This design comes from an exercise in tuning for a short achievable clock period and few clock cycles on the open sky130 flow, not from production work.
Only simulation tests tie the RTL to the original design; equivalence was not proved.
Some runs may be left out. An edit can pass the tests and still lose a function that they never use.

`flow/run.sh`:
```
#!/bin/bash
# synth_recipe.tcl (not shown) runs the flow's synth.tcl, then flattens the netlist and writes it again
# the make line also repeats each setting of config.mk as NAME=value (left out here)
make -C /OpenROAD-flow-scripts/flow DESIGN_CONFIG=/design/flow/config.mk WORK_HOME=/design/flow/orfs CLKGATE_MAP_FILE= SYNTH_SCRIPT=/design/flow/synth_recipe.tcl finish
```
`flow/constraint.sdc`:
```
create_clock -name core_clock -period 11.0 [get_ports {clk}]
set_input_delay 2.2000 -clock core_clock [delete_from_list [all_inputs] [get_ports {clk}]]
set_output_delay 2.2000 -clock core_clock [all_outputs]
set_load 0.01 [all_outputs]
```
`flow/config.mk`:
```
export PLATFORM = sky130hd
export DESIGN_NAME = Muliti_CPU
export DESIGN_NICKNAME = Muliti_CPU
export VERILOG_FILES = /design/flow/design.v
export SDC_FILE = /design/flow/constraint.sdc
export NUM_CORES = 4
export LEC_CHECK = 0
export CAP_MARGIN = 20
export CORE_MARGIN = 2
export CORE_UTILIZATION = 30
export PLACE_DENSITY = 0.5
export SLEW_MARGIN = 20
```
`flow/design.v`:
```
`timescale 1ns / 1ps
module ADC32 (
	input [31:0] A,
	input [31:0] B,
	input C0,
	output [32:0] S );
	assign S = A + {C0, B} + C0;
endmodule
`timescale 1ns / 1ps
module SignalExt_32 (
	input S,
	output [31:0] So );
	assign So = {32{S}};
endmodule
`timescale 1ns / 1ps
module and32 (
	input [31:0] A,
	input [31:0] B,
	output [31:0] res );
	assign res = A & B;
endmodule
`timescale 1ns / 1ps
module or32 (
	input [31:0] A,
	input [31:0] B,
	output [31:0] res );
	assign res = A | B;
endmodule
`timescale 1ns / 1ps
module xor32 (
	input [31:0] A,
	input [31:0] B,
	output [31:0] res );
	assign res = A ^ B;
endmodule
`timescale 1ns / 1ps
module nor32 (
	input [31:0] A,
	input [31:0] B,
	output [31:0] res );
	assign res = ~ (A | B);
endmodule
`timescale 1ns / 1ps
module srl32 (
	input [31:0] A,
	input [31:0] B,
	output [31:0] res );
	assign res = B >> 1;
endmodule
`timescale 1ns / 1ps
module or_bit_32 (
	input [31:0] A,
	output o );
	assign o = | A;
endmodule
`timescale 1ns / 1ps
module mux8to1_32(
	input [31:0] x0,
	input [31:0] x1,
	input [31:0] x2,
	input [31:0] x3,
	input [31:0] x4,
	input [31:0] x5,
	input [31:0] x6,
	input [31:0] x7,
	input [2:0] sel,
	output reg[31:0] o );
	always @* begin
		case(sel)
			3'b000: o = x0;
			3'b001: o = x1;
			3'b010: o = x2;
			3'b011: o = x3;
			3'b100: o = x4;
			3'b101: o = x5;
			3'b110: o = x6;
			3'b111: o = x7;
		endcase
	end
endmodule
`timescale 1ns / 1ps
module mux4to1_32 (
	input [1:0] sel,
	input [31:0] a,
	input [31:0] b,
	input [31:0] c,
	input [31:0] d,
	output reg[31:0] o );
	always @* begin
		case(sel)
			2'b00: o = a;
			2'b01: o = b;
			2'b10: o = c;
			2'b11: o = d;
		endcase
	end
endmodule
`timescale 1ns / 1ps
module mux4to1_5 (
	input [1:0] sel,
	input [4:0] a,
	input [4:0] b,
	input [4:0] c,
	input [4:0] d,
	output reg [4:0] o );
	always @* begin
		case(sel)
			2'b00: o = a;
			2'b01: o = b;
			2'b10: o = c;
			2'b11: o = d;
		endcase
	end
endmodule
`timescale 1ns / 1ps
module mux2to1_32 (
	input [31:0] a,
	input [31:0] b,
	input sel,
	output [31:0] o );
	assign o = sel ? a : b;
endmodule
`timescale 1ns / 1ps
module Ext_32 (
	input [15:0] imm_16,
	output [31:0] Imm_32 );
	assign Imm_32 = {{16{imm_16[15]}}, imm_16};
endmodule
`timescale 1ns / 1ps
module ALU (
	input [2:0] ALU_operation,
	input [31:0] A,
	input [31:0] B,
	output overflow,
	output zero,
	output [31:0] res );
	wire or_all_bits;
	wire [32:0] S;
	wire [31:0] outand;
	wire [31:0] outor;
	wire [31:0] outxor;
	wire [31:0] outnor;
	wire [31:0] outsrl;
	wire [31:0] addnumber;
	wire [31:0] mask;
	wire [31:0] res_DUMMY;
	assign res[31:0] = res_DUMMY[31:0];
	assign zero = ~or_all_bits;
	and32 O1 (.A(A[31:0]), .B(B[31:0]), .res(outand[31:0]));	
	or32  O2 (.A(A[31:0]), .B(B[31:0]), .res(outor[31:0]));
	ADC32 O3 (.A(A[31:0]), .B(addnumber[31:0]), .C0(ALU_operation[2]), .S(S[32:0]));
	xor32 O4 (.A(A[31:0]), .B(B[31:0]), .res(outxor[31:0]));
	nor32 O5 (.A(A[31:0]), .B(B[31:0]), .res(outnor[31:0]));
	srl32 O6 (.A(A[31:0]), .B(B[31:0]), .res(outsrl[31:0]));
	xor32 O7 (.A(mask[31:0]), .B(B[31:0]), .res(addnumber[31:0]));
	mux8to1_32 muxout (
		.sel(ALU_operation[2:0]),
		.x0(outand[31:0]),
		.x1(outor[31:0]),
		.x2(S[31:0]),
		.x3(outxor[31:0]),
		.x4(outnor[31:0]),
		.x5(outsrl[31:0]),
		.x6(S[31:0]),
		.x7({31'b0, S[32]}),
		.o(res_DUMMY[31:0])
	);
	or_bit_32 Or_bit (.A(res_DUMMY[31:0]), .o(or_all_bits));
	SignalExt_32 sign (.S(ALU_operation[2]), .So(mask[31:0]));
endmodule
`timescale 1ns / 1ps
module REG32 (
	input clk,
	input CE,
	input [31:0] D,
	output [31:0] Q );
	reg [31:0] register;
	assign Q = register;
	always @(posedge clk) begin
		if(CE == 1) register <= D;
	end
endmodule
`timescale 1ns / 1ps
module REG32_with_rst (
	input clk,
	input rst,
	input CE,
	input [31:0] D,
	output [31:0] Q );
	reg [31:0] register;
	assign Q = register;
	always @(posedge clk, posedge rst) begin
		if(rst == 1) register <= 0;
		else if(CE == 1) register <= D;
	end
endmodule
`timescale 1ns / 1ps
module Regs (
	input clk, rst, L_S,
	input [4:0] R_addr_A, R_addr_B, Wt_addr,
	input [31:0] Wt_data,
	output [31:0] rdata_A, rdata_B );
	reg [31:0] register [1:31];
	integer i;
	assign rdata_A = (R_addr_A == 0)? 0: register[R_addr_A];
	assign rdata_B = (R_addr_B == 0)? 0: register[R_addr_B];
	always @(posedge clk, posedge rst) begin
		if(rst == 1) for(i = 1; i < 32; i = i + 1) register[i] <= 0;
		else if(Wt_addr != 0 && L_S == 1) register[Wt_addr] <= Wt_data;
	end
endmodule
`timescale 1ns / 1ps
module ctrl (
	input clk,
	input reset,
	input zero,
	input overflow,
	input MIO_ready,
	input [31:0] Inst_in,
	output [4:0] state_out,
	output reg MemRead,
	output reg MemWrite,
	output reg CPU_MIO,
	output reg IorD,
	output reg IRWrite,
	output reg RegWrite,
	output reg ALUSrcA,
	output reg PCWrite,
	output reg PCWriteCond,
	output reg Branch,
	output reg [1:0] RegDst,
	output reg [1:0] MemtoReg,
	output reg [1:0] ALUSrcB,
	output reg [1:0] PCSource,
	output reg [2:0] ALU_operation );
	parameter
		IF     = 5'b00000,
		ID     = 5'b00001,
		EX_R   = 5'b00010,
		EX_MEM = 5'b00011,
		EX_I   = 5'b00100,
		WB_LUI = 5'b00101,
		EX_BEQ = 5'b00110,
		EX_BNE = 5'b00111,
		EX_JR  = 5'b01000,
		EX_JAL = 5'b01001,
		EX_J   = 5'b01010,
		MEM_RD = 5'b01011,
		MEM_WD = 5'b01100,
		WB_R   = 5'b01101,
		WB_I   = 5'b01110,
		WB_LW  = 5'b01111,
		ERROR  = 5'b11111
	;
	parameter
		AND  = 3'b000,
		OR   = 3'b001,
		ADD  = 3'b010,
		XOR  = 3'b011,
		NOR  = 3'b100,
		SRL  = 3'b101,
		SUB  = 3'b110,
		SLTU = 3'b111
	;
	reg [4:0] state;
	assign state_out = state;
	always @ (posedge clk or posedge reset) begin
		if (reset == 1) begin
			{ 
		PCWrite,                
		PCWriteCond,            
		IorD,                   
		MemRead,                
		MemWrite,               
		IRWrite,                
		MemtoReg,               
		PCSource,               
		ALUSrcB,                
		ALUSrcA,                
		RegWrite,               
		RegDst,                 
		CPU_MIO                 
	} <= 17'h12821;
			ALU_operation <= ADD;
			state <= IF;
		end
		else case (state)
			IF: begin 
				if(MIO_ready) begin
					{ 
		PCWrite,                
		PCWriteCond,            
		IorD,                   
		MemRead,                
		MemWrite,               
		IRWrite,                
		MemtoReg,               
		PCSource,               
		ALUSrcB,                
		ALUSrcA,                
		RegWrite,               
		RegDst,                 
		CPU_MIO                 
	} <= 17'h00060;
					state <= ID;
					ALU_operation <= ADD;
				end
				else begin
					{ 
		PCWrite,                
		PCWriteCond,            
		IorD,                   
		MemRead,                
		MemWrite,               
		IRWrite,                
		MemtoReg,               
		PCSource,               
		ALUSrcB,                
		ALUSrcA,                
		RegWrite,               
		RegDst,                 
		CPU_MIO                 
	} <= 17'h12821;
					state <= IF;
					ALU_operation <= ADD;
				end
			end
			ID: begin
				case (Inst_in[31:26])
					6'h00: begin
						if(Inst_in[5:0] == 6'h08) begin
							{ 
		PCWrite,                
		PCWriteCond,            
		IorD,                   
		MemRead,                
		MemWrite,               
		IRWrite,                
		MemtoReg,               
		PCSource,               
		ALUSrcB,                
		ALUSrcA,                
		RegWrite,               
		RegDst,                 
		CPU_MIO                 
	} <= 17'h10010;
							state <= EX_JR;
							ALU_operation <= ADD;
						end else begin
							{ 
		PCWrite,                
		PCWriteCond,            
		IorD,                   
		MemRead,                
		MemWrite,               
		IRWrite,                
		MemtoReg,               
		PCSource,               
		ALUSrcB,                
		ALUSrcA,                
		RegWrite,               
		RegDst,                 
		CPU_MIO                 
	} <= 17'h00010;
							state <= EX_R;
							case (Inst_in[5:0])
								6'h02: ALU_operation <= SRL;
								6'h20: ALU_operation <= ADD;
								6'h22: ALU_operation <= SUB;
								6'h24: ALU_operation <= AND;
								6'h25: ALU_operation <= OR;
								6'h26: ALU_operation <= XOR;
								6'h27: ALU_operation <= NOR;
								6'h2B: ALU_operation <= SLTU;
								default: ALU_operation <= ADD;
							endcase
						end
					end
					6'h23: begin
						{ 
		PCWrite,                
		PCWriteCond,            
		IorD,                   
		MemRead,                
		MemWrite,               
		IRWrite,                
		MemtoReg,               
		PCSource,               
		ALUSrcB,                
		ALUSrcA,                
		RegWrite,               
		RegDst,                 
		CPU_MIO                 
	} <= 17'h00050;
						state <= EX_MEM;
						ALU_operation <= ADD;
					end
					6'h2B: begin
						{ 
		PCWrite,                
		PCWriteCond,            
		IorD,                   
		MemRead,                
		MemWrite,               
		IRWrite,                
		MemtoReg,               
		PCSource,               
		ALUSrcB,                
		ALUSrcA,                
		RegWrite,               
		RegDst,                 
		CPU_MIO                 
	} <= 17'h00050;
						state <= EX_MEM;
						ALU_operation <= ADD;
					end
					6'h04: begin
						{ 
		PCWrite,                
		PCWriteCond,            
		IorD,                   
		MemRead,                
		MemWrite,               
		IRWrite,                
		MemtoReg,               
		PCSource,               
		ALUSrcB,                
		ALUSrcA,                
		RegWrite,               
		RegDst,                 
		CPU_MIO                 
	} <= 17'h08090;
						state <= EX_BEQ;
						ALU_operation <= SUB;
						Branch <= 1;
					end
					6'h05: begin
						{ 
		PCWrite,                
		PCWriteCond,            
		IorD,                   
		MemRead,                
		MemWrite,               
		IRWrite,                
		MemtoReg,               
		PCSource,               
		ALUSrcB,                
		ALUSrcA,                
		RegWrite,               
		RegDst,                 
		CPU_MIO                 
	} <= 17'h08090;
						state <= EX_BNE;
						ALU_operation <= SUB;
						Branch <= 0;
					end
					6'h08: begin
						{ 
		PCWrite,                
		PCWriteCond,            
		IorD,                   
		MemRead,                
		MemWrite,               
		IRWrite,                
		MemtoReg,               
		PCSource,               
		ALUSrcB,                
		ALUSrcA,                
		RegWrite,               
		RegDst,                 
		CPU_MIO                 
	} <= 17'h00050;
						state <= EX_I;
						ALU_operation <= ADD;
					end
					6'h0C: begin
						{ 
		PCWrite,                
		PCWriteCond,            
		IorD,                   
		MemRead,                
		MemWrite,               
		IRWrite,                
		MemtoReg,               
		PCSource,               
		ALUSrcB,                
		ALUSrcA,                
		RegWrite,               
		RegDst,                 
		CPU_MIO                 
	} <= 17'h00050;
						state <= EX_I;
						ALU_operation <= AND;
					end
					6'h0D: begin
						{ 
		PCWrite,                
		PCWriteCond,            
		IorD,                   
		MemRead,                
		MemWrite,               
		IRWrite,                
		MemtoReg,               
		PCSource,               
		ALUSrcB,                
		ALUSrcA,                
		RegWrite,               
		RegDst,                 
		CPU_MIO                 
	} <= 17'h00050;
						state <= EX_I;
						ALU_operation <= OR;
					end
					6'h0E: begin
						{ 
		PCWrite,                
		PCWriteCond,            
		IorD,                   
		MemRead,                
		MemWrite,               
		IRWrite,                
		MemtoReg,               
		PCSource,               
		ALUSrcB,                
		ALUSrcA,                
		RegWrite,               
		RegDst,                 
		CPU_MIO                 
	} <= 17'h00050;
						state <= EX_I;
						ALU_operation <= XOR;
					end
					6'h0B: begin
						{ 
		PCWrite,                
		PCWriteCond,            
		IorD,                   
		MemRead,                
		MemWrite,               
		IRWrite,                
		MemtoReg,               
		PCSource,               
		ALUSrcB,                
		ALUSrcA,                
		RegWrite,               
		RegDst,                 
		CPU_MIO                 
	} <= 17'h00050;
						state <= EX_I;
						ALU_operation <= SLTU;
					end
					6'h0F:  begin
						{ 
		PCWrite,                
		PCWriteCond,            
		IorD,                   
		MemRead,                
		MemWrite,               
		IRWrite,                
		MemtoReg,               
		PCSource,               
		ALUSrcB,                
		ALUSrcA,                
		RegWrite,               
		RegDst,                 
		CPU_MIO                 
	} <= 17'h00468;
						state <= WB_LUI;
						ALU_operation <= ADD;
					end
					6'h02: begin
						{ 
		PCWrite,                
		PCWriteCond,            
		IorD,                   
		MemRead,                
		MemWrite,               
		IRWrite,                
		MemtoReg,               
		PCSource,               
		ALUSrcB,                
		ALUSrcA,                
		RegWrite,               
		RegDst,                 
		CPU_MIO                 
	} <= 17'h10160;
						state <= EX_J;
						ALU_operation <= ADD;
					end
					6'h03: begin
						{ 
		PCWrite,                
		PCWriteCond,            
		IorD,                   
		MemRead,                
		MemWrite,               
		IRWrite,                
		MemtoReg,               
		PCSource,               
		ALUSrcB,                
		ALUSrcA,                
		RegWrite,               
		RegDst,                 
		CPU_MIO                 
	} <= 17'h1076C;
						state <= EX_JAL;
						ALU_operation <= ADD;
					end
				endcase
			end
			EX_MEM: begin
				case (Inst_in[31:26])
					6'h23: begin
						{ 
		PCWrite,                
		PCWriteCond,            
		IorD,                   
		MemRead,                
		MemWrite,               
		IRWrite,                
		MemtoReg,               
		PCSource,               
		ALUSrcB,                
		ALUSrcA,                
		RegWrite,               
		RegDst,                 
		CPU_MIO                 
	} <= 17'h06051;
						state <= MEM_RD;
						ALU_operation <= ADD;
					end
					6'h2B: begin
						{ 
		PCWrite,                
		PCWriteCond,            
		IorD,                   
		MemRead,                
		MemWrite,               
		IRWrite,                
		MemtoReg,               
		PCSource,               
		ALUSrcB,                
		ALUSrcA,                
		RegWrite,               
		RegDst,                 
		CPU_MIO                 
	} <= 17'h05051;
						state <= MEM_WD;
						ALU_operation <= ADD;
					end
				endcase
			end
			EX_R: begin
				{ 
		PCWrite,                
		PCWriteCond,            
		IorD,                   
		MemRead,                
		MemWrite,               
		IRWrite,                
		MemtoReg,               
		PCSource,               
		ALUSrcB,                
		ALUSrcA,                
		RegWrite,               
		RegDst,                 
		CPU_MIO                 
	} <= 17'h0001A;
				state <= WB_R;
				ALU_operation <= ADD;
			end
			EX_I: begin
				{ 
		PCWrite,                
		PCWriteCond,            
		IorD,                   
		MemRead,                
		MemWrite,               
		IRWrite,                
		MemtoReg,               
		PCSource,               
		ALUSrcB,                
		ALUSrcA,                
		RegWrite,               
		RegDst,                 
		CPU_MIO                 
	} <= 17'h00058;
				state <= WB_I;
				ALU_operation <= ADD;
			end
			WB_LUI: begin
				{ 
		PCWrite,                
		PCWriteCond,            
		IorD,                   
		MemRead,                
		MemWrite,               
		IRWrite,                
		MemtoReg,               
		PCSource,               
		ALUSrcB,                
		ALUSrcA,                
		RegWrite,               
		RegDst,                 
		CPU_MIO                 
	} <= 17'h12821;
				state <= IF;
				ALU_operation <= ADD;
			end
			EX_BEQ: begin
				{ 
		PCWrite,                
		PCWriteCond,            
		IorD,                   
		MemRead,                
		MemWrite,               
		IRWrite,                
		MemtoReg,               
		PCSource,               
		ALUSrcB,                
		ALUSrcA,                
		RegWrite,               
		RegDst,                 
		CPU_MIO                 
	} <= 17'h12821;
				state <= IF;
				ALU_operation <= ADD;
			end
			EX_BNE: begin
				{ 
		PCWrite,                
		PCWriteCond,            
		IorD,                   
		MemRead,                
		MemWrite,               
		IRWrite,                
		MemtoReg,               
		PCSource,               
		ALUSrcB,                
		ALUSrcA,                
		RegWrite,               
		RegDst,                 
		CPU_MIO                 
	} <= 17'h12821;
				state <= IF;
				ALU_operation <= ADD;
			end
			EX_JR: begin
				{ 
		PCWrite,                
		PCWriteCond,            
		IorD,                   
		MemRead,                
		MemWrite,               
		IRWrite,                
		MemtoReg,               
		PCSource,               
		ALUSrcB,                
		ALUSrcA,                
		RegWrite,               
		RegDst,                 
		CPU_MIO                 
	} <= 17'h12821;
				state <= IF;
				ALU_operation <= ADD;
			end
			EX_JAL: begin
				{ 
		PCWrite,                
		PCWriteCond,            
		IorD,                   
		MemRead,                
		MemWrite,               
		IRWrite,                
		MemtoReg,               
		PCSource,               
		ALUSrcB,                
		ALUSrcA,                
		RegWrite,               
		RegDst,                 
		CPU_MIO                 
	} <= 17'h12821;
				state <= IF;
				ALU_operation <= ADD;
			end
			EX_J: begin
				{ 
		PCWrite,                
		PCWriteCond,            
		IorD,                   
		MemRead,                
		MemWrite,               
		IRWrite,                
		MemtoReg,               
		PCSource,               
		ALUSrcB,                
		ALUSrcA,                
		RegWrite,               
		RegDst,                 
		CPU_MIO                 
	} <= 17'h12821;
				state <= IF;
				ALU_operation <= ADD;
			end
			MEM_RD: begin
				if(MIO_ready) begin
					{ 
		PCWrite,                
		PCWriteCond,            
		IorD,                   
		MemRead,                
		MemWrite,               
		IRWrite,                
		MemtoReg,               
		PCSource,               
		ALUSrcB,                
		ALUSrcA,                
		RegWrite,               
		RegDst,                 
		CPU_MIO                 
	} <= 17'h00208;
					state <= WB_LW;
					ALU_operation <= ADD;
				end
				else begin
					{ 
		PCWrite,                
		PCWriteCond,            
		IorD,                   
		MemRead,                
		MemWrite,               
		IRWrite,                
		MemtoReg,               
		PCSource,               
		ALUSrcB,                
		ALUSrcA,                
		RegWrite,               
		RegDst,                 
		CPU_MIO                 
	} <= 17'h06051;
					state <= MEM_RD;
					ALU_operation <= ADD;
				end
			end
			MEM_WD: begin
				if(MIO_ready) begin
					{ 
		PCWrite,                
		PCWriteCond,            
		IorD,                   
		MemRead,                
		MemWrite,               
		IRWrite,                
		MemtoReg,               
		PCSource,               
		ALUSrcB,                
		ALUSrcA,                
		RegWrite,               
		RegDst,                 
		CPU_MIO                 
	} <= 17'h12821;
					state <= IF;
					ALU_operation <= ADD;
				end
				else begin
					{ 
		PCWrite,                
		PCWriteCond,            
		IorD,                   
		MemRead,                
		MemWrite,               
		IRWrite,                
		MemtoReg,               
		PCSource,               
		ALUSrcB,                
		ALUSrcA,                
		RegWrite,               
		RegDst,                 
		CPU_MIO                 
	} <= 17'h05051;
					state <= MEM_WD;
					ALU_operation <= ADD;
				end
			end
			WB_R: begin
				{ 
		PCWrite,                
		PCWriteCond,            
		IorD,                   
		MemRead,                
		MemWrite,               
		IRWrite,                
		MemtoReg,               
		PCSource,               
		ALUSrcB,                
		ALUSrcA,                
		RegWrite,               
		RegDst,                 
		CPU_MIO                 
	} <= 17'h12821;
				state <= IF;
				ALU_operation <= ADD;
			end
			WB_I: begin
				{ 
		PCWrite,                
		PCWriteCond,            
		IorD,                   
		MemRead,                
		MemWrite,               
		IRWrite,                
		MemtoReg,               
		PCSource,               
		ALUSrcB,                
		ALUSrcA,                
		RegWrite,               
		RegDst,                 
		CPU_MIO                 
	} <= 17'h12821;
				state <= IF;
				ALU_operation <= ADD;
			end
			WB_LW: begin
				{ 
		PCWrite,                
		PCWriteCond,            
		IorD,                   
		MemRead,                
		MemWrite,               
		IRWrite,                
		MemtoReg,               
		PCSource,               
		ALUSrcB,                
		ALUSrcA,                
		RegWrite,               
		RegDst,                 
		CPU_MIO                 
	} <= 17'h12821;
				state <= IF;
				ALU_operation <= ADD;
			end
		endcase
	end
endmodule
`timescale 1ns / 1ps
module M_datapath (
	input clk,
	input reset,
	input IorD,
	input ALUSrcA,
	input RegWrite,
	input IRWrite,
	input MIO_ready,
	input PCWrite,
	input PCWriteCond,
	input Branch,
	input [1:0] PCSource,
	input [1:0] RegDst,
	input [1:0] MemtoReg,
	input [1:0] ALUSrcB,
	input [2:0] ALU_operation,
	input [31:0] data2CPU,
	output zero,
	output overflow,
	output [31:0] PC_Current,
	output [31:0] M_addr,
	output [31:0] data_out,
	output [31:0] Inst );
	wire [4:0] Wt_addr;
	wire [31:0] A;
	wire [31:0] B;
	wire [31:0] res;
	wire [31:0] Wt_data;
	wire [31:0] rdata_A;
	wire [31:0] rdata_B;
	wire [31:0] MDR_data;
	wire [31:0] PC_in;
	wire [31:0] ALU_Out;
	wire [31:0] Imm_32;
	wire PC_CE;
	assign data_out = rdata_B;
	assign PC_CE = MIO_ready & (PCWrite | (PCWriteCond & (~(zero ^ Branch))));
	ALU U1 (.A(A), .B(B), .ALU_operation(ALU_operation), .zero(zero), .res(res), .overflow(overflow));
	Regs U2 (
		.clk(clk), .rst(reset), .L_S(RegWrite), .R_addr_A(Inst[25:21]), .R_addr_B(Inst[20:16]),
		.Wt_addr(Wt_addr), .Wt_data(Wt_data), .rdata_A(rdata_A), .rdata_B(rdata_B)
	);
	REG32_with_rst PC (.clk(clk), .rst(reset), .CE(PC_CE), .D(PC_in), .Q(PC_Current));
	REG32
		IR (.clk(clk), .CE(IRWrite), .D(data2CPU), .Q(Inst)),
		MDR (.clk(clk), .CE(1), .D(data2CPU), .Q(MDR_data)),
		ALUout (.clk(clk), .CE(1), .D(res), .Q(ALU_Out))
	;
	mux4to1_5 MUX1 (.a(Inst[20:16]), .b(Inst[15:11]), .c(5'b11111), .d(5'bx), .sel(RegDst), .o(Wt_addr));
	mux2to1_32 
		MUX4 (.a(rdata_A), .b(PC_Current), .o(A), .sel(ALUSrcA)),
		MUX5 (.a(ALU_Out), .b(PC_Current), .o(M_addr), .sel(IorD))
	;
	mux4to1_32
		MUX2 (.a(ALU_Out), .b(MDR_data), .c({Inst[15:0], {16{1'b0}}}), .d(PC_Current), .sel(MemtoReg), .o(Wt_data)),
		MUX3 (.a(rdata_B), .b(4), .c(Imm_32), .d({Imm_32[29:0], 2'b00}), .sel(ALUSrcB), .o(B)),
		MUX6 (.a(res), .b(ALU_Out), .c({PC_Current[31:28], Inst[25:0], 2'b00}), .d(ALU_Out), .sel(PCSource), .o(PC_in))
	;
	Ext_32 Ext_32 (.imm_16(Inst[15:0]), .Imm_32(Imm_32));
endmodule
`timescale 1ns / 1ps
module Muliti_CPU (
	input clk,
	input reset,
	input MIO_ready,
	input [31:0] Data_in,
	output mem_w,
	output CPU_MIO,
	output [31:0] Addr_out,
	output [31:0] Data_out );
	wire [31:0] PC_out;
	wire [31:0] inst_out;
	wire overflow;
	wire zero;
	wire MemRead;
	wire MemWrite;
	wire IorD;
	wire IRWrite;
	wire RegWrite;
	wire ALUSrcA;
	wire PCWrite;
	wire PCWriteCond;
	wire Branch;
	wire [1:0] RegDst;
	wire [1:0] MemtoReg;
	wire [1:0] ALUSrcB;
	wire [1:0] PCSource;
	wire [2:0] ALU_operation;
	assign mem_w = MemWrite && (~MemRead);
	ctrl m_ctrl (
		.clk(clk),
		.reset(reset),
		.Inst_in(inst_out),
		.MIO_ready(MIO_ready),
		.overflow(overflow),
		.zero(zero),
		.MemRead(MemRead),
		.MemWrite(MemWrite),
		.CPU_MIO(CPU_MIO),
		.IorD(IorD),
		.IRWrite(IRWrite),
		.RegWrite(RegWrite),
		.ALUSrcA(ALUSrcA),
		.PCWrite(PCWrite),
		.PCWriteCond(PCWriteCond),
		.Branch(Branch),
		.RegDst(RegDst),
		.MemtoReg(MemtoReg),
		.ALUSrcB(ALUSrcB),
		.PCSource(PCSource),
		.ALU_operation(ALU_operation),
		.state_out()
	);
	M_datapath m_datapath (
		.clk(clk),
		.reset(reset),
		.MIO_ready(MIO_ready),
		.IorD(IorD),
		.IRWrite(IRWrite),
		.RegWrite(RegWrite),
		.ALUSrcA(ALUSrcA),
		.PCWrite(PCWrite),
		.PCWriteCond(PCWriteCond),
		.Branch(Branch),
		.RegDst(RegDst),
		.MemtoReg(MemtoReg),
		.ALUSrcB(ALUSrcB),
		.PCSource(PCSource),
		.ALU_operation(ALU_operation),
		.data2CPU(Data_in),
		.PC_Current(PC_out),
		.Inst(inst_out),
		.data_out(Data_out),
		.M_addr(Addr_out),
		.zero(zero),
		.overflow(overflow)
	);
endmodule
```
Run 1, supply network:
Scale: 1 px per um. Pins as bars on the die edge. Tap cells in grey.
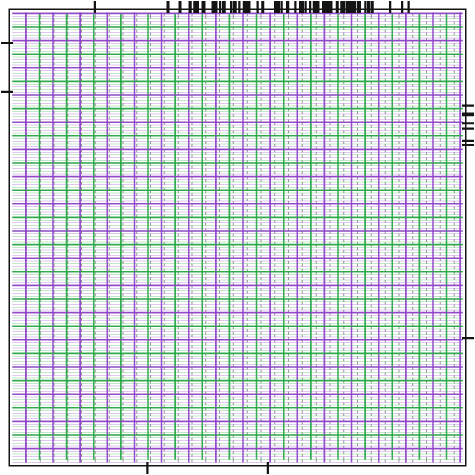
VSS: marked purple. VDD: marked green.
101 signal pins sit on the boundary. 2672 tap cells.

Run 1, cell classes on the final placement:
Scale: 1 px per um. Fill, decap, tap and diode cells in grey.
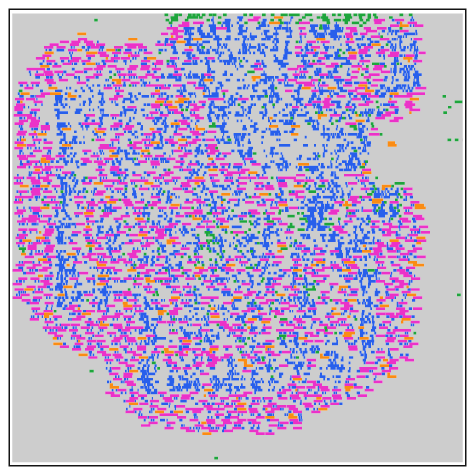
combinational and other logic: marked blue, cells 5234, share of their area 46%. other buffers and delay cells: marked green, cells 363, share of their area 4.8%. flops: marked magenta, cells 1145, share of their area 42%. clock drivers and dummy loads: marked orange, cells 254, share of their area 7.1%.

==> flow_summary.toml, run 1 <==
[run_status]
status = "no timing/DRC/antenna violations"

[logic_synthesis]
synth_fa_ha_area_frac = 0.0202
yosys_most_used_dff = "dfrtp_1"
synth_top_area_frac = 0.427
seq_area_frac_synth = 0.467
synth_compound_area_frac = 0.248
synth_seq_cells = 1145
synth_warnings = 10
synth-xor-area-share = 0.00747
syn_area_sq_um = 61000
synth_top_area_cell = "dfrtp_1"
synth_area_per_cell_sq_um = 8.66
syn_nets = 7181
synthMuxAreaShare = 0.0261
yosys.area_share.simple = 0.180
yosysUniqueCellTypes = 80
synth_edf_count = 33
netlist_instances = 7048
netlist_top_cells_count = "nand2_1 (1229), o21ai_0 (1141), dfrtp_1 (1042)"
synthTopCellsByArea = "dfrtp_1 (43%), o21ai_0 (9.4%), nand2_1 (7.6%)"
async_flop_share = 0.915
synth_top_family_by_area = "compound AO/OA/AOI/OAI gates"
synth_most_common_cell = "nand2_1"

[sta]
slew_viol_final = 0
fin_setup_tns_ns = 0
min_period_ns = 10.12
fin_crit_sh = 0.920
fmax_ghz = 0.0988
fin_ws_ns = 0.880
finClkSkew_ns = 0.0382
hold_viol = 0
relSlewSlack = 0.189
worstMarginPinSlew_ns = 1.22
rsz0062_at_grt = "no"
setup_viol = 0

[clock_network]
ctsResizeCount = 0
clock_latency_ns = 0.84
cts.path.max_buffers = 3
cts-root-buf = "clkbuf_16"
hold_buffers = 0
cts_buffers = 141
cts_tree = "done"
clkSlewWorstSetupHoldPaths_ns = 0.07
clock-sinks = 1145
cts.htree.levels = 4
cts_setup_buffers = 0

[placed_design]
place_area_sq_um = 65700
post-place-ws_ns = 1.42
io_buffer_count = 100
place_congestion = 1.03
dp_hpwl_mm = 234

[hold_path]
whs_path_depth = 2
min_from = "m_ctrl.MemWrite"

[drt]
viasPerCell = 6.48
drt_iter0_markers = 10700
drt-pass1-iter-count = 9

[finish]
register_area_sq_um = 28500
multi_input_area_sq_um = 30200
fin_area_sq_um = 70700
fin_nets = 7018
final_layout_size_suffix_gt1_frac = 0.0996
fillCellCount = 20700
fin_util = 0.350
area_growth_pct = 15.9

[global_route]
grt_pass1_vias = 58600
grt_first_pass_wirelength_mm = 495
grt_util_all_layers = 0.342
gr-total-overflow = 0
grt_max_degree = 144
grt.busiest_layer = "met2"
grt_use_met3 = 0.123
grt_use_met2 = 0.480
antenna_found_initial = 34
grtUsageMet1 = 0.443

[floorplan]
start_util = 0.302
std_cell_rows = 165
core_area_sq_um = 202000
io_pins = 101
die_area_sq_um = 207000
die_y_um = 455
die_x_um = 455

[setup_path]
critical_path_class = "reg -> reg"
path_max_fanout = 24
required_ns = 11.72
reg2regPathDepth = 27
cp-end-kind = "flop"
start_kind = "flop"
cp.arrival_ns = 10.84
crit_start = "m_datapath.IR.register[17]"
timing.rr.start = "m_datapath.IR.register[17]"
Testbench counts for the RTL of run 1, summed over its fixed seeds: cycles 202,916.
Run 1, clock network drawn from the DEF:
Scale: 1 px per um.
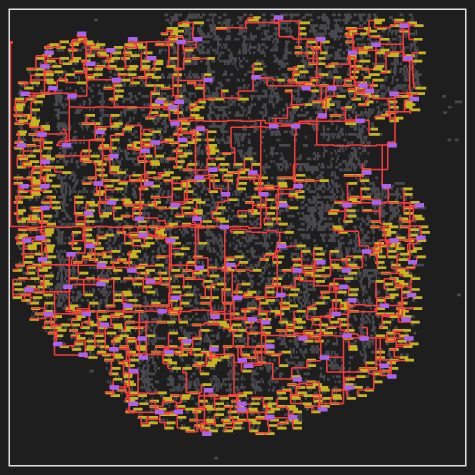
clock drivers: marked purple, count 141. clock wires: marked red, length 17700 um. flip-flops: marked yellow, count 1145.
There are 142 routed clock nets. Position of the flops: widely spread.

Run 1, wiring by layer:
Scale: 1 px per um. Two of the layers only.
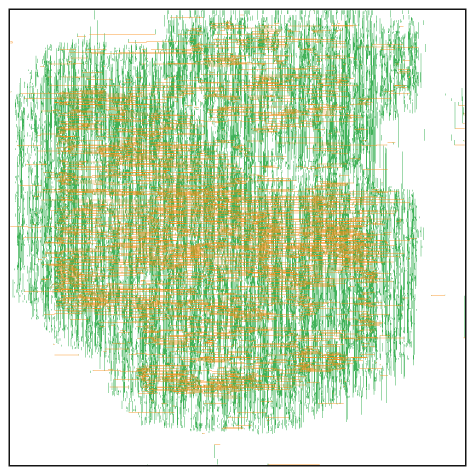
metal 2: marked green, wire length 146 mm. metal 3: marked orange, wire length 46.2 mm.
vias post-DR: 62800
Post-Route WL: 362 mm
WL/cell: 37.3 um

[run 1: path summary, 6_finish.rpt]
path	endpoint	slack [ns]
min in group asynchronous	m_ctrl.ALUSrcA	1.81
max in group asynchronous	m_datapath.U2.register[22][27]	7.13
worst max-delay path	m_datapath.PC.register[13]	0.88
worst max register to register	m_datapath.PC.register[13]	0.88
worst min-delay path	m_ctrl.MemWrite	0.48
worst min register to register	m_ctrl.MemWrite	0.48
[run 1: area by class of cell]
cell class | count | share of cell area
inverters | 146 | 0.00781
clock inverters | 51 | 0.00965
multi-input cells | 5088 | 0.427
clock buffers | 203 | 0.0578
repair buffers | 363 | 0.0461
diodes | 30 | 0.00106
flip-flops and latches | 1145 | 0.403
well taps | 2672 | 0.0473
[run 1: cells by family after synthesis]
kind of cell    count (synthesis)
fa+ha+maj                      98
buf+inv                       815
flops                        1145
simple gates                 2383
mux                           151
compound gates               2404
xor+xnor                       52
[run 1: cells in the final DEF, fill, tap and decap left out, types with 30 or more instances in the layout]
| cell type | netlist | routed |
|---|---|---|
| nand4_1 | 165 | 165 |
| clkbuf_16 | 0 | 142 |
| nor2_4 | 0 | 35 |
| mux2i_1 | 115 | 115 |
| edfxtp_1 | 33 | 33 |
| clkbuf_8 | 0 | 30 |
| buf_4 | 1 | 240 |
| nand3_1 | 322 | 315 |
| a21oi_1 | 223 | 201 |
| nor3_1 | 54 | 49 |
| dfxtp_1 | 64 | 64 |
| a2111oi_0 | 46 | 46 |
| clkbuf_1 | 580 | 31 |
| a22oi_1 | 481 | 481 |
| inv_1 | 145 | 144 |
| a22o_1 | 99 | 99 |
| a222oi_1 | 30 | 30 |
| nor4_1 | 41 | 40 |
| a211oi_1 | 36 | 35 |
| dfrtp_1 | 1042 | 1036 |
| a221oi_1 | 81 | 81 |
| clkdlybuf4s50_1 | 0 | 100 |
| xnor2_1 | 45 | 45 |
| a21o_1 | 39 | 39 |
| nand2_1 | 1229 | 1226 |
| nor2_1 | 240 | 180 |
| o21ai_0 | 1141 | 1126 |
| diode_2 | 0 | 30 |
| and3_1 | 135 | 134 |
| ha_1 | 97 | 97 |
[run 1: worst max-delay path, stage by stage, from the launching register on]
cell and delay [ns]:
edfxtp_1 0.78, buf_4 0.47, nand2b_1 0.53, nor3_2 0.79, buf_4 0.55, a22oi_1 0.16, nand4_1 0.13, or3_1 0.31
a32oi_1 0.22, inv_1 0.20, xnor2_1 0.16, inv_1 0.09, fa_1 0.43, nor2b_1 0.22, o2111ai_1 0.31, a2111o_1 0.56
a31oi_1 0.55, xnor2_1 0.19, a221oi_1 0.33, a21oi_1 0.18, nor4_2 0.29, nand4b_1 0.19, or4_1 0.54, nor4_2 0.46
a21oi_1 0.21, nor3_4 0.23, buf_4 0.47, mux2_4 0.34
[run 1: metal layers]
layer	routed length [um]	vias up
met5	163	-
met4	28400	22
met3	46200	1516
met2	146000	5002
met1	141000	31000
li1	-	25400
[run 1: flip-flops by register name (all words and copies together) (netlist names), 2 cells and up]
name	count
m_ctrl.ALUSrcB	2
m_ctrl.ALU_operation	3
m_datapath.MDR.register	32
m_ctrl.MemtoReg	2
m_datapath.PC.register	32
m_ctrl.state	4
m_ctrl.PCSource	2
m_datapath.IR.register	32
m_datapath.ALUout.register	32
m_ctrl.RegDst	2
m_datapath.U2.register	992
[run 1: metrics by stage]
step	instances	hold slack, ns
floorplan	7048	0.438
global placement	9407	0.458
detailed placement	9410	0.471
CTS	9664	0.485
global route	9673	0.501
finish	9698	0.477
Run 1, the clock network:
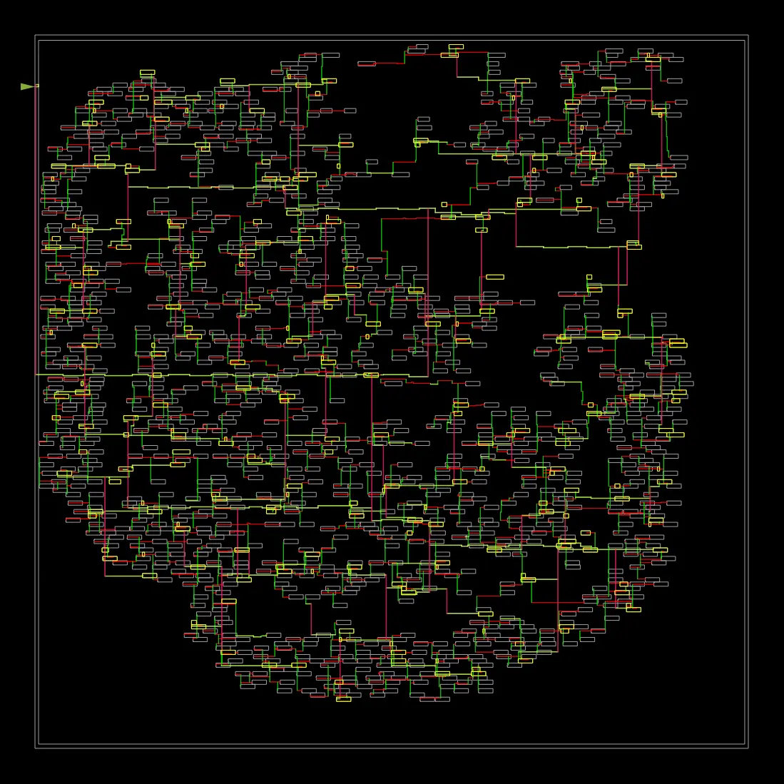

--- run 2 (changed files replaced; the others as in run 1) ---
==> flow/design.v <==
`timescale 1ns / 1ps
module Muliti_CPU (
	input clk,
	input reset,
	input MIO_ready,
	input [31:0] Data_in,
	output mem_w,
	output CPU_MIO,
	output [31:0] Addr_out,
	output [31:0] Data_out );
	reg [31:0] addr_q;
	reg        memw_q;
	reg [31:0] dout_q;
	reg        mode_mem;     
	reg [31:0] pc_f;         
	reg        ld_en;        
	reg [4:0]  ld_rd;
	assign Addr_out = addr_q;
	assign mem_w    = memw_q;
	assign Data_out = dout_q;
	assign CPU_MIO  = 1'b1;
	reg        xv;
	reg [31:0] ir;
	reg [31:0] A, B;
	reg [31:0] pcx4;         
	reg [31:0] btgt;         
	reg        pred_t;       
	reg [31:0] R [1:31];
	integer i;
	wire [5:0] op = ir[31:26];
	wire [5:0] fn = ir[5:0];
	wire x_r     = (op == 6'h00);
	wire x_jr    = x_r && (fn == 6'h08);
	wire x_lw    = (op == 6'h23);
	wire x_sw    = (op == 6'h2B);
	wire x_beq   = (op == 6'h04);
	wire x_bne   = (op == 6'h05);
	wire x_jal   = (op == 6'h03);
	wire x_addi  = (op == 6'h08);
	wire x_andi  = (op == 6'h0C);
	wire x_ori   = (op == 6'h0D);
	wire x_xori  = (op == 6'h0E);
	wire x_sltiu = (op == 6'h0B);
	wire x_lui   = (op == 6'h0F);
	wire x_mem   = x_lw | x_sw;
	wire [31:0] imm32 = {{16{ir[15]}}, ir[15:0]};
	wire [31:0] op2   = x_r ? B : imm32;
	wire f_sub  = x_r && (fn == 6'h22);
	wire f_and  = x_r && (fn == 6'h24);
	wire f_or   = x_r && (fn == 6'h25);
	wire f_xor  = x_r && (fn == 6'h26);
	wire f_nor  = x_r && (fn == 6'h27);
	wire f_sltu = x_r && (fn == 6'h2B);
	wire f_srl  = x_r && (fn == 6'h02);
	wire d_and  = f_and | x_andi;
	wire d_or   = f_or | x_ori;
	wire d_xor  = f_xor | x_xori;
	wire d_sltu = f_sltu | x_sltiu;
	wire d_add  = ~(f_sub | d_and | d_or | f_xor | x_xori | f_nor | d_sltu | f_srl | x_lui | x_jal);
	wire [31:0] sum  = A + op2;
	wire [32:0] diff = {1'b0, A} + {1'b0, ~op2} + 33'd1;
	wire        ltu  = ~diff[32];
	reg [31:0] xres;
	always @* begin
		xres = 32'b0;
		if (d_add)  xres = xres | sum;
		if (f_sub)  xres = xres | diff[31:0];
		if (d_and)  xres = xres | (A & op2);
		if (d_or)   xres = xres | (A | op2);
		if (d_xor)  xres = xres | (A ^ op2);
		if (f_nor)  xres = xres | ~(A | op2);
		if (d_sltu) xres = xres | {31'b0, ltu};
		if (f_srl)  xres = xres | {1'b0, B[31:1]};
		if (x_lui)  xres = xres | {ir[15:0], 16'b0};
		if (x_jal)  xres = xres | pcx4;
	end
	wire       x_wr_rd = x_r && !x_jr;
	wire       x_wr_rt = x_addi | x_andi | x_ori | x_xori | x_sltiu | x_lui;
	wire [4:0] x_dst   = x_jal ? 5'd31 : (x_wr_rd ? ir[15:11] : ir[20:16]);
	wire       x_we    = xv && !mode_mem && (x_wr_rd | x_wr_rt | x_jal) && (x_dst != 5'd0);
	wire eq       = (A == B);
	wire taken    = (x_beq & eq) | (x_bne & ~eq);
	wire br_wrong = (x_beq | x_bne) && (taken != pred_t);
	wire jr_wrong = x_jr && !pred_t;
	wire redirect = xv && (br_wrong | jr_wrong);
	wire [31:0] rtarget = jr_wrong ? sum : (taken ? btgt : pcx4);
	wire [31:0] w    = Data_in;
	wire [5:0]  wop  = w[31:26];
	wire [4:0]  wrs  = w[25:21];
	wire [4:0]  wrt  = w[20:16];
	wire [31:0] pcf4 = addr_q + 32'd4;
	wire [31:0] rA = (wrs == 5'd0) ? 32'b0 : R[wrs];
	wire [31:0] rB = (wrt == 5'd0) ? 32'b0 : R[wrt];
	wire [31:0] A_next = (x_we && x_dst == wrs) ? xres : rA;
	wire [31:0] B_next = (x_we && x_dst == wrt) ? xres : rB;
	wire w_j   = (wop == 6'h02) | (wop == 6'h03);
	wire w_br  = (wop == 6'h04) | (wop == 6'h05);
	wire w_bb  = w_br && w[15];
	wire x_ld_hz = xv && x_lw && (ir[20:16] == wrs);
	wire w_jrp = (wop == 6'h00) && (w[5:0] == 6'h08) && (wrt == 5'd0) && !x_ld_hz;
	wire [31:0] btgt_f = pcf4 + {{14{w[15]}}, w[15:0], 2'b00};
	wire [31:0] jtgt_f = {pcf4[31:28], w[25:0], 2'b00};
	wire [31:0] pred_next = w_j ? jtgt_f : (w_bb ? btgt_f : (w_jrp ? A_next : pcf4));
	always @(posedge clk or posedge reset) begin
		if (reset) begin
			addr_q   <= 32'b0;
			memw_q   <= 1'b0;
			dout_q   <= 32'b0;
			mode_mem <= 1'b0;
			pc_f     <= 32'b0;
			ld_en    <= 1'b0;
			ld_rd    <= 5'b0;
			xv       <= 1'b0;
			ir       <= 32'b0;
			A        <= 32'b0;
			B        <= 32'b0;
			pcx4     <= 32'b0;
			btgt     <= 32'b0;
			pred_t   <= 1'b0;
		end else if (MIO_ready) begin
			if (mode_mem) begin
				mode_mem <= 1'b0;
				memw_q   <= 1'b0;
				addr_q   <= pc_f;
				if (ld_en && ld_rd != 5'd0) begin
					if (ld_rd == ir[25:21]) A <= Data_in;
					if (ld_rd == ir[20:16]) B <= Data_in;
				end
			end else begin
				if (xv && x_mem) begin
					mode_mem <= 1'b1;
					addr_q   <= sum;
					memw_q   <= x_sw;
					dout_q   <= B;
					ld_en    <= x_lw;
					ld_rd    <= ir[20:16];
					pc_f     <= pred_next;
				end else if (redirect) begin
					addr_q   <= rtarget;
				end else begin
					addr_q   <= pred_next;
				end
				if (redirect) begin
					xv <= 1'b0;
				end else begin
					xv     <= 1'b1;
					ir     <= w;
					A      <= A_next;
					B      <= B_next;
					pcx4   <= pcf4;
					btgt   <= btgt_f;
					pred_t <= w_bb | w_jrp;
				end
			end
		end
	end
	always @(posedge clk or posedge reset) begin
		if (reset) begin
			for (i = 1; i < 32; i = i + 1) R[i] <= 32'b0;
		end else if (MIO_ready) begin
			if (mode_mem) begin
				if (ld_en && ld_rd != 5'd0) R[ld_rd] <= Data_in;
			end else if (x_we) begin
				R[x_dst] <= xres;
			end
		end
	end
endmodule
==> flow/config.mk <==
export PLATFORM = sky130hd
export DESIGN_NAME = Muliti_CPU
export DESIGN_NICKNAME = Muliti_CPU
export VERILOG_FILES = /design/flow/design.v
export SDC_FILE = /design/flow/constraint.sdc
export NUM_CORES = 4
export LEC_CHECK = 0
export ABC_CLOCK_PERIOD_IN_PS = 3000
export CAP_MARGIN = 20
export CORE_MARGIN = 2
export CORE_UTILIZATION = 30
export PLACE_DENSITY = 0.5
export SETUP_SLACK_MARGIN = 5
export SLEW_MARGIN = 20
Run 2, the clock network:
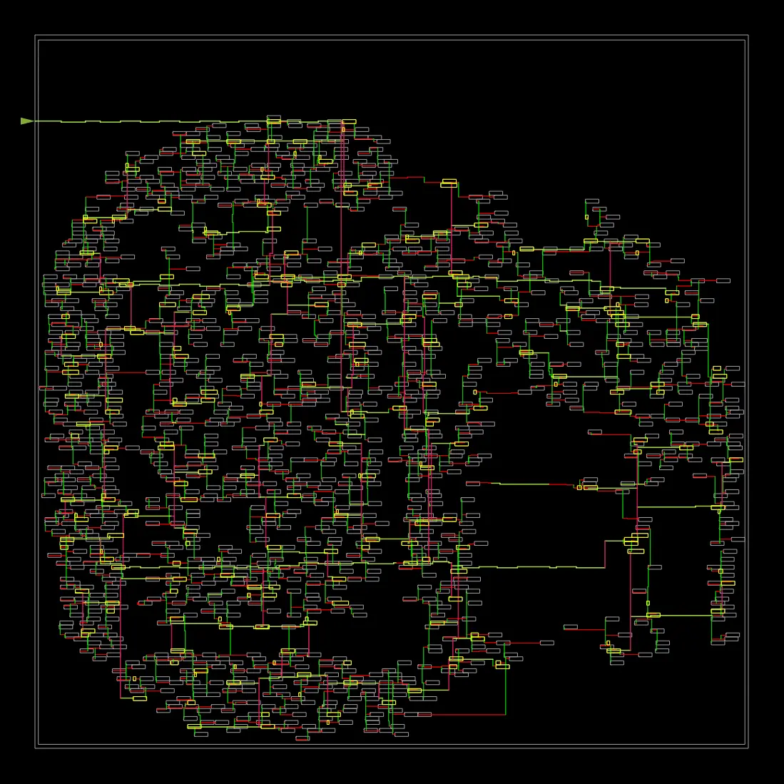
Clock Sink Count: 1256
Clock Skew: 0.0917 ns
Worst-Skew Late Latency: 0.88 ns
# clk buffers: 200
clock buffer count from CTS: 145

==> run 2 against run 1 <==
  * Non-clock buffer count increased by 9
  * Final cell count increased by 14%
  * Core utilization down 0.24 points
  * Via count is 15% higher
  * Highest routed layer unchanged
  * Critical endpoint is now pc_f[4]
  * First-iteration DRC count increased by 16%
==> flow_summary.toml, run 2 <==
[logic_synthesis]
synth_top_area_cell = "dfrtp_1"
netlist_instances = 8081
synth_edf_count = 0
synth_warnings = 2
synthMuxAreaShare = 0.0350
syn_nets = 8245
synth_top_area_frac = 0.448
syn_area_sq_um = 70200
synthTopCellsByArea = "dfrtp_1 (45%), nand2_1 (8.5%), o21ai_0 (7.6%)"
synth_top_family_by_area = "compound AO/OA/AOI/OAI gates"
seq_area_frac_synth = 0.448
async_flop_share = 1.00
synth_most_common_cell = "nand2_1"
synth_fa_ha_area_frac = 0.0233
synth_compound_area_frac = 0.262
yosysUniqueCellTypes = 105
synth_area_per_cell_sq_um = 8.68
netlist_top_cells_count = "nand2_1 (1588), dfrtp_1 (1256), o21ai_0 (1067)"
synth-xor-area-share = 0.0197
yosys.area_share.simple = 0.162
yosys_most_used_dff = "dfrtp_1"
synth_seq_cells = 1256

[drt]
drt_iter0_markers = 12300
ant_nets = 0
vias = 72000
drc_errors = 0
drt-total-wl_mm = 411
drt-pass1-iter-count = 15
avgRoutedWirePerCell_um = 37.3
viasPerCell = 6.53

[sta]
fin_crit_sh = 0.564
fin_setup_tns_ns = 0
setup_viol = 0
hold_ws_ns = 0.471
rsz0062_at_grt = "yes"
relSlewSlack = 0.201
worstMarginPinSlew_ns = 1.20
slew_viol_final = 0
fmax_ghz = 0.161
min_period_ns = 6.20
hold_viol = 0

[setup_path]
required_ns = 11.75
start_kind = "input pin"
critical_path_class = "in -> reg"
cp.arrival_ns = 6.95
cp-end-kind = "flop"
path_max_fanout = 17

[global_route]
grt_pass1_vias = 67600
antenna_found_initial = 33
grt_max_degree = 181
grt_first_pass_wirelength_mm = 560
grt_util_all_layers = 0.335
gr-total-overflow = 0

[finish]
fin_nets = 8017
largest_register_ffs = 992
layout_common_cells = "nand2_1 (1584), dfrtp_1 (1255), o21ai_0 (1043), a22oi_1 (656), a21oi_1 (327)"
area_growth_pct = 15.1
final_common_cell = "nand2_1"
final_layout_size_suffix_gt1_frac = 0.119
fillCellCount = 23900
largest-register = "R"

[placed_design]
dp_hpwl_mm = 264
io_buffer_count = 99
place_congestion = 1.02

[clock_network]
cts_tree = "done"
cts-root-buf = "clkbuf_16"
clkSlewWorstSetupHoldPaths_ns = 0.06
hold_buffers = 0
cts.path.max_buffers = 3
cts.htree.levels = 4

[floorplan]
die_x_um = 488
start_util = 0.302
io_pins = 101
die_y_um = 488
die_area_sq_um = 238000

[flow_run]
timing.max_cap.violations = 0

[run_status]
status = "no timing/DRC/antenna violations"

[hold_path]
hold_class = "reg -> reg"
Testbench counts for the RTL of run 2, summed over its fixed seeds: cycles 66,994.
Run 2, cell classes on the final placement:
Scale: 1 px per um. Fill, decap, tap and diode cells in grey.
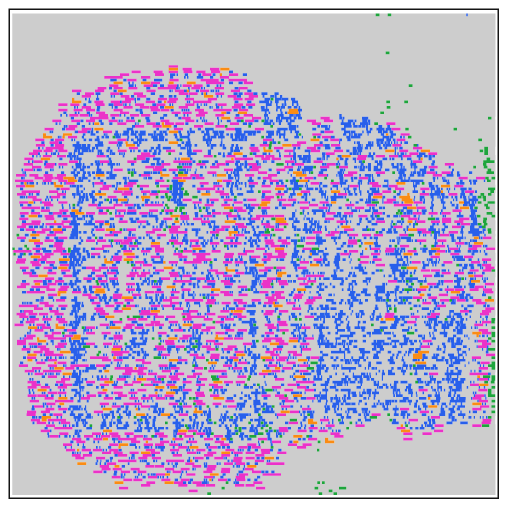
combinational and other logic: marked blue, cells 6078, share of their area 48%. other buffers and delay cells: marked green, cells 372, share of their area 4.2%. flops: marked magenta, cells 1256, share of their area 41%. clock drivers and dummy loads: marked orange, cells 254, share of their area 6.6%.
final instance area: 80800 sq um
CORE AREA: 233000 sq um
fraction of area in registers: 0.389
row cnt: 177
post-layout util: 0.347

==> run 2: layer usage <==
metal / vias to the layer above / share of wire / GRT usage / wire length (um)
met1: 35200 / 0.37 / 0.415 / 152000
met3: 1900 / 0.13 / 0.114 / 52800
met5: - / 0.00096 / 0.00816 / 396
met2: 5831 / 0.41 / 0.489 / 170000
li1: 29000 / - / - / -
met4: 32 / 0.088 / 0.231 / 36200
==> run 2: cells by family after synthesis <==
| group | Yosys count |
|---|---|
| flops | 1256 |
| simple gates | 2596 |
| xor+xnor | 156 |
| fa+ha+maj | 129 |
| compound gates | 2833 |
| buf+inv | 887 |
| other cells | 1 |
| mux | 223 |
==> run 2: final timing paths <==
path	from	endpoint	slack, ns	cells past startpoint
min in group asynchronous	reset	dout_q[19]	1.75	2
max in group asynchronous	reset	R[21][5]	7.20	4
max	Data_in[24]	pc_f[4]	4.80	15
max reg2reg	ir[29]	R[10][22]	5.08	17
min	btgt[15]	btgt[15]	0.47	2
min reg2reg	btgt[15]	btgt[15]	0.47	2
==> run 2: final cells by class <==
class | instances | area, sq um | share of cell area
antenna | 17 | 42.5 | 0.000527
inverter | 133 | 503 | 0.00623
timing repair buffer | 372 | 3240 | 0.0401
sequential | 1256 | 31400 | 0.389
multi-input combinational | 5945 | 36600 | 0.454
clock buffer | 200 | 4160 | 0.0515
clock inverter | 54 | 918 | 0.0114
tap | 3043 | 3810 | 0.0471
==> run 2: per-stage QoR <==
stage	setup slack [ns]	cell area, sq um	cells
after CTS	5.02	80200	11000
after global routing	4.79	80700	11000
after detailed placement	3.65	74700	10700
after floorplan	-8.56	70200	8081
final	4.80	80800	11000
after global placement	3.67	74700	10700
==> run 2: worst max-delay path, cell delays in order <==
cell	delay [ns]
clkbuf_4	0.37
buf_4	0.34
nand2_1	0.33
nor2_4	0.68
buf_4	0.43
buf_4	0.46
a22oi_1	0.22
nand4_1	0.15
or3_1	0.13
nor4_2	0.08
nor3_1	0.64
a21o_1	0.31
a21oi_1	0.11
a21oi_1	0.20
mux2_2	0.18
==> run 2: repair_timing <==
item | 4_1_cts | 5_1_grt
setup buffers | 13 | 27
pin swaps | 11 | 14
setup endpoints to repair | 541 | 555
gates cloned | 6 | 1
resized for setup | 38 | 48
Run 2, wiring by layer:
Scale: 1 px per um. Two of the layers only.
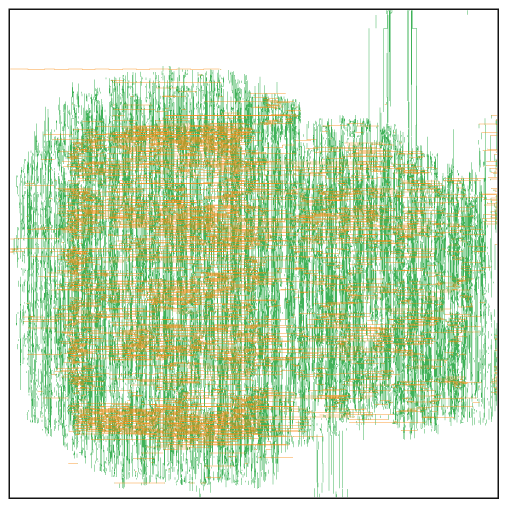

## Run 3: files that changed since run 2, shown whole
removed: flow/run.sh
==> flow/design.v <==
`timescale 1ns / 1ps
module Muliti_CPU (
	input clk,
	input reset,
	input MIO_ready,
	input [31:0] Data_in,
	output mem_w,
	output CPU_MIO,
	output [31:0] Addr_out,
	output [31:0] Data_out );
	reg [31:0] addr_q;
	reg        memw_q;
	reg [31:0] dout_q;
	reg        mode_mem;     
	reg [31:0] pc_f;         
	reg        ld_en;        
	reg [4:0]  ld_rd;
	assign Addr_out = addr_q;
	assign mem_w    = memw_q;
	assign Data_out = dout_q;
	assign CPU_MIO  = 1'b1;
	reg        rv;
	reg [31:0] ir;
	reg [31:0] pcr;          
	reg [31:0] pcr4;         
	reg        r_pt;         
	reg        r_pret;       
	reg [31:0] r_ptgt;       
	reg        bt_v   [0:7];
	reg [26:0] bt_tag [0:7];
	reg [29:0] bt_tgt [0:7];
	reg [31:0] link_q;       
	reg        bu_set, bu_clr;    
	reg [2:0]  bu_idx;
	reg [26:0] bu_tag;
	reg [29:0] bu_tgt;
	reg        xv;
	reg [31:0] A, B, O2;     
	reg [4:0]  x_rs, x_rt;
	reg        x_o2reg;      
	reg [31:0] pcx4;
	reg [31:0] btgt;
	reg [15:0] x_imm;
	reg        x_add, x_sub, x_and, x_or, x_xor, x_nor, x_sltu, x_srl, x_lui, x_jal;
	reg        x_we;         
	reg [4:0]  x_dst;
	reg        x_lw, x_sw;
	reg        x_br, x_bne, x_pred;    
	reg        x_jr;                   
	reg        x_jrp;                  
	reg [31:0] x_ptgt;                 
	reg [2:0]  x_bidx;                 
	reg [31:0] R [1:31];
	integer i;
	wire [31:0] sum  = A + O2;
	wire [32:0] diff = {1'b0, A} + {1'b0, ~O2} + 33'd1;
	reg [31:0] xres;
	always @* begin
		xres = 32'b0;
		if (x_add)  xres = xres | sum;
		if (x_sub)  xres = xres | diff[31:0];
		if (x_and)  xres = xres | (A & O2);
		if (x_or)   xres = xres | (A | O2);
		if (x_xor)  xres = xres | (A ^ O2);
		if (x_nor)  xres = xres | ~(A | O2);
		if (x_sltu) xres = xres | {31'b0, ~diff[32]};
		if (x_srl)  xres = xres | {1'b0, B[31:1]};
		if (x_lui)  xres = xres | {x_imm, 16'b0};
		if (x_jal)  xres = xres | pcx4;
	end
	wire x_act   = xv && !mode_mem;
	wire x_wr    = x_act && x_we;
	wire x_eq    = (A == B);
	wire x_taken = x_bne ? ~x_eq : x_eq;
	wire x_bad   = x_br && (x_taken != x_pred);
	wire x_rbad  = x_jrp && (A != x_ptgt);
	wire x_redir = x_act && (x_bad || x_jr || x_rbad);
	wire [31:0] x_tgt = (x_jr | x_jrp) ? sum : (x_taken ? btgt : pcx4);
	wire x_mem   = x_act && (x_lw || x_sw);
	wire [5:0] op  = ir[31:26];
	wire [5:0] fn  = ir[5:0];
	wire [4:0] rs  = ir[25:21];
	wire [4:0] rt  = ir[20:16];
	wire [4:0] rd  = ir[15:11];
	wire r_r     = (op == 6'h00);
	wire r_jr    = r_r && (fn == 6'h08);
	wire r_lw    = (op == 6'h23);
	wire r_sw    = (op == 6'h2B);
	wire r_beq   = (op == 6'h04);
	wire r_bne   = (op == 6'h05);
	wire r_jal   = (op == 6'h03);
	wire r_addi  = (op == 6'h08);
	wire r_andi  = (op == 6'h0C);
	wire r_ori   = (op == 6'h0D);
	wire r_xori  = (op == 6'h0E);
	wire r_sltiu = (op == 6'h0B);
	wire r_lui   = (op == 6'h0F);
	wire r_br    = r_beq | r_bne;
	wire f_sub  = r_r && (fn == 6'h22);
	wire f_and  = r_r && (fn == 6'h24);
	wire f_or   = r_r && (fn == 6'h25);
	wire f_xor  = r_r && (fn == 6'h26);
	wire f_nor  = r_r && (fn == 6'h27);
	wire f_sltu = r_r && (fn == 6'h2B);
	wire f_srl  = r_r && (fn == 6'h02);
	wire d_and  = f_and | r_andi;
	wire d_or   = f_or | r_ori;
	wire d_xor  = f_xor | r_xori;
	wire d_sltu = f_sltu | r_sltiu;
	wire d_add  = ~(f_sub | d_and | d_or | d_xor | f_nor | d_sltu | f_srl | r_lui | r_jal);
	wire       r_wr_rd = r_r && !r_jr;
	wire       r_wr_rt = r_addi | r_andi | r_ori | r_xori | r_sltiu | r_lui;
	wire [4:0] r_dst   = r_jal ? 5'd31 : (r_wr_rd ? rd : rt);
	wire       r_we    = (r_wr_rd | r_wr_rt | r_jal) && (r_dst != 5'd0);
	wire [31:0] imm32 = {{16{ir[15]}}, ir[15:0]};
	wire [31:0] rA = (rs == 5'd0) ? 32'b0 : R[rs];
	wire [31:0] rB = (rt == 5'd0) ? 32'b0 : R[rt];
	wire hitA = x_wr && (x_dst == rs);
	wire hitB = x_wr && (x_dst == rt);
	wire [31:0] A_next = hitA ? xres : rA;
	wire [31:0] B_next = hitB ? xres : rB;
	wire ldA  = x_act && x_lw && (x_dst == rs) && (rs != 5'd0);
	wire r_sp     = r_br && !r_pt && ir[15];                  
	wire r_predt  = r_br && (r_pt | ir[15]);                  
	wire r_jrgo   = r_jr && !r_pret && (rt == 5'd0) && !ldA;   
	wire [31:0] r_btgt = pcr4 + {imm32[29:0], 2'b00};
	wire r_act    = rv && !mode_mem && !x_redir;
	wire r_go_t   = r_sp;                                      
	wire r_go_n   = r_pt && !r_br && !r_jr;                    
	wire r_redir  = r_act && (r_go_t || r_go_n || r_jrgo);
	wire [31:0] r_tgt = r_jrgo ? A_next : (r_go_t ? r_btgt : pcr4);
	wire [31:0] w    = Data_in;
	wire [5:0]  wop  = w[31:26];
	wire [31:0] pcf4 = addr_q + 32'd4;
	wire        w_j  = (wop == 6'h02) | (wop == 6'h03);
	wire        w_jal = (wop == 6'h03);
	wire        w_ret = (wop == 6'h00) && (w[5:0] == 6'h08) && (w[25:21] == 5'd31) && (w[20:16] == 5'd0);
	wire [2:0]  f_idx = addr_q[4:2];
	wire        f_hit = bt_v[f_idx] && (bt_tag[f_idx] == addr_q[31:5]);
	wire [31:0] f_next = w_j ? {pcf4[31:28], w[25:0], 2'b00} :
	                     w_ret ? link_q :
	                     f_hit ? {bt_tgt[f_idx], 2'b00} : pcf4;
	wire [31:0] next_fetch = x_redir ? x_tgt : (r_redir ? r_tgt : f_next);
	always @(posedge clk or posedge reset) begin
		if (reset) begin
			addr_q   <= 32'b0;
			memw_q   <= 1'b0;
			dout_q   <= 32'b0;
			mode_mem <= 1'b0;
			pc_f     <= 32'b0;
			ld_en    <= 1'b0;
			ld_rd    <= 5'b0;
			rv       <= 1'b0;
			ir       <= 32'b0;
			pcr      <= 32'b0;
			pcr4     <= 32'b0;
			r_pt     <= 1'b0;
			r_pret   <= 1'b0;
			r_ptgt   <= 32'b0;
			link_q   <= 32'b0;
			xv       <= 1'b0;
			A        <= 32'b0;
			B        <= 32'b0;
			O2       <= 32'b0;
			x_rs     <= 5'b0;
			x_rt     <= 5'b0;
			x_o2reg  <= 1'b0;
			pcx4     <= 32'b0;
			btgt     <= 32'b0;
			x_imm    <= 16'b0;
			x_add    <= 1'b0;
			x_sub    <= 1'b0;
			x_and    <= 1'b0;
			x_or     <= 1'b0;
			x_xor    <= 1'b0;
			x_nor    <= 1'b0;
			x_sltu   <= 1'b0;
			x_srl    <= 1'b0;
			x_lui    <= 1'b0;
			x_jal    <= 1'b0;
			x_we     <= 1'b0;
			x_dst    <= 5'b0;
			x_lw     <= 1'b0;
			x_sw     <= 1'b0;
			x_br     <= 1'b0;
			x_bne    <= 1'b0;
			x_pred   <= 1'b0;
			x_jr     <= 1'b0;
			x_jrp    <= 1'b0;
			x_ptgt   <= 32'b0;
			x_bidx   <= 3'b0;
		end else if (MIO_ready) begin
			if (mode_mem) begin
				mode_mem <= 1'b0;
				memw_q   <= 1'b0;
				addr_q   <= pc_f;
				if (ld_en && ld_rd != 5'd0) begin
					if (ld_rd == x_rs) A <= Data_in;
					if (ld_rd == x_rt) B <= Data_in;
					if (ld_rd == x_rt && x_o2reg) O2 <= Data_in;
				end
			end else begin
				if (x_mem) begin
					mode_mem <= 1'b1;
					addr_q   <= sum;
					memw_q   <= x_sw;
					dout_q   <= B;
					ld_en    <= x_lw;
					ld_rd    <= x_dst;
					pc_f     <= next_fetch;
				end else begin
					addr_q   <= next_fetch;
				end
				rv   <= !(x_redir || r_redir);
				ir   <= w;
				pcr  <= addr_q;
				pcr4 <= pcf4;
				r_pt   <= f_hit && !w_j && !w_ret;
				r_pret <= w_ret;
				r_ptgt <= link_q;
				if (w_jal && !(x_redir || r_redir)) link_q <= pcf4;
				xv      <= rv && !x_redir;
				A       <= A_next;
				B       <= B_next;
				O2      <= r_r ? B_next : imm32;
				x_rs    <= rs;
				x_rt    <= rt;
				x_o2reg <= r_r;
				pcx4    <= pcr4;
				btgt    <= r_btgt;
				x_imm   <= ir[15:0];
				x_add   <= d_add;
				x_sub   <= f_sub;
				x_and   <= d_and;
				x_or    <= d_or;
				x_xor   <= d_xor;
				x_nor   <= f_nor;
				x_sltu  <= d_sltu;
				x_srl   <= f_srl;
				x_lui   <= r_lui;
				x_jal   <= r_jal;
				x_we    <= r_we;
				x_dst   <= r_lw ? rt : r_dst;
				x_lw    <= r_lw;
				x_sw    <= r_sw;
				x_br    <= r_br;
				x_bne   <= r_bne;
				x_pred  <= r_predt;
				x_jr    <= r_jr && !r_jrgo && !r_pret;
				x_jrp   <= r_jr && r_pret;
				x_ptgt  <= r_ptgt;
				x_bidx  <= pcr[4:2];
			end
		end
	end
	always @(posedge clk or posedge reset) begin
		if (reset) begin
			for (i = 1; i < 32; i = i + 1) R[i] <= 32'b0;
		end else if (MIO_ready) begin
			if (mode_mem) begin
				if (ld_en && ld_rd != 5'd0) R[ld_rd] <= Data_in;
			end else if (x_wr) begin
				R[x_dst] <= xres;
			end
		end
	end
	always @(posedge clk or posedge reset) begin
		if (reset) begin
			for (i = 0; i < 8; i = i + 1) begin
				bt_v[i]   <= 1'b0;
				bt_tag[i] <= 27'b0;
				bt_tgt[i] <= 30'b0;
			end
			bu_set <= 1'b0;
			bu_clr <= 1'b0;
			bu_idx <= 3'b0;
			bu_tag <= 27'b0;
			bu_tgt <= 30'b0;
		end else begin
			if (bu_set) begin
				bt_v[bu_idx]   <= 1'b1;
				bt_tag[bu_idx] <= bu_tag;
				bt_tgt[bu_idx] <= bu_tgt;
			end else if (bu_clr) begin
				bt_v[bu_idx]   <= 1'b0;
			end
			bu_set <= 1'b0;
			bu_clr <= 1'b0;
			if (MIO_ready && !mode_mem) begin
				if (x_act && x_br) begin
					bu_clr <= x_bad && !x_taken;
					bu_idx <= x_bidx;
				end else begin
					bu_set <= r_act && r_go_t;
					bu_clr <= r_act && r_go_n;
					bu_idx <= pcr[4:2];
					bu_tag <= pcr[31:5];
					bu_tgt <= r_btgt[31:2];
				end
			end
		end
	end
endmodule
==> flow/flow/run.sh <==
#!/bin/bash
set -euo pipefail
MARGIN=${MARGIN:-6.5}
bash standard.sh SETUP_SLACK_MARGIN=$MARGIN finish > standard_make.log 2>&1
==> flow/standard.sh <==
#!/bin/bash
# synth_recipe.tcl (not shown) runs the flow's synth.tcl, then flattens the netlist and writes it again
# the make line also repeats each setting of config.mk as NAME=value (left out here)
make -C /OpenROAD-flow-scripts/flow DESIGN_CONFIG=/design/flow/config.mk WORK_HOME=/design/flow/orfs CLKGATE_MAP_FILE= SYNTH_SCRIPT=/design/flow/synth_recipe.tcl "${@:-finish}"
==> flow/config.mk <==
export PLATFORM = sky130hd
export DESIGN_NAME = Muliti_CPU
export DESIGN_NICKNAME = Muliti_CPU
export VERILOG_FILES = /design/flow/design.v
export SDC_FILE = /design/flow/constraint.sdc
export NUM_CORES = 4
export LEC_CHECK = 0
export ABC_CLOCK_PERIOD_IN_PS = 2500
export CAP_MARGIN = 20
export CORE_MARGIN = 2
export CORE_UTILIZATION = 30
export PLACE_DENSITY = 0.5
export SLEW_MARGIN = 20
Run 3, wiring by layer:
Scale: 1 px per um. Two of the layers only.
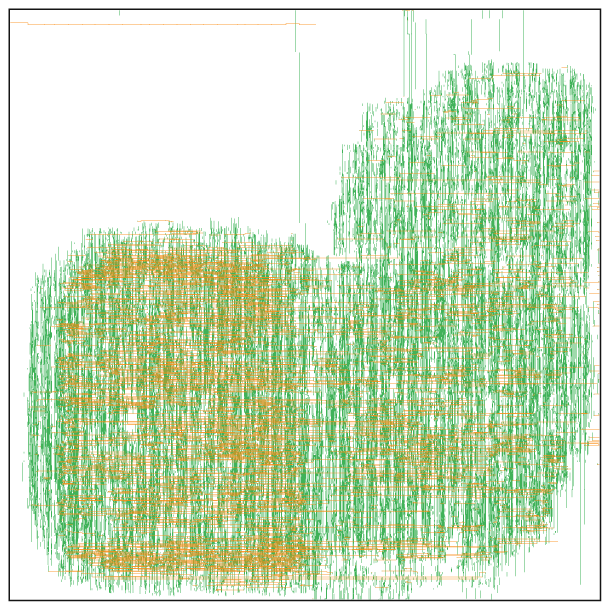
metal 2: marked green, wire length 229 mm. metal 3: marked orange, wire length 72.4 mm.
Global Route Usage Sum: 0.309
WL/cell: 35.7 um
vias post-DR: 98300
Post-Route WL: 561 mm

==> run 3 against run 2 <==
  * Final cell count rose by 43%
  * Worst hold slack got worse by 0.0024 ns
  * Sequential cell count is 771 higher
  * Global-route usage down 2.6 points
  * Worst setup slack improved by 1.5 ns
  * Core utilization is 0.73 points higher
  * Via count rose by 37%
  * Critical path depth is 3 lower
  * Cell area up 50%
  * The layout now fails its checks (capacitance limit, slew limit)
==> flow_summary.toml, run 3 <==
[logic_synthesis]
synth_area_per_cell_sq_um = 9.31
synth_top_area_cell = "dfrtp_1"
synth_top_area_frac = 0.493
netlist_top_cells_count = "nand2_1 (2230), dfrtp_1 (2027), o21ai_0 (1441)"
synth_warnings = 5
synthTopCellsByArea = "dfrtp_1 (49%), nand2_1 (8.1%), o21ai_0 (7.0%)"
synth_edf_count = 0
async_flop_share = 1.00
netlist_instances = 11100
syn_nets = 11200
yosys_most_used_dff = "dfrtp_1"
syn_area_sq_um = 103000
synth_seq_cells = 2027
synth_most_common_cell = "nand2_1"
seq_area_frac_synth = 0.493
yosysUniqueCellTypes = 101

[sta]
rsz0062_at_grt = "yes"
setup_viol = 0
worstMarginPinSlew_ns = 1.87
fin_ws_ns = 6.32
min_period_ns = 4.68
fin_crit_sh = 0.426
fmax_ghz = 0.214
slew_viol_final = 6
relSlewSlack = -0.256
fin_setup_tns_ns = 0
hold_viol = 0

[drt]
ant_nets = 0
drc_errors = 0
drt_iter0_markers = 15800
drt-pass1-iter-count = 10
viasPerCell = 6.25

[floorplan]
core_area_sq_um = 342000
die_x_um = 590
io_pins = 101
std_cell_rows = 215
die_area_sq_um = 348000
start_util = 0.301
die_y_um = 590

[clock_network]
clock-sinks = 2027
cts.htree.levels = 4
cts-root-buf = "clkbuf_16"
cts_tree = "done"
cts.path.max_buffers = 4
hold_buffers = 0
clkSlewWorstSetupHoldPaths_ns = 0.06

[global_route]
grt_pass1_vias = 92200
antenna_found_initial = 50
gr-total-overflow = 0
grt_max_degree = 166
grt_first_pass_wirelength_mm = 763

[placed_design]
place_congestion = 0.987
dp_hpwl_mm = 344
place_area_sq_um = 110000
io_buffer_count = 99
post-place-ws_ns = 4.81

[setup_path]
start_kind = "flop"
max_stage_delay_ns = 0.81
cp_slowest_cell = "a21oi_1"
required_ns = 11.91
worst-path-buf-inv = 3
cp-end-kind = "flop"
cpMostUsedCell = "a21oi_1"
cp_top_family = "compound AO/OA/AOI/OAI gates"
critical_path_class = "reg -> reg"
path_max_fanout = 29
cp.arrival_ns = 5.59
worstPathCellList = "buf_6 > or3b_2 > nor2_4 > buf_4 > buf_4 > a22oi_1 > nand2_1 > nor3_1 > a21oi_1 > a21oi_1 > o211a_1 > a21oi_1"

[finish]
layout_common_cells = "nand2_1 (2220), dfrtp_1 (1986), o21ai_0 (1391), a22oi_1 (885), mux2_2 (558)"
area_growth_pct = 17.8
largest-register = "R"
register_area_sq_um = 50800
final_layout_size_suffix_gt1_frac = 0.165
final_common_cell = "nand2_1"
fillCellCount = 34600
fin_nets = 11100
reg_top3 = "R (992), bt_tgt (240), bt_tag (216)"
largest_register_ffs = 992
multi_input_area_sq_um = 50900
fin_area_sq_um = 121000

[flow_run]
timing.max_cap.violations = 3

[hold_path]
hold_class = "reg -> reg"

[run_status]
status = "finished with violations"
violations = "capacitance limit, slew limit"
Testbench counts for the RTL of run 3, summed over its fixed seeds: cycles 71,633.
Run 3, the clock network:
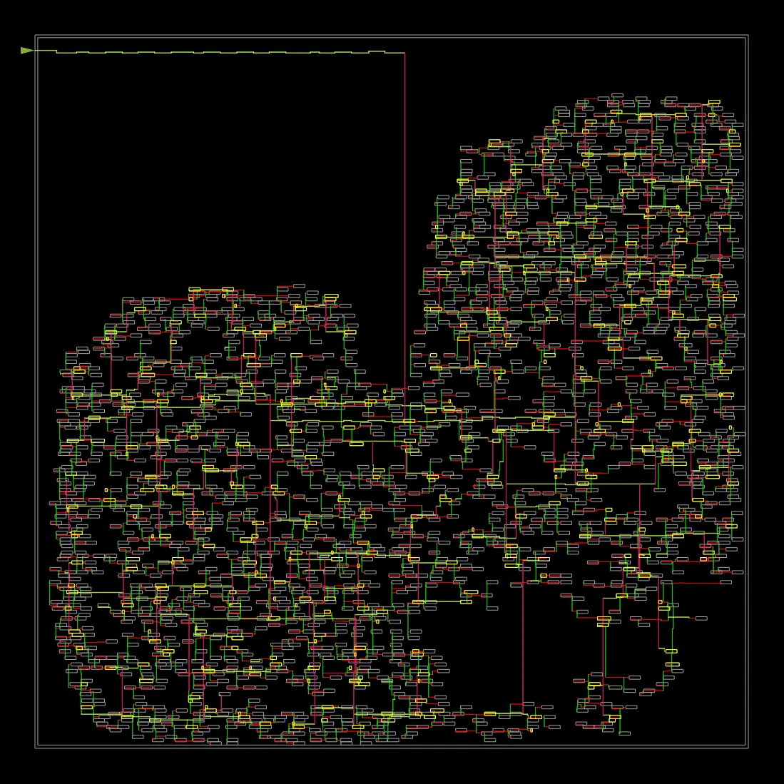
Worst-Skew Late Latency: 1.00 ns
clock buffer count from CTS: 230
count of flip-flops and latches: 2027
Clock Skew: 0.116 ns

## run 3: area by class of cell
type                       count  share of cell area
clock buffer                 337              0.0560
multi-input combinational   7982               0.419
inverter                     152             0.00490
antenna                       56             0.00116
clock inverter                79             0.00973
sequential                  2027               0.419
timing repair buffer         539              0.0432
tap                         4557              0.0470
## run 3: layer usage
| metal | global-route usage | up-vias | share of wire |
|---|---|---|---|
| met2 | 0.442 | 7161 | 0.41 |
| li1 | - | 39800 | - |
| met4 | 0.202 | 40 | 0.081 |
| met1 | 0.392 | 49200 | 0.38 |
| met3 | 0.110 | 2095 | 0.13 |
| met5 | 0.0119 | - | 0.0019 |
## run 3: path summary, 6_finish.rpt
check / start / endpoint / slack (ns) / cells after the start
hold / removal: pcr[22] / bu_tag[17] / 0.47 / 1
hold reg to reg: pcr[22] / bu_tag[17] / 0.47 / 1
setup / recovery: ir[16] / O2[31] / 6.32 / 12
min in group asynchronous: reset / bu_tgt[2] / 1.77 / 2
max in group asynchronous: reset / R[19][3] / 6.87 / 4
setup reg to reg: ir[16] / O2[31] / 6.32 / 12
## run 3: timing repair
action,4_1_cts,5_1_grt
buffers inserted,67,49
gates resized for setup,305,165
gates cloned,15,8
pin swaps,47,31
endpoints found under the setup margin,1185,831
## run 3: cell families (layout without fill, tap and decap cells)
| family | count (synthesis) | after routing | synth area share |
|---|---|---|---|
| AOI/OAI and AO/OA | 3517 | 3522 | 0.220 |
| xor gates and xnor gates | 184 | 184 | 0.0158 |
| adders and majority gates | 135 | 135 | 0.0166 |
| buffers and inverters | 1069 | 1107 | 0.0402 |
| DFF | 2027 | 2027 | 0.493 |
| muxes | 649 | 650 | 0.0699 |
| other | 1 | 57 | 0.0000364 |
| and+or+nand+nor | 3477 | 3490 | 0.145 |
## run 3: per-stage QoR
stage / std cells / util / hold WS (ns)
global route: 15700 / 0.354 / 0.483
floorplan: 11100 / - / 0.439
detailed placement: 15100 / 0.321 / 0.459
CTS: 15600 / 0.350 / 0.470
finish: 15700 / 0.355 / 0.469
global placement: 15100 / 0.321 / 0.448
Run 3, supply network:
Pins as bars on the die edge. Tap cells in grey.
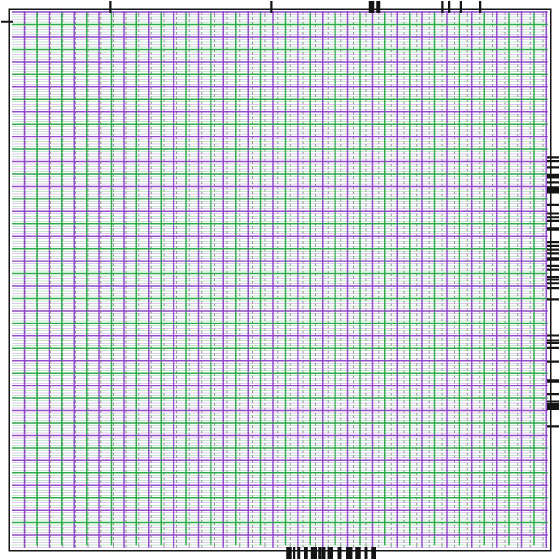

==> run 4: a larger rewrite; changed files in full <==
==> flow/design.v <==
`timescale 1ns / 1ps
module Muliti_CPU (
	input clk,
	input reset,
	input MIO_ready,
	input [31:0] Data_in,
	output mem_w,
	output CPU_MIO,
	output [31:0] Addr_out,
	output [31:0] Data_out );
	reg [31:0] addr_q;
	reg        memw_q;
	reg [31:0] dout_q;
	reg        mode_mem;     
	reg [31:0] pc_f;         
	reg        f_fail;       
	reg [31:0] f_ret;        
	reg        ld_en;        
	reg [4:0]  ld_rd;
	reg        wb_en;        
	reg [4:0]  wb_rd;
	reg [31:0] wbq;
	assign Addr_out = addr_q;
	assign mem_w    = memw_q;
	assign Data_out = dout_q;
	assign CPU_MIO  = 1'b1;
	reg        rv;
	reg [31:0] ir;
	reg [31:1] selA, selB;   
	reg [31:0] pcr;          
	reg [31:0] pcr4;         
	reg        r_pt;         
	reg        r_pret;       
	reg [31:0] r_ptgt;       
	reg        bt_v   [0:7];
	reg [26:0] bt_tag [0:7];
	reg [29:0] bt_tgt [0:7];
	reg [31:0] link_q;       
	reg        bu_set, bu_clr;    
	reg [2:0]  bu_idx;
	reg [26:0] bu_tag;
	reg [29:0] bu_tgt;
	reg        xv;
	reg [31:0] A, B, O2;     
	reg [4:0]  x_rs, x_rt;
	reg        x_o2reg;      
	reg [31:0] pcx4;
	reg [31:0] btgt;
	reg [15:0] x_imm;
	reg        x_add, x_sub, x_and, x_or, x_xor, x_nor, x_sltu, x_srl, x_lui, x_jal;
	reg        x_we;         
	reg [4:0]  x_dst;
	reg        x_lw, x_sw;
	reg        x_br, x_bne, x_pred;    
	reg        x_jr;                   
	reg        x_jrp;                  
	reg [31:0] x_ptgt;                 
	reg [2:0]  x_bidx;
	reg [26:0] x_btag;                 
	reg [31:0] R [1:31];
	reg [31:1] rvld;         
	integer i;
	wire [31:0] sum  = A + O2;
	wire [32:0] diff = {1'b0, A} + {1'b0, ~O2} + 33'd1;
	reg [31:0] xres;
	always @* begin
		xres = 32'b0;
		if (x_add)  xres = xres | sum;
		if (x_sub)  xres = xres | diff[31:0];
		if (x_and)  xres = xres | (A & O2);
		if (x_or)   xres = xres | (A | O2);
		if (x_xor)  xres = xres | (A ^ O2);
		if (x_nor)  xres = xres | ~(A | O2);
		if (x_sltu) xres = xres | {31'b0, ~diff[32]};
		if (x_srl)  xres = xres | {1'b0, B[31:1]};
		if (x_lui)  xres = xres | {x_imm, 16'b0};
		if (x_jal)  xres = xres | pcx4;
	end
	wire x_act   = xv && !mode_mem;
	wire x_wr    = x_act && x_we;
	wire x_eq    = (A == B);
	wire x_taken = x_bne ? ~x_eq : x_eq;
	wire x_bad   = x_br && (x_taken != x_pred);
	wire x_rbad  = x_jrp && (A != x_ptgt);
	wire x_redir = x_act && (x_bad || x_jr || x_rbad);
	wire x_mem   = x_act && (x_lw || x_sw);
	wire xs_sum  = x_act && (x_lw || x_sw || x_jr || x_rbad);
	wire xs_bt   = x_act && x_br && !x_pred && x_taken;
	wire xs_bn   = x_act && x_br && x_pred && !x_taken;
	wire [5:0] op  = ir[31:26];
	wire [5:0] fn  = ir[5:0];
	wire [4:0] rs  = ir[25:21];
	wire [4:0] rt  = ir[20:16];
	wire [4:0] rd  = ir[15:11];
	wire r_r     = (op == 6'h00);
	wire r_jr    = r_r && (fn == 6'h08);
	wire r_lw    = (op == 6'h23);
	wire r_sw    = (op == 6'h2B);
	wire r_beq   = (op == 6'h04);
	wire r_bne   = (op == 6'h05);
	wire r_jal   = (op == 6'h03);
	wire r_addi  = (op == 6'h08);
	wire r_andi  = (op == 6'h0C);
	wire r_ori   = (op == 6'h0D);
	wire r_xori  = (op == 6'h0E);
	wire r_sltiu = (op == 6'h0B);
	wire r_lui   = (op == 6'h0F);
	wire r_br    = r_beq | r_bne;
	wire f_sub  = r_r && (fn == 6'h22);
	wire f_and  = r_r && (fn == 6'h24);
	wire f_or   = r_r && (fn == 6'h25);
	wire f_xor  = r_r && (fn == 6'h26);
	wire f_nor  = r_r && (fn == 6'h27);
	wire f_sltu = r_r && (fn == 6'h2B);
	wire f_srl  = r_r && (fn == 6'h02);
	wire d_and  = f_and | r_andi;
	wire d_or   = f_or | r_ori;
	wire d_xor  = f_xor | r_xori;
	wire d_sltu = f_sltu | r_sltiu;
	wire d_add  = ~(f_sub | d_and | d_or | d_xor | f_nor | d_sltu | f_srl | r_lui | r_jal);
	wire       r_wr_rd = r_r && !r_jr;
	wire       r_wr_rt = r_addi | r_andi | r_ori | r_xori | r_sltiu | r_lui;
	wire [4:0] r_dst   = r_jal ? 5'd31 : (r_wr_rd ? rd : rt);
	wire       r_we    = (r_wr_rd | r_wr_rt | r_jal) && (r_dst != 5'd0);
	wire [31:0] imm32 = {{16{ir[15]}}, ir[15:0]};
	wire ldfA = wb_en && (wb_rd == rs);
	wire ldfB = wb_en && (wb_rd == rt);
	reg [31:0] rA_raw, rB_raw;    
	always @* begin
		rA_raw = 32'b0;
		rB_raw = 32'b0;
		for (i = 1; i < 32; i = i + 1) begin
			rA_raw = rA_raw | ((selA[i] && rvld[i]) ? R[i] : 32'b0);
			rB_raw = rB_raw | ((selB[i] && rvld[i]) ? R[i] : 32'b0);
		end
	end
	wire [31:0] rA = ldfA ? wbq : rA_raw;
	wire [31:0] rB = ldfB ? wbq : rB_raw;
	wire hitA = x_wr && (x_dst == rs);
	wire hitB = x_wr && (x_dst == rt);
	wire [31:0] A_next = hitA ? xres : rA;
	wire [31:0] B_next = hitB ? xres : rB;
	wire ldA  = x_act && x_lw && (x_dst == rs) && (rs != 5'd0);
	wire r_sp     = r_br && !r_pt && ir[15];                  
	wire r_predt  = r_br && (r_pt | ir[15]);                  
	wire r_jrgo   = r_jr && !r_pret && (rt == 5'd0) && !ldA;   
	wire [31:0] r_btgt = pcr4 + {imm32[29:0], 2'b00};
	wire r_act    = rv && !mode_mem && !x_redir;
	wire r_go_t   = r_sp;                                      
	wire r_go_n   = r_pt && !r_br && !r_jr;                    
	wire r_go     = rv && !mode_mem && (r_go_t || r_go_n || r_jrgo);
	wire r_redir  = r_go && !x_redir;
	wire [31:0] r_tgt = r_jrgo ? A_next : (r_go_t ? r_btgt : pcr4);
	wire [31:0] w    = Data_in;
	wire [5:0]  wop  = w[31:26];
	wire [31:0] pcf4 = addr_q + 32'd4;
	wire        w_j  = (wop == 6'h02) | (wop == 6'h03);
	wire        w_jal = (wop == 6'h03);
	wire        w_ret = (wop == 6'h00) && (w[5:0] == 6'h08) && (w[25:21] == 5'd31) && (w[20:16] == 5'd0);
	wire [2:0]  f_idx = addr_q[4:2];
	wire        f_hit = bt_v[f_idx] && (bt_tag[f_idx] == addr_q[31:5]);
	wire [31:0] f_next = w_j ? {pcf4[31:28], w[25:0], 2'b00} :
	                     w_ret ? link_q :
	                     f_hit ? {bt_tgt[f_idx], 2'b00} : pcf4;
	wire [31:0] pcf_next = r_go ? r_tgt : (f_fail ? f_ret : f_next);
	wire [31:0] addr_next = xs_sum ? sum : (xs_bt ? btgt : (xs_bn ? pcx4 : pcf_next));
	reg  [31:1] selA_f, selB_f;
	always @* begin
		for (i = 1; i < 32; i = i + 1) begin
			selA_f[i] = (w[25:21] == i);
			selB_f[i] = (w[20:16] == i);
		end
	end
	always @(posedge clk or posedge reset) begin
		if (reset) begin
			addr_q   <= 32'b0;
			memw_q   <= 1'b0;
			mode_mem <= 1'b0;
			wb_en    <= 1'b0;
			f_fail   <= 1'b0;
			rv       <= 1'b0;
			xv       <= 1'b0;
			link_q   <= 32'b0;
		end else begin
			if (mode_mem) begin
				wb_en <= MIO_ready && ld_en && (ld_rd != 5'd0);
				if (MIO_ready) begin
					mode_mem <= 1'b0;
					memw_q   <= 1'b0;
					addr_q   <= pc_f;
				end
			end else begin
				wb_en  <= x_wr;
				addr_q <= addr_next;
				if (x_mem) begin
					mode_mem <= 1'b1;
					memw_q   <= x_sw;
				end
				rv <= MIO_ready && !f_fail && !(x_redir || r_redir);
				if (f_fail)
					f_fail <= 1'b0;
				else if (!MIO_ready && !x_redir && !r_go)
					f_fail <= 1'b1;
				if (MIO_ready && !f_fail && w_jal && !(x_redir || r_redir)) link_q <= pcf4;
				xv <= rv && !x_redir;
			end
		end
	end
	always @(posedge clk) begin
		if (mode_mem) begin
			wb_rd <= ld_rd;
			wbq   <= Data_in;
			if (ld_en && ld_rd != 5'd0) begin
				if (ld_rd == x_rs) A <= Data_in;
				if (ld_rd == x_rt) B <= Data_in;
				if (ld_rd == x_rt && x_o2reg) O2 <= Data_in;
			end
		end else begin
			wb_rd <= x_dst;
			wbq   <= xres;
			pc_f  <= pcf_next;
			if (x_mem) begin
				dout_q <= B;
				ld_en  <= x_lw;
				ld_rd  <= x_dst;
			end
			if (!f_fail) f_ret <= addr_q;
			ir     <= w;
			selA   <= selA_f;
			selB   <= selB_f;
			pcr    <= addr_q;
			pcr4   <= pcf4;
			r_pt   <= f_hit && !w_j && !w_ret;
			r_pret <= w_ret;
			r_ptgt <= link_q;
			A       <= A_next;
			B       <= B_next;
			O2      <= r_r ? B_next : imm32;
			x_rs    <= rs;
			x_rt    <= rt;
			x_o2reg <= r_r;
			pcx4    <= pcr4;
			btgt    <= r_btgt;
			x_imm   <= ir[15:0];
			x_add   <= d_add;
			x_sub   <= f_sub;
			x_and   <= d_and;
			x_or    <= d_or;
			x_xor   <= d_xor;
			x_nor   <= f_nor;
			x_sltu  <= d_sltu;
			x_srl   <= f_srl;
			x_lui   <= r_lui;
			x_jal   <= r_jal;
			x_we    <= r_we;
			x_dst   <= r_lw ? rt : r_dst;
			x_lw    <= r_lw;
			x_sw    <= r_sw;
			x_br    <= r_br;
			x_bne   <= r_bne;
			x_pred  <= r_predt;
			x_jr    <= r_jr && !r_jrgo && !r_pret;
			x_jrp   <= r_jr && r_pret;
			x_ptgt  <= r_ptgt;
			x_bidx  <= pcr[4:2];
			x_btag  <= pcr[31:5];
		end
	end
	always @(posedge clk or posedge reset) begin
		if (reset) begin
			rvld <= 31'b0;
		end else begin
			for (i = 1; i < 32; i = i + 1)
				if (wb_en && wb_rd == i) rvld[i] <= 1'b1;
		end
	end
	always @(posedge clk) begin
		for (i = 1; i < 32; i = i + 1)
			if (wb_en && wb_rd == i) R[i] <= wbq;
	end
	always @(posedge clk or posedge reset) begin
		if (reset) begin
			for (i = 0; i < 8; i = i + 1) bt_v[i] <= 1'b0;
			bu_set <= 1'b0;
			bu_clr <= 1'b0;
		end else begin
			if (bu_set) bt_v[bu_idx] <= 1'b1;
			else if (bu_clr) bt_v[bu_idx] <= 1'b0;
			bu_set <= 1'b0;
			bu_clr <= 1'b0;
			if (!mode_mem) begin
				if (x_act && x_br) begin
					bu_clr <= x_bad && !x_taken;
					bu_set <= x_bad && x_taken;
				end else begin
					bu_set <= r_act && r_go_t;
					bu_clr <= r_act && r_go_n;
				end
			end
		end
	end
	always @(posedge clk) begin
		if (bu_set) begin
			bt_tag[bu_idx] <= bu_tag;
			bt_tgt[bu_idx] <= bu_tgt;
		end
		if (!mode_mem) begin
			if (x_act && x_br) begin
				bu_idx <= x_bidx;
				bu_tag <= x_btag;
				bu_tgt <= btgt[31:2];
			end else begin
				bu_idx <= pcr[4:2];
				bu_tag <= pcr[31:5];
				bu_tgt <= r_btgt[31:2];
			end
		end
	end
endmodule
==> flow/flow/run.sh <==
#!/bin/bash
# The standard layout (standard.sh: standard synthesis and the ORFS
# steps) with changes to how it is made only; constraints and clock period
# are unchanged:
#  - the port buffers that buffer_ports inserts are buf_6 cells rather than
#    the smallest buffer (a slow delay cell).
set -euo pipefail
MARGIN=${MARGIN:-6.8}
bash standard.sh SETUP_SLACK_MARGIN=$MARGIN SKIP_GATE_CLONING=1 \
  "BUFFER_PORTS_ARGS=-buffer_cell sky130_fd_sc_hd__buf_6" \
  finish > standard_make.log 2>&1
==> flow/config.mk <==
export PLATFORM = sky130hd
export DESIGN_NAME = Muliti_CPU
export DESIGN_NICKNAME = Muliti_CPU
export VERILOG_FILES = /design/flow/design.v
export SDC_FILE = /design/flow/constraint.sdc
export NUM_CORES = 4
export LEC_CHECK = 0
export ABC_CLOCK_PERIOD_IN_PS = 2500
export CAP_MARGIN = 30
export CORE_MARGIN = 2
export CORE_UTILIZATION = 30
export PLACE_DENSITY = 0.5
export SLEW_MARGIN = 30
Run 4, supply network:
Pins as bars on the die edge. Tap cells in grey.
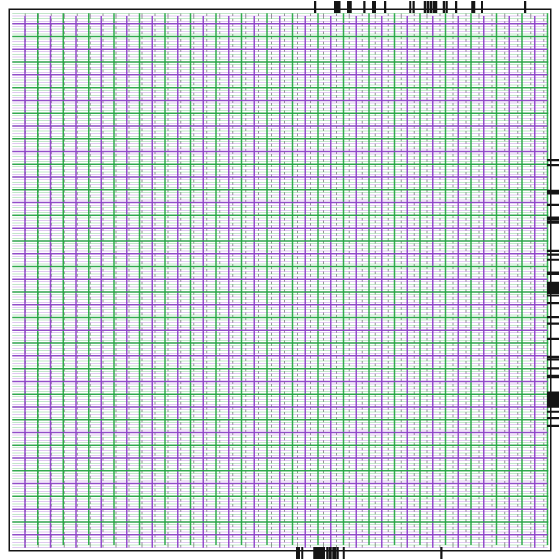
VSS: marked purple. VDD: marked green.
The core has 209 rows. 41 straps on met5. 210 met1 rails follow the rows. 4325 tap cells.
CORE AREA: 324000 sq um
Chip Height: 575 um

Run 4, clock network drawn from the DEF:
Scale: 1 px per um.
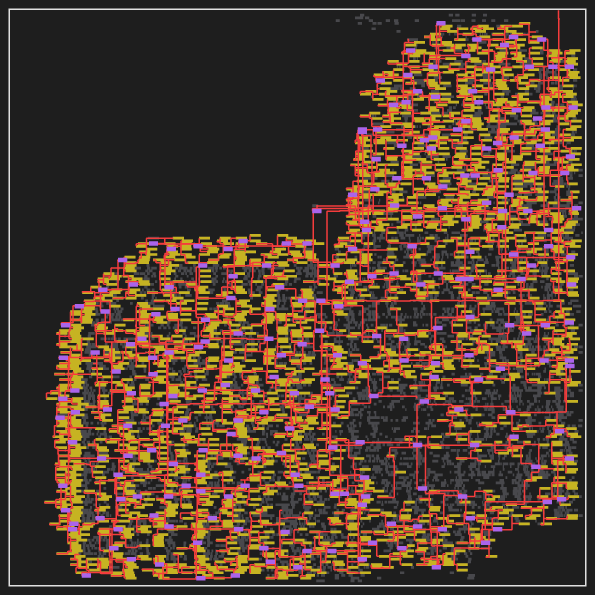
clock drivers: marked purple, count 241. clock wires: marked red, length 29.7 mm. flip-flops: marked yellow, count 2218.
Position of the flops: widely spread.
Clock Skew: 0.201 ns
Worst-Skew Late Latency: 1.03 ns

==> run 4 against run 3 <==
  * Synthesized cell count fell by 37%
  * Via count fell by 25%
  * Now clean on timing, DRC and antenna
  * Non-clock buffer count fell by 86
  * Worst setup slack improved by 0.40 ns
  * Final cell count fell by 25%
  * Sequential share of layout area rose by 15 points
  * Die area fell by 5.0%
  * Maximum frequency rose by 9.2%
  * Sequential cell count rose by 191
  * Critical endpoint is now addr_q[9]
  * First-iteration DRC count fell by 14%
==> flow_summary.toml, run 4 <==
[sta]
rsz0062_at_grt = "yes"
hold_viol = 0
worstMarginPinSlew_ns = 1.15
min_period_ns = 4.29
fin_crit_sh = 0.390
fin_setup_tns_ns = 0
fin_ws_ns = 6.71
fmax_ghz = 0.233
relSlewSlack = 0.232
setup_viol = 0
slew_viol_final = 0

[clock_network]
cts.path.max_buffers = 4
cts.htree.levels = 4
clock-sinks = 2218
cts_buffers = 241
cts-root-buf = "clkbuf_16"
clkSlewWorstSetupHoldPaths_ns = 0.06
cts_tree = "done"

[logic_synthesis]
synth_warnings = 3
netlist_top_cells_count = "edfxtp_1 (2070), a22oi_1 (562), clkbuf_1 (406)"
yosys_most_used_dff = "edfxtp_1"
synth_top_area_frac = 0.636
synth_most_common_cell = "edfxtp_1"
synth_seq_cells = 2218
synth_edf_count = 2070
netlist_instances = 6970
synth_top_area_cell = "edfxtp_1"
async_flop_share = 0.0500
syn_area_sq_um = 97800
seq_area_frac_synth = 0.672
synth_area_per_cell_sq_um = 14.0
synthTopCellsByArea = "edfxtp_1 (64%), a22oi_1 (4.3%), dfrtp_1 (2.8%)"
yosysUniqueCellTypes = 84
syn_nets = 7139

[setup_path]
path_max_fanout = 21
worstPathCellList = "and2_2 > buf_4 > a22o_1 > a221oi_1 > nand3_1 > nor3_1 > nand4_1 > o211ai_1 > a21boi_1 > a21o_1 > nand4_1 > o2bb2ai_1"
cpMostUsedCell = "nand4_1"
reg2regPathDepth = 12
cp.arrival_ns = 4.99
start_kind = "flop"
cp_slowest_cell = "and2_2"
timing.rr.start = "selA[10]"
critical_path_class = "reg -> reg"
cp-end-kind = "flop"
max_stage_delay_ns = 0.53
required_ns = 11.70
r2r_slack_ns = 6.71
regToRegEndpoint = "addr_q[9]"

[floorplan]
die_area_sq_um = 331000
die_x_um = 575
std_cell_rows = 209
io_pins = 101
start_util = 0.302

[run_status]
status = "no timing/DRC/antenna violations"

[drt]
vias = 74200
viasPerCell = 6.33
drc_errors = 0
drt_iter0_markers = 13600
drt-total-wl_mm = 471
drt-pass1-iter-count = 10
ant_nets = 0
avgRoutedWirePerCell_um = 40.2

[flow_run]
timing.max_cap.violations = 0

[global_route]
grt_pass1_vias = 69700
grt_max_degree = 144
grt_first_pass_wirelength_mm = 623
gr-total-overflow = 0
grt_util_all_layers = 0.274
antenna_found_initial = 40

[finish]
fillCellCount = 31000
final_common_cell = "edfxtp_1"
layout_common_cells = "edfxtp_1 (2070), a22oi_1 (559), nand2_1 (390), nor2_1 (332), buf_4 (293)"
final_layout_size_suffix_gt1_frac = 0.185
largest_register_ffs = 992
largest-register = "R"
reg_top3 = "R (992), bt_tgt (240), bt_tag (216)"
fin_nets = 7341
area_growth_pct = 18.4

[placed_design]
io_buffer_count = 99
dp_hpwl_mm = 287
post-place-ws_ns = 5.62
place_congestion = 0.995

[hold_path]
min_from = "r_ptgt[11]"
min_to = "x_ptgt[11]"
whs_path_depth = 0
hold_class = "reg -> reg"
Testbench counts for the RTL of run 4, summed over its fixed seeds: cycles 69,748.
run 4: worst max path at each step:
stage / to / startpoint / slack, ns / cells after the start
after floorplan: addr_q[22] / Data_in[24] / 6.80 / 11
after global placement: addr_q[17] / Data_in[0] / 4.62 / 15
after detailed placement: addr_q[25] / addr_q[2] / 5.62 / 13
after CTS: addr_q[25] / addr_q[2] / 6.79 / 14
after global routing: Addr_out[3] / addr_q[3] / 6.72 / 3
final: addr_q[9] / selA[10] / 6.71 / 12
run 4: critical path, delay by kind of cell, from the launching register on:
kind / cells / cell delay [ns]
compound gates: 6 / 1.88
simple gates: 5 / 1.22
buf+inv: 1 / 0.49
flops: 1 / 0.46
run 4: cell families (layout without fill, tap and decap cells):
kind of cell / after synthesis / in the layout / synth area share
XOR/XNOR: 225 / 225 / 0.0201
buffers and inverters: 642 / 1049 / 0.0252
other: 1 / 23 / 0.0000383
multiplexers: 305 / 305 / 0.0447
AO/OA/AOI/OAI: 1904 / 1904 / 0.145
adder cells (fa/ha/maj): 134 / 134 / 0.0174
flip-flops: 2218 / 2218 / 0.672
AND/OR/NAND/NOR: 1541 / 1541 / 0.0758
run 4: area by class of cell:
cell class                 instances  area [sq um]  area share
clock buffer                     285          6400      0.0552
timing repair buffer             453          4490      0.0387
multi-input combinational       4110         31100       0.269
sequential                      2218         65700       0.567
inverter                         148           579     0.00500
tap                             4325          5410      0.0467
clock inverter                   163          2060      0.0178
antenna                           22          55.1    0.000475
run 4: metrics by stage:
step	cells	util	cell area, sq um	hold slack [ns]
floorplan	6970	-	97900	0.400
global placement	11200	0.323	105000	0.401
detailed placement	11200	0.324	105000	0.405
CTS	11700	0.354	115000	0.417
global route	11700	0.357	116000	0.426
finish	11700	0.357	116000	0.418
run 4: metal layers:
metal	global-route usage	share of wire
met5	0.00100	0.00043
met4	0.171	0.076
met3	0.0961	0.14
met2	0.402	0.42
met1	0.344	0.36
run 4: timing repair:
| item | CTS | global route |
|---|---|---|
| pin swaps | 15 | 27 |
| setup endpoints to repair | 193 | 117 |
| gates resized for setup | 138 | 91 |
| setup buffers | 49 | 40 |
| hold buffers | 0 | 0 |
| hold endpoints to repair | 0 | 0 |
Run 4, the clock network:
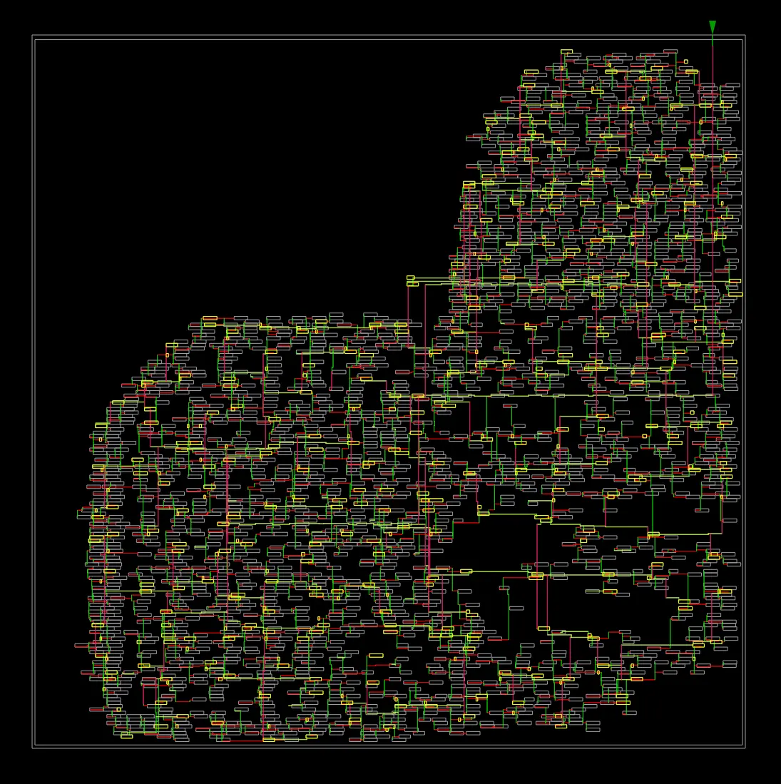

--- run 5 (diff from run 4) ---
--- a/flow/flow/run.sh
+++ b/flow/flow/run.sh
@@ -5,7 +5,7 @@
 #  - the port buffers that buffer_ports inserts are buf_6 cells rather than
 #    the smallest buffer (a slow delay cell).
 set -euo pipefail
-MARGIN=${MARGIN:-6.8}
+MARGIN=${MARGIN:-7.3}
 bash standard.sh SETUP_SLACK_MARGIN=$MARGIN SKIP_GATE_CLONING=1 \
   "BUFFER_PORTS_ARGS=-buffer_cell sky130_fd_sc_hd__buf_6" \
   finish > standard_make.log 2>&1
Run 5, the clock network:
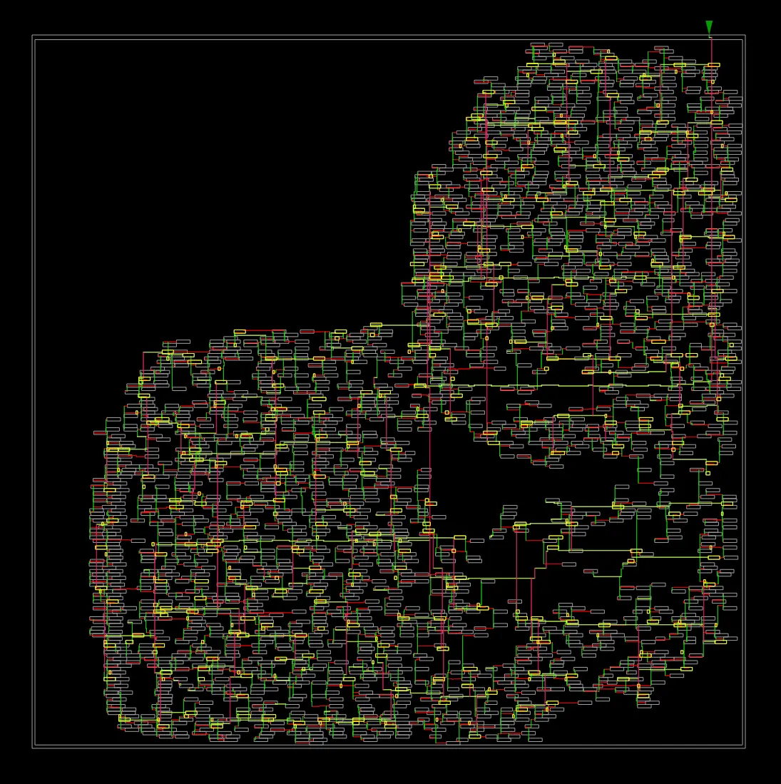
Worst-Skew Late Latency: 1.01 ns
Clock Skew: 0.160 ns

Run 5, wiring by layer:
Scale: 1 px per um. Two of the layers only.
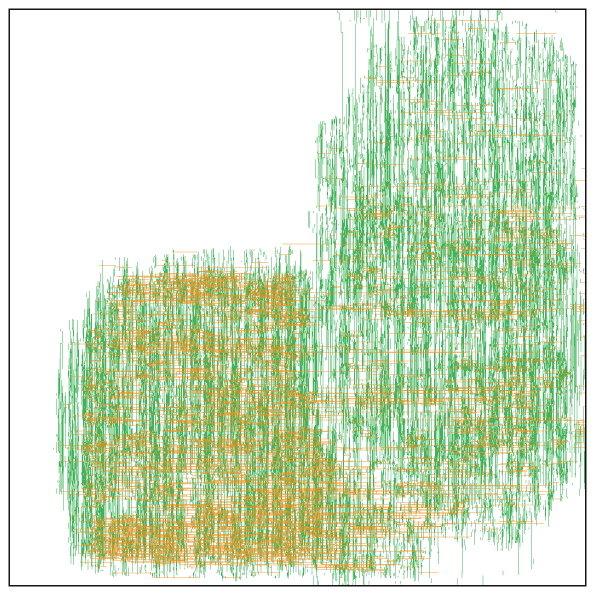
metal 2: marked green, wire length 202 mm. metal 3: marked orange, wire length 66.0 mm.

==> run 5 against run 4 <==
  * Synthesized area unchanged
  * Critical path type unchanged
  * Sequential cell count is the same
  * Cell area is 2.8% higher
  * Still clean
  * Critical endpoint is now addr_q[8]
  * Largest cell class unchanged
  * Core utilization up 1.0 points
==> flow_summary.toml, run 5 <==
[run_status]
status = "no timing/DRC/antenna violations"

[logic_synthesis]
synthMuxAreaShare = 0.0447
synth-xor-area-share = 0.0201
syn_nets = 7139
syn_area_sq_um = 97800
netlist_instances = 6970
synth_warnings = 3
synth_top_area_cell = "edfxtp_1"
synth_most_common_cell = "edfxtp_1"
yosys_most_used_dff = "edfxtp_1"
synth_area_per_cell_sq_um = 14.0
synth_fa_ha_area_frac = 0.0174
synth_edf_count = 2070
synth_compound_area_frac = 0.145
synth_top_area_frac = 0.636
yosys.area_share.simple = 0.0758
synth_seq_cells = 2218
synthTopCellsByArea = "edfxtp_1 (64%), a22oi_1 (4.3%), dfrtp_1 (2.8%)"
seq_area_frac_synth = 0.672
yosysUniqueCellTypes = 84
synth_top_family_by_area = "compound AO/OA/AOI/OAI gates"
netlist_top_cells_count = "edfxtp_1 (2070), a22oi_1 (562), clkbuf_1 (406)"
async_flop_share = 0.0500

[clock_network]
cts.htree.levels = 4
clkSlewWorstSetupHoldPaths_ns = 0.06
clock-sinks = 2218
cts.path.max_buffers = 4
cts_buffers = 238
cts-root-buf = "clkbuf_16"
cts_tree = "done"

[placed_design]
placedCellCount = 11200
place_area_sq_um = 105000
io_buffer_count = 99
dp_hpwl_mm = 287
place_congestion = 0.959

[floorplan]
core_area_sq_um = 324000
start_util = 0.302
std_cell_rows = 209
die_area_sq_um = 331000
die_y_um = 575
die_x_um = 575
io_pins = 101

[sta]
fin_crit_sh = 0.386
slew_viol_final = 0
hold_viol = 0
fin_setup_tns_ns = 0
worstMarginPinSlew_ns = 1.26
setup_viol = 0
rsz0062_at_grt = "yes"
relSlewSlack = 0.161
min_period_ns = 4.24
fmax_ghz = 0.236

[finish]
final_layout_size_suffix_gt1_frac = 0.232
final_cells = 11900
reg_top3 = "R (992), bt_tgt (240), bt_tag (216)"
fin_nets = 7548
largest_register_ffs = 992
fin_util = 0.367
largest-register = "R"
layout_common_cells = "edfxtp_1 (2070), a22oi_1 (560), buf_4 (408), nand2_1 (381), nor2_1 (315)"
final_common_cell = "edfxtp_1"
area_growth_pct = 21.8
fin_area_sq_um = 119000

[drt]
drt-pass1-iter-count = 9
ant_nets = 0
drc_errors = 0
avgRoutedWirePerCell_um = 40.3
drt-total-wl_mm = 480
viasPerCell = 6.34
vias = 75700
drt_iter0_markers = 13900

[global_route]
antenna_found_initial = 35
grt_util_all_layers = 0.279
gr-total-overflow = 0
grt_first_pass_wirelength_mm = 634
grt_max_degree = 130
grt_pass1_vias = 70700

[flow_run]
timing.max_cap.violations = 0

[setup_path]
worst-path-buf-inv = 4
cp_slowest_cell = "o211ai_1"
r2r_slack_ns = 6.76
cp-end-kind = "flop"
cp.arrival_ns = 4.95
start_kind = "flop"
max_stage_delay_ns = 0.45
reg2regPathDepth = 13
worstPathCellList = "buf_4 > xnor2_1 > nand4_1 > nor4_2 > a21boi_0 > o21a_1 > or2_2 > buf_4 > nor2_1 > clkinvlp_4 > buf_12 > o211ai_1 > o22ai_1"
critical_path_class = "reg -> reg"
cpMostUsedCell = "buf_4"
timing.rr.start = "A[0]"
required_ns = 11.71
path_max_fanout = 39
cp_top_family = "compound AO/OA/AOI/OAI gates"
regToRegEndpoint = "addr_q[8]"

[hold_path]
min_to = "x_ptgt[23]"
min_from = "r_ptgt[23]"
hold_class = "reg -> reg"
whs_path_depth = 0

[power_and_ir_drop]
run 5: cell counts after synthesis:
Identical to the previous run, type by type.
run 5: logic make-up after synthesis:
group                      after synthesis
adders and majority gates              134
other                                    1
xor gates and xnor gates               225
DFF                                   2218
and+or+nand+nor                       1541
muxes                                  305
AOI/OAI and AO/OA                     1904
buffers and inverters                  642
run 5: how the worst max path moves through the flow:
stage | endpoint | slack (ns) | startpoint | cells past startpoint
5_1_grt | addr_q[13] | 6.75 | addr_q[2] | 18
3_5_place_dp | addr_q[17] | 5.07 | Data_in[0] | 13
4_1_cts | Addr_out[2] | 6.88 | addr_q[2] | 3
6_report | addr_q[8] | 6.76 | A[0] | 13
3_3_place_gp | addr_q[17] | 4.62 | Data_in[26] | 12
2_1_floorplan | addr_q[31] | 6.86 | Data_in[25] | 11
run 5: stage by stage:
stage / hold WS [ns] / worst slack (ns)
2_1_floorplan: 0.400 / 6.86
3_5_place_dp: 0.405 / 5.07
5_1_grt: 0.423 / 6.75
4_1_cts: 0.418 / 6.88
6_report: 0.418 / 6.76
3_3_place_gp: 0.404 / 4.62
run 5: layer usage:
layer  vias to the layer above  share of wire  global-route usage
li1                      28800              -                   -
met2                      6728           0.42               0.410
met3                      1752           0.14              0.0959
met1                     38400           0.36               0.351
met5                         -        0.00076             0.00143
met4                        34          0.079               0.174
run 5: repair_timing:
action / 4_1_cts / 5_1_grt
buffers inserted: 205 / 87
setup endpoints to repair: 298 / 276
hold buffers: 0 / 0
resized for setup: 460 / 254
pin swaps: 80 / 132
cloned: 0 / 0
run 5: worst reg2reg max path: stages (launching register included):
cell	delay, ns
edfxtp_1	0.43
buf_4	0.17
xnor2_1	0.42
nand4_1	0.17
nor4_2	0.41
a21boi_0	0.28
o21a_1	0.36
or2_2	0.32
buf_4	0.30
nor2_1	0.28
clkinvlp_4	0.14
buf_12	0.17
o211ai_1	0.45
o22ai_1	0.16
run 5: layout make-up:
class	count	area (sq um)
multi-input cells	4110	32700
repair buffers	663	6780
inverters	148	592
well taps	4325	5410
fillers	30700	205000
clock inverters	138	1460
diodes	22	55.1
flip-flops and latches	2218	65800
clock buffers	309	6380
Run 5, supply network:
Pins as bars on the die edge. Tap cells in grey.
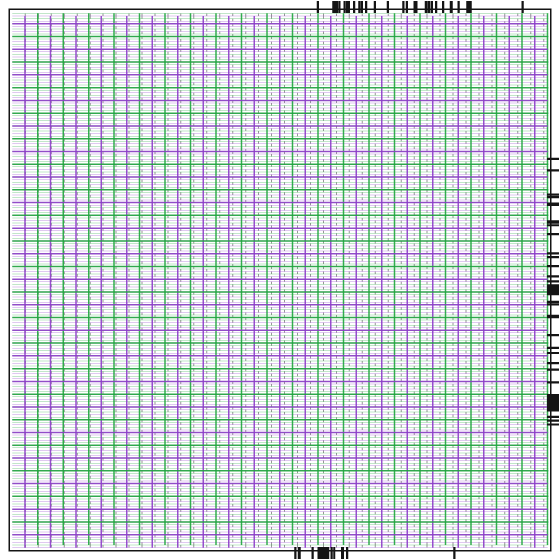

--- run 6 (diff from run 5) ---
--- a/flow/config.mk
+++ b/flow/config.mk
@@ -9,5 +9,5 @@
 export CAP_MARGIN = 30
 export CORE_MARGIN = 2
 export CORE_UTILIZATION = 30
-export PLACE_DENSITY = 0.5
+export PLACE_DENSITY = 0.62
 export SLEW_MARGIN = 30
Run 6, supply network:
Pins as bars on the die edge. Tap cells in grey.
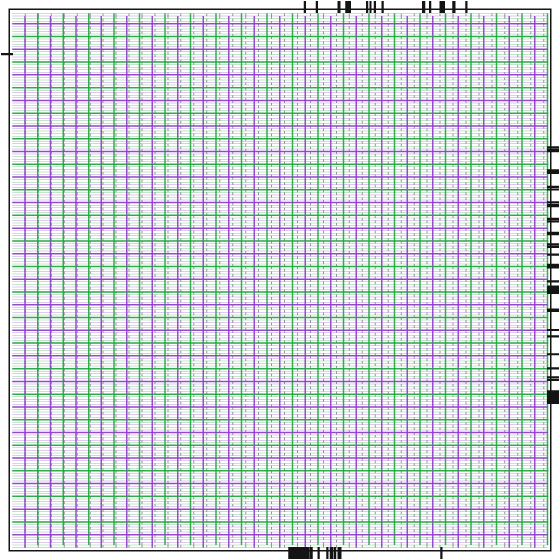
VDD: marked green. VSS: marked purple.
4325 tap cells. 42 straps on met4. 41 straps on met5. 210 met1 rails follow the rows.

Run 6, clock network drawn from the DEF:
Scale: 1 px per um.
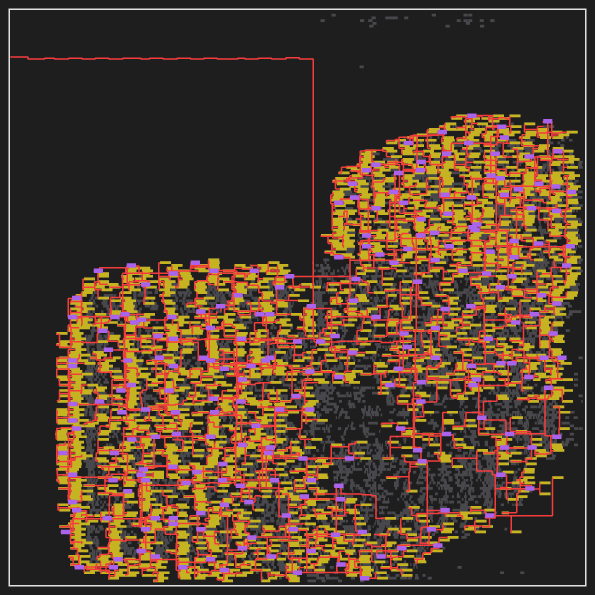
flip-flops: marked yellow, count 2218. clock drivers: marked purple, count 226. clock wires: marked red, length 26.9 mm.
There are 227 routed clock nets.
Worst-Skew Late Latency: 0.94 ns

==> run 6 against run 5 <==
  * Still clean on timing, DRC and antenna
  * Register-to-register slack got worse by 0.02 ns
  * Maximum frequency decreased by 0.35%
  * Wire length decreased by 4.8%
  * Worst hold slack got worse by 0.028 ns
  * Global-route usage decreased by 1.5 points
  * Non-clock buffer count decreased by 72
  * Cell area decreased by 0.66%
  * Clock skew decreased by 0.068 ns
  * Sequential share of layout area increased by 0.38 points
  * Critical endpoint is now addr_q[13]
  * Largest cell class unchanged
  * Highest routed layer unchanged
==> flow_summary.toml, run 6 <==
[floorplan]
start_util = 0.302
io_pins = 101
die_y_um = 575
die_x_um = 575
std_cell_rows = 209

[global_route]
grt_use_met2 = 0.375
grt_use_met3 = 0.124
grtUsageMet1 = 0.316
gr-total-overflow = 0
grt_pass1_vias = 71100
antenna_found_initial = 33
grt.busiest_layer = "met2"
grt_first_pass_wirelength_mm = 606

[clock_network]
cts-root-buf = "clkbuf_16"
cts.htree.levels = 4
cts.path.max_buffers = 4

[setup_path]
path_max_fanout = 18
reg2regPathDepth = 12
cp-end-kind = "flop"
start_kind = "flop"
r2r_slack_ns = 6.74
critical_path_class = "reg -> reg"
cp.arrival_ns = 5.00

[sta]
min_period_ns = 4.26
slew_viol_final = 0
rsz0062_at_grt = "yes"
hold_viol = 0
setup_viol = 0

[logic_synthesis]
netlist_top_cells_count = "edfxtp_1 (2070), a22oi_1 (562), clkbuf_1 (406)"
async_flop_share = 0.0500
synth-xor-area-share = 0.0201
synth_most_common_cell = "edfxtp_1"
synthMuxAreaShare = 0.0447
synth_seq_cells = 2218
synthTopCellsByArea = "edfxtp_1 (64%), a22oi_1 (4.3%), dfrtp_1 (2.8%)"
yosysUniqueCellTypes = 84
yosys_most_used_dff = "edfxtp_1"
syn_nets = 7139
synth_top_family_by_area = "compound AO/OA/AOI/OAI gates"
syn_area_sq_um = 97800
synth_area_per_cell_sq_um = 14.0
synth_edf_count = 2070

[flow_run]
timing.max_cap.violations = 0

[drt]
drc_errors = 0
viasPerCell = 6.46
drt-pass1-iter-count = 14
avgRoutedWirePerCell_um = 38.7

[hold_path]
hold_class = "reg -> reg"
whs_path_depth = 0

[finish]
fin_nets = 7464
area_growth_pct = 21.0
fin_area_sq_um = 118000
layout_common_cells = "edfxtp_1 (2070), a22oi_1 (559), nand2_1 (378), buf_4 (337), nor2_1 (315)"
largest-register = "R"

[run_status]
status = "no timing/DRC/antenna violations"

[placed_design]
place_congestion = 0.995
dp_hpwl_mm = 270
place_area_sq_um = 105000
==> run 6: cell counts after synthesis <==
Identical to the previous run, type by type.
==> run 6: worst paths after layout <==
check	start	end
hold reg to reg	pcr[19]	x_btag[14]
setup reg to reg	selA[4]	addr_q[13]
setup / recovery	selA[4]	addr_q[13]
min in group asynchronous	reset	wb_en
max in group asynchronous	reset	addr_q[2]
hold / removal	pcr[19]	x_btag[14]
==> run 6: critical path: stages (launching register included) <==
cell and delay, ns:
edfxtp_1 0.41, and2_2 0.51, buf_4 0.47, a22o_1 0.26
a221oi_1 0.28, nand4_1 0.15, nor3_1 0.22, nand4_1 0.15
o211ai_1 0.48, o21ai_1 0.39, o21ai_0 0.44, nand4_1 0.14
o2bb2ai_1 0.15
==> run 6: timing repair <==
item / CTS / global route
gates cloned: 0 / 0
gates resized for setup: 474 / 262
buffers inserted: 190 / 84
setup endpoints to repair: 353 / 230
pin swaps: 66 / 152
==> run 6: per-layer routing <==
metal	vias to the layer above	routed length (um)
li1	28600	-
met2	7754	185000
met3	2310	76000
met5	-	1050
met4	46	41200
met1	37700	154000
==> run 6: area by class of cell <==
type | count | area (sq um)
Fill cell | 30400 | 206000
Sequential cell | 2218 | 65800
Multi-Input combinational cell | 4110 | 32800
Timing Repair Buffer | 591 | 6290
Clock buffer | 286 | 6050
Tap cell | 4325 | 5410
Clock inverter | 128 | 1400
Inverter | 148 | 587
Antenna cell | 19 | 47.5
==> run 6: metrics by stage <==
stage | setup WS [ns] | hold slack, ns | instances | util
global placement | 4.90 | 0.402 | 11100 | 0.323
global route | 6.78 | 0.420 | 11800 | 0.365
floorplan | 6.86 | 0.400 | 6970 | -
detailed placement | 5.35 | 0.405 | 11100 | 0.323
finish | 6.74 | 0.390 | 11800 | 0.365
CTS | 6.90 | 0.392 | 11700 | 0.358
==> run 6: cells by family after synthesis <==
| logic type | Yosys count |
|---|---|
| flip-flops | 2218 |
| AO/OA/AOI/OAI | 1904 |
| AND/OR/NAND/NOR | 1541 |
| buffers and inverters | 642 |
| multiplexers | 305 |
| XOR/XNOR | 225 |
| adder cells (fa/ha/maj) | 134 |
| other | 1 |
Run 6, the clock network:
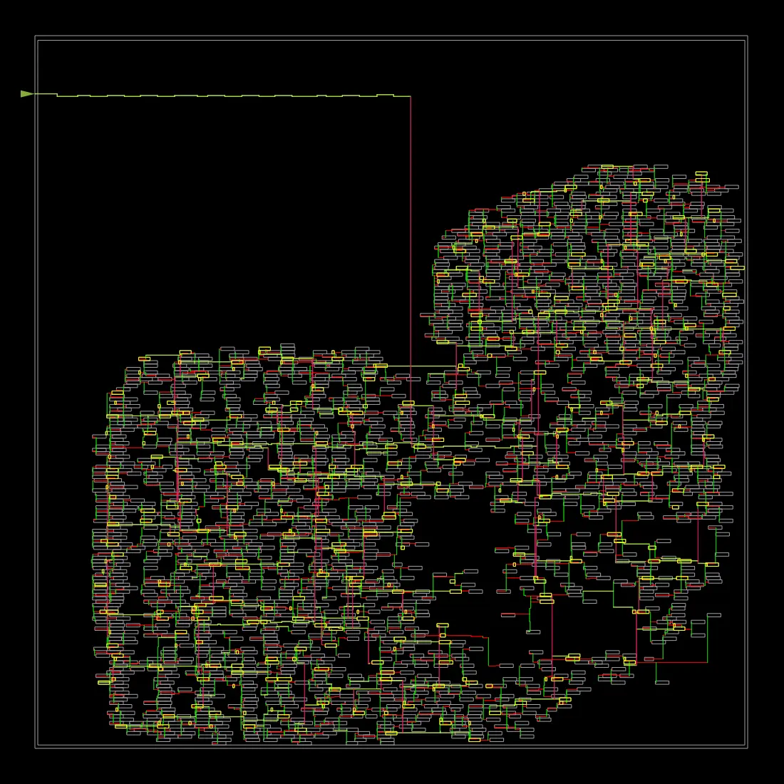

--- run 7 (diff from run 6) ---
--- a/flow/flow/run.sh
+++ b/flow/flow/run.sh
@@ -5,7 +5,7 @@
 #  - the port buffers that buffer_ports inserts are buf_6 cells rather than
 #    the smallest buffer (a slow delay cell).
 set -euo pipefail
-MARGIN=${MARGIN:-7.3}
+MARGIN=${MARGIN:-8}
 bash standard.sh SETUP_SLACK_MARGIN=$MARGIN SKIP_GATE_CLONING=1 \
   "BUFFER_PORTS_ARGS=-buffer_cell sky130_fd_sc_hd__buf_6" \
   finish > standard_make.log 2>&1
--- a/flow/config.mk
+++ b/flow/config.mk
@@ -9,5 +9,5 @@
 export CAP_MARGIN = 30
 export CORE_MARGIN = 2
 export CORE_UTILIZATION = 30
-export PLACE_DENSITY = 0.62
+export PLACE_DENSITY = 0.5
 export SLEW_MARGIN = 30
Run 7, the clock network:
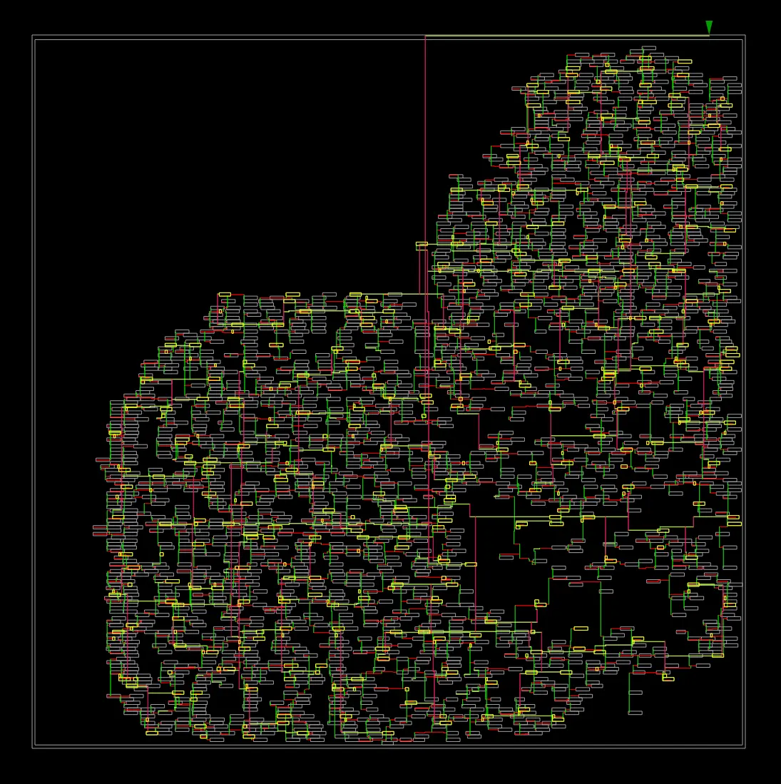
# clk buffers: 293
Clock Skew: 0.164 ns
Worst-Skew Late Latency: 0.97 ns

==> run 7 against run 6 <==
  * Critical path depth fell by 3
  * First-iteration DRC count fell by 13%
  * Largest cell class unchanged
  * Still clean
  * Critical endpoint is now addr_q[23]
==> flow_summary.toml, run 7 <==
[logic_synthesis]
synth_edf_count = 2070
synth_top_area_cell = "edfxtp_1"
netlist_instances = 6970
synth_most_common_cell = "edfxtp_1"
syn_area_sq_um = 97800
async_flop_share = 0.0500
synth_top_area_frac = 0.636
syn_nets = 7139
seq_area_frac_synth = 0.672
synth_seq_cells = 2218
netlist_top_cells_count = "edfxtp_1 (2070), a22oi_1 (562), clkbuf_1 (406)"
synth_area_per_cell_sq_um = 14.0
yosysUniqueCellTypes = 84
synthTopCellsByArea = "edfxtp_1 (64%), a22oi_1 (4.3%), dfrtp_1 (2.8%)"
yosys_most_used_dff = "edfxtp_1"

[sta]
relSlewSlack = 0.180
min_period_ns = 4.14
setup_viol = 0
fmax_ghz = 0.242
fin_crit_sh = 0.376
fin_setup_tns_ns = 0
worstMarginPinSlew_ns = 1.23
slew_viol_final = 0
hold_viol = 0
rsz0062_at_grt = "yes"

[placed_design]
io_buffer_count = 99
place_area_sq_um = 105000
dp_hpwl_mm = 284
place_congestion = 0.993

[global_route]
grt_pass1_vias = 71700
gr-total-overflow = 0
grt_max_degree = 130
grt_util_all_layers = 0.283
antenna_found_initial = 26
grt_first_pass_wirelength_mm = 641

[setup_path]
cp_slowest_cell = "o22ai_1"
max_stage_delay_ns = 0.87
start_kind = "input pin"
critical_path_class = "in -> reg"
path_max_fanout = 33
crit_start = "Data_in[28]"
worstPathCellList = "buf_6 > nor4_4 > nand2_1 > buf_4 > o22ai_1 > a211oi_1 > a21oi_1 > a31o_2 > o221ai_2"
required_ns = 11.76
regToRegEndpoint = "addr_q[20]"
endpoint = "addr_q[23]"
cp.arrival_ns = 4.90
reg2regPathDepth = 19
r2r_slack_ns = 6.97
timing.rr.start = "addr_q[2]"
cp-end-kind = "flop"

[drt]
drc_errors = 0
ant_nets = 0
drt_iter0_markers = 13800
viasPerCell = 6.34
drt-total-wl_mm = 488
avgRoutedWirePerCell_um = 40.1
drt-pass1-iter-count = 13
vias = 77200

[clock_network]
cts.path.max_buffers = 4
cts_tree = "done"
cts_buffers = 237
cts.htree.levels = 4
clkSlewWorstSetupHoldPaths_ns = 0.06
cts-root-buf = "clkbuf_16"
hold_buffers = 0

[finish]
layout_common_cells = "edfxtp_1 (2070), a22oi_1 (556), buf_4 (478), nand2_1 (365), nor2_1 (297)"
final_common_cell = "edfxtp_1"
area_growth_pct = 27.4
largest-register = "R"
fillCellCount = 30200
final_layout_size_suffix_gt1_frac = 0.290
reg_top3 = "R (992), bt_tgt (240), bt_tag (216)"
fin_area_sq_um = 125000
fin_util = 0.384
fin_nets = 7790
largest_register_ffs = 992

[floorplan]
std_cell_rows = 209
die_x_um = 575
die_y_um = 575
die_area_sq_um = 331000
core_area_sq_um = 324000
start_util = 0.302
io_pins = 101

[hold_path]
hold_class = "reg -> reg"

[flow_run]
timing.max_cap.violations = 0

[run_status]
status = "no timing/DRC/antenna violations"
Run 7, cell classes on the final placement:
Scale: 1 px per um. Fill, decap, tap and diode cells in grey.
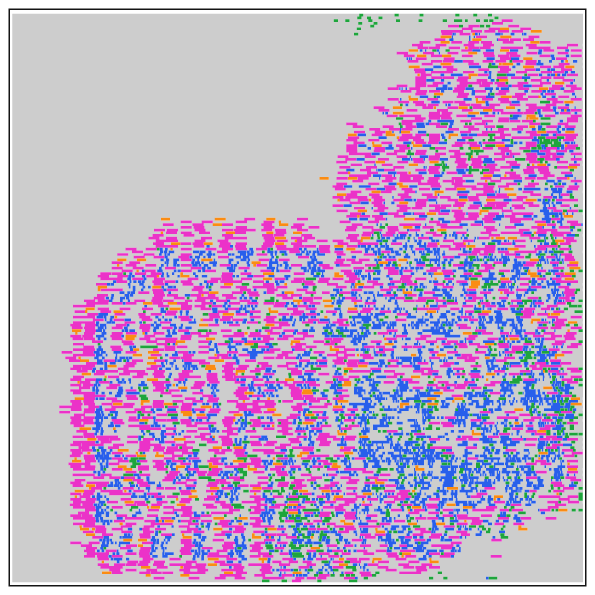
clock drivers and dummy loads: marked orange, cells 444, share of their area 6.8%. combinational and other logic: marked blue, cells 4258, share of their area 30%. other buffers and delay cells: marked green, cells 906, share of their area 8.4%. flops: marked magenta, cells 2218, share of their area 55%.

[run 7: cell counts after synthesis]
Identical to the previous run, type by type.
[run 7: through the flow]
step / setup WS [ns] / instances / hold WS, ns
after global routing: 6.86 / 12200 / 0.404
after CTS: 6.92 / 12000 / 0.387
after detailed placement: 5.42 / 11200 / 0.405
after global placement: 4.52 / 11200 / 0.402
after floorplan: 6.92 / 6970 / 0.400
final: 6.86 / 12200 / 0.393
[run 7: area by class of cell]
type | instances | area [sq um] | area share
flip-flops and latches | 2218 | 65800 | 0.528
multi-input cells | 4110 | 34700 | 0.278
repair buffers | 906 | 9980 | 0.0801
clock buffers | 293 | 6300 | 0.0506
well taps | 4325 | 5410 | 0.0434
clock inverters | 151 | 1800 | 0.0144
inverters | 148 | 617 | 0.00495
diodes | 26 | 65.1 | 0.000522
[run 7: worst min-delay path by stage]
stage,from,slack (ns),cells after the start,to
floorplan,r_ptgt[0],0.40,0,x_ptgt[0]
global placement,r_ptgt[27],0.40,0,x_ptgt[27]
detailed placement,r_ptgt[16],0.41,0,x_ptgt[16]
CTS,r_ptgt[8],0.39,0,x_ptgt[8]
global route,r_ptgt[8],0.40,0,x_ptgt[8]
finish,pcr[22],0.39,0,x_btag[17]
[run 7: critical path: cells and delay by family]
family | cells | cell delay [ns]
and+or+nand+nor | 2 | 0.71
AOI/OAI and AO/OA | 5 | 1.49
buffers and inverters | 2 | 0.45
[run 7: per-layer routing]
layer	share of wire	global-route usage
met5	0.00061	0.00143
met4	0.085	0.188
met3	0.14	0.0969
met2	0.42	0.418
met1	0.35	0.349
[run 7: logic make-up after synthesis]
| logic type | count (synthesis) | share of synthesized area |
|---|---|---|
| fa+ha+maj | 134 | 0.0174 |
| buf+inv | 642 | 0.0252 |
| simple gates | 1541 | 0.0758 |
| mux | 305 | 0.0447 |
| xor+xnor | 225 | 0.0201 |
| other cells | 1 | 0.0000383 |
| compound gates | 1904 | 0.145 |
| flops | 2218 | 0.672 |
[run 7: repair_timing]
action | in CTS | in global routing
pin swaps | 253 | 230
buffers inserted | 353 | 187
endpoints found under the setup margin | 615 | 419
resized for setup | 1113 | 333

==> static timing again, ports no longer ideal <==
In the flow no input, the clock included, has a driving cell. The finished layouts below were timed again as built, in two steps.
Step 1 (the two cells are an assumption about what drives the block):
set clk [get_ports {clk}]
set_driving_cell -lib_cell sky130_fd_sc_hd__clkbuf_16 $clk
set_driving_cell -lib_cell sky130_fd_sc_hd__buf_2 [delete_from_list [all_inputs] $clk]
Step 2 also shifts input and output timing later by t, the mid clock arrival at the registers, as if the neighbouring blocks saw the same clock.
Slacks: ideal ports / drivers / drivers and shift; pairs: ideal ports / drivers.
run	t (ns)	setup slack, ns	worst slew at a driven data input, ns
run 1	0.909	0.880 / 0.880 / 0.880	0.08
run 2	0.925	4.800 / 4.859 / 3.934	0.07
run 3	1.042	6.318 / 6.318 / 5.479	0.30
run 4	1.039	6.713 / 6.640 / 5.858	0.08
run 5	1.032	6.757 / 6.757 / 5.911	0.23
run 6	0.993	6.741 / 6.731 / 5.897	0.10
run 7	0.977	6.863 / 6.875 / 5.934	0.07
The setup slack of run 7, which loses most, moves by +0.012 ns with the drivers and by -0.929 ns with both steps.
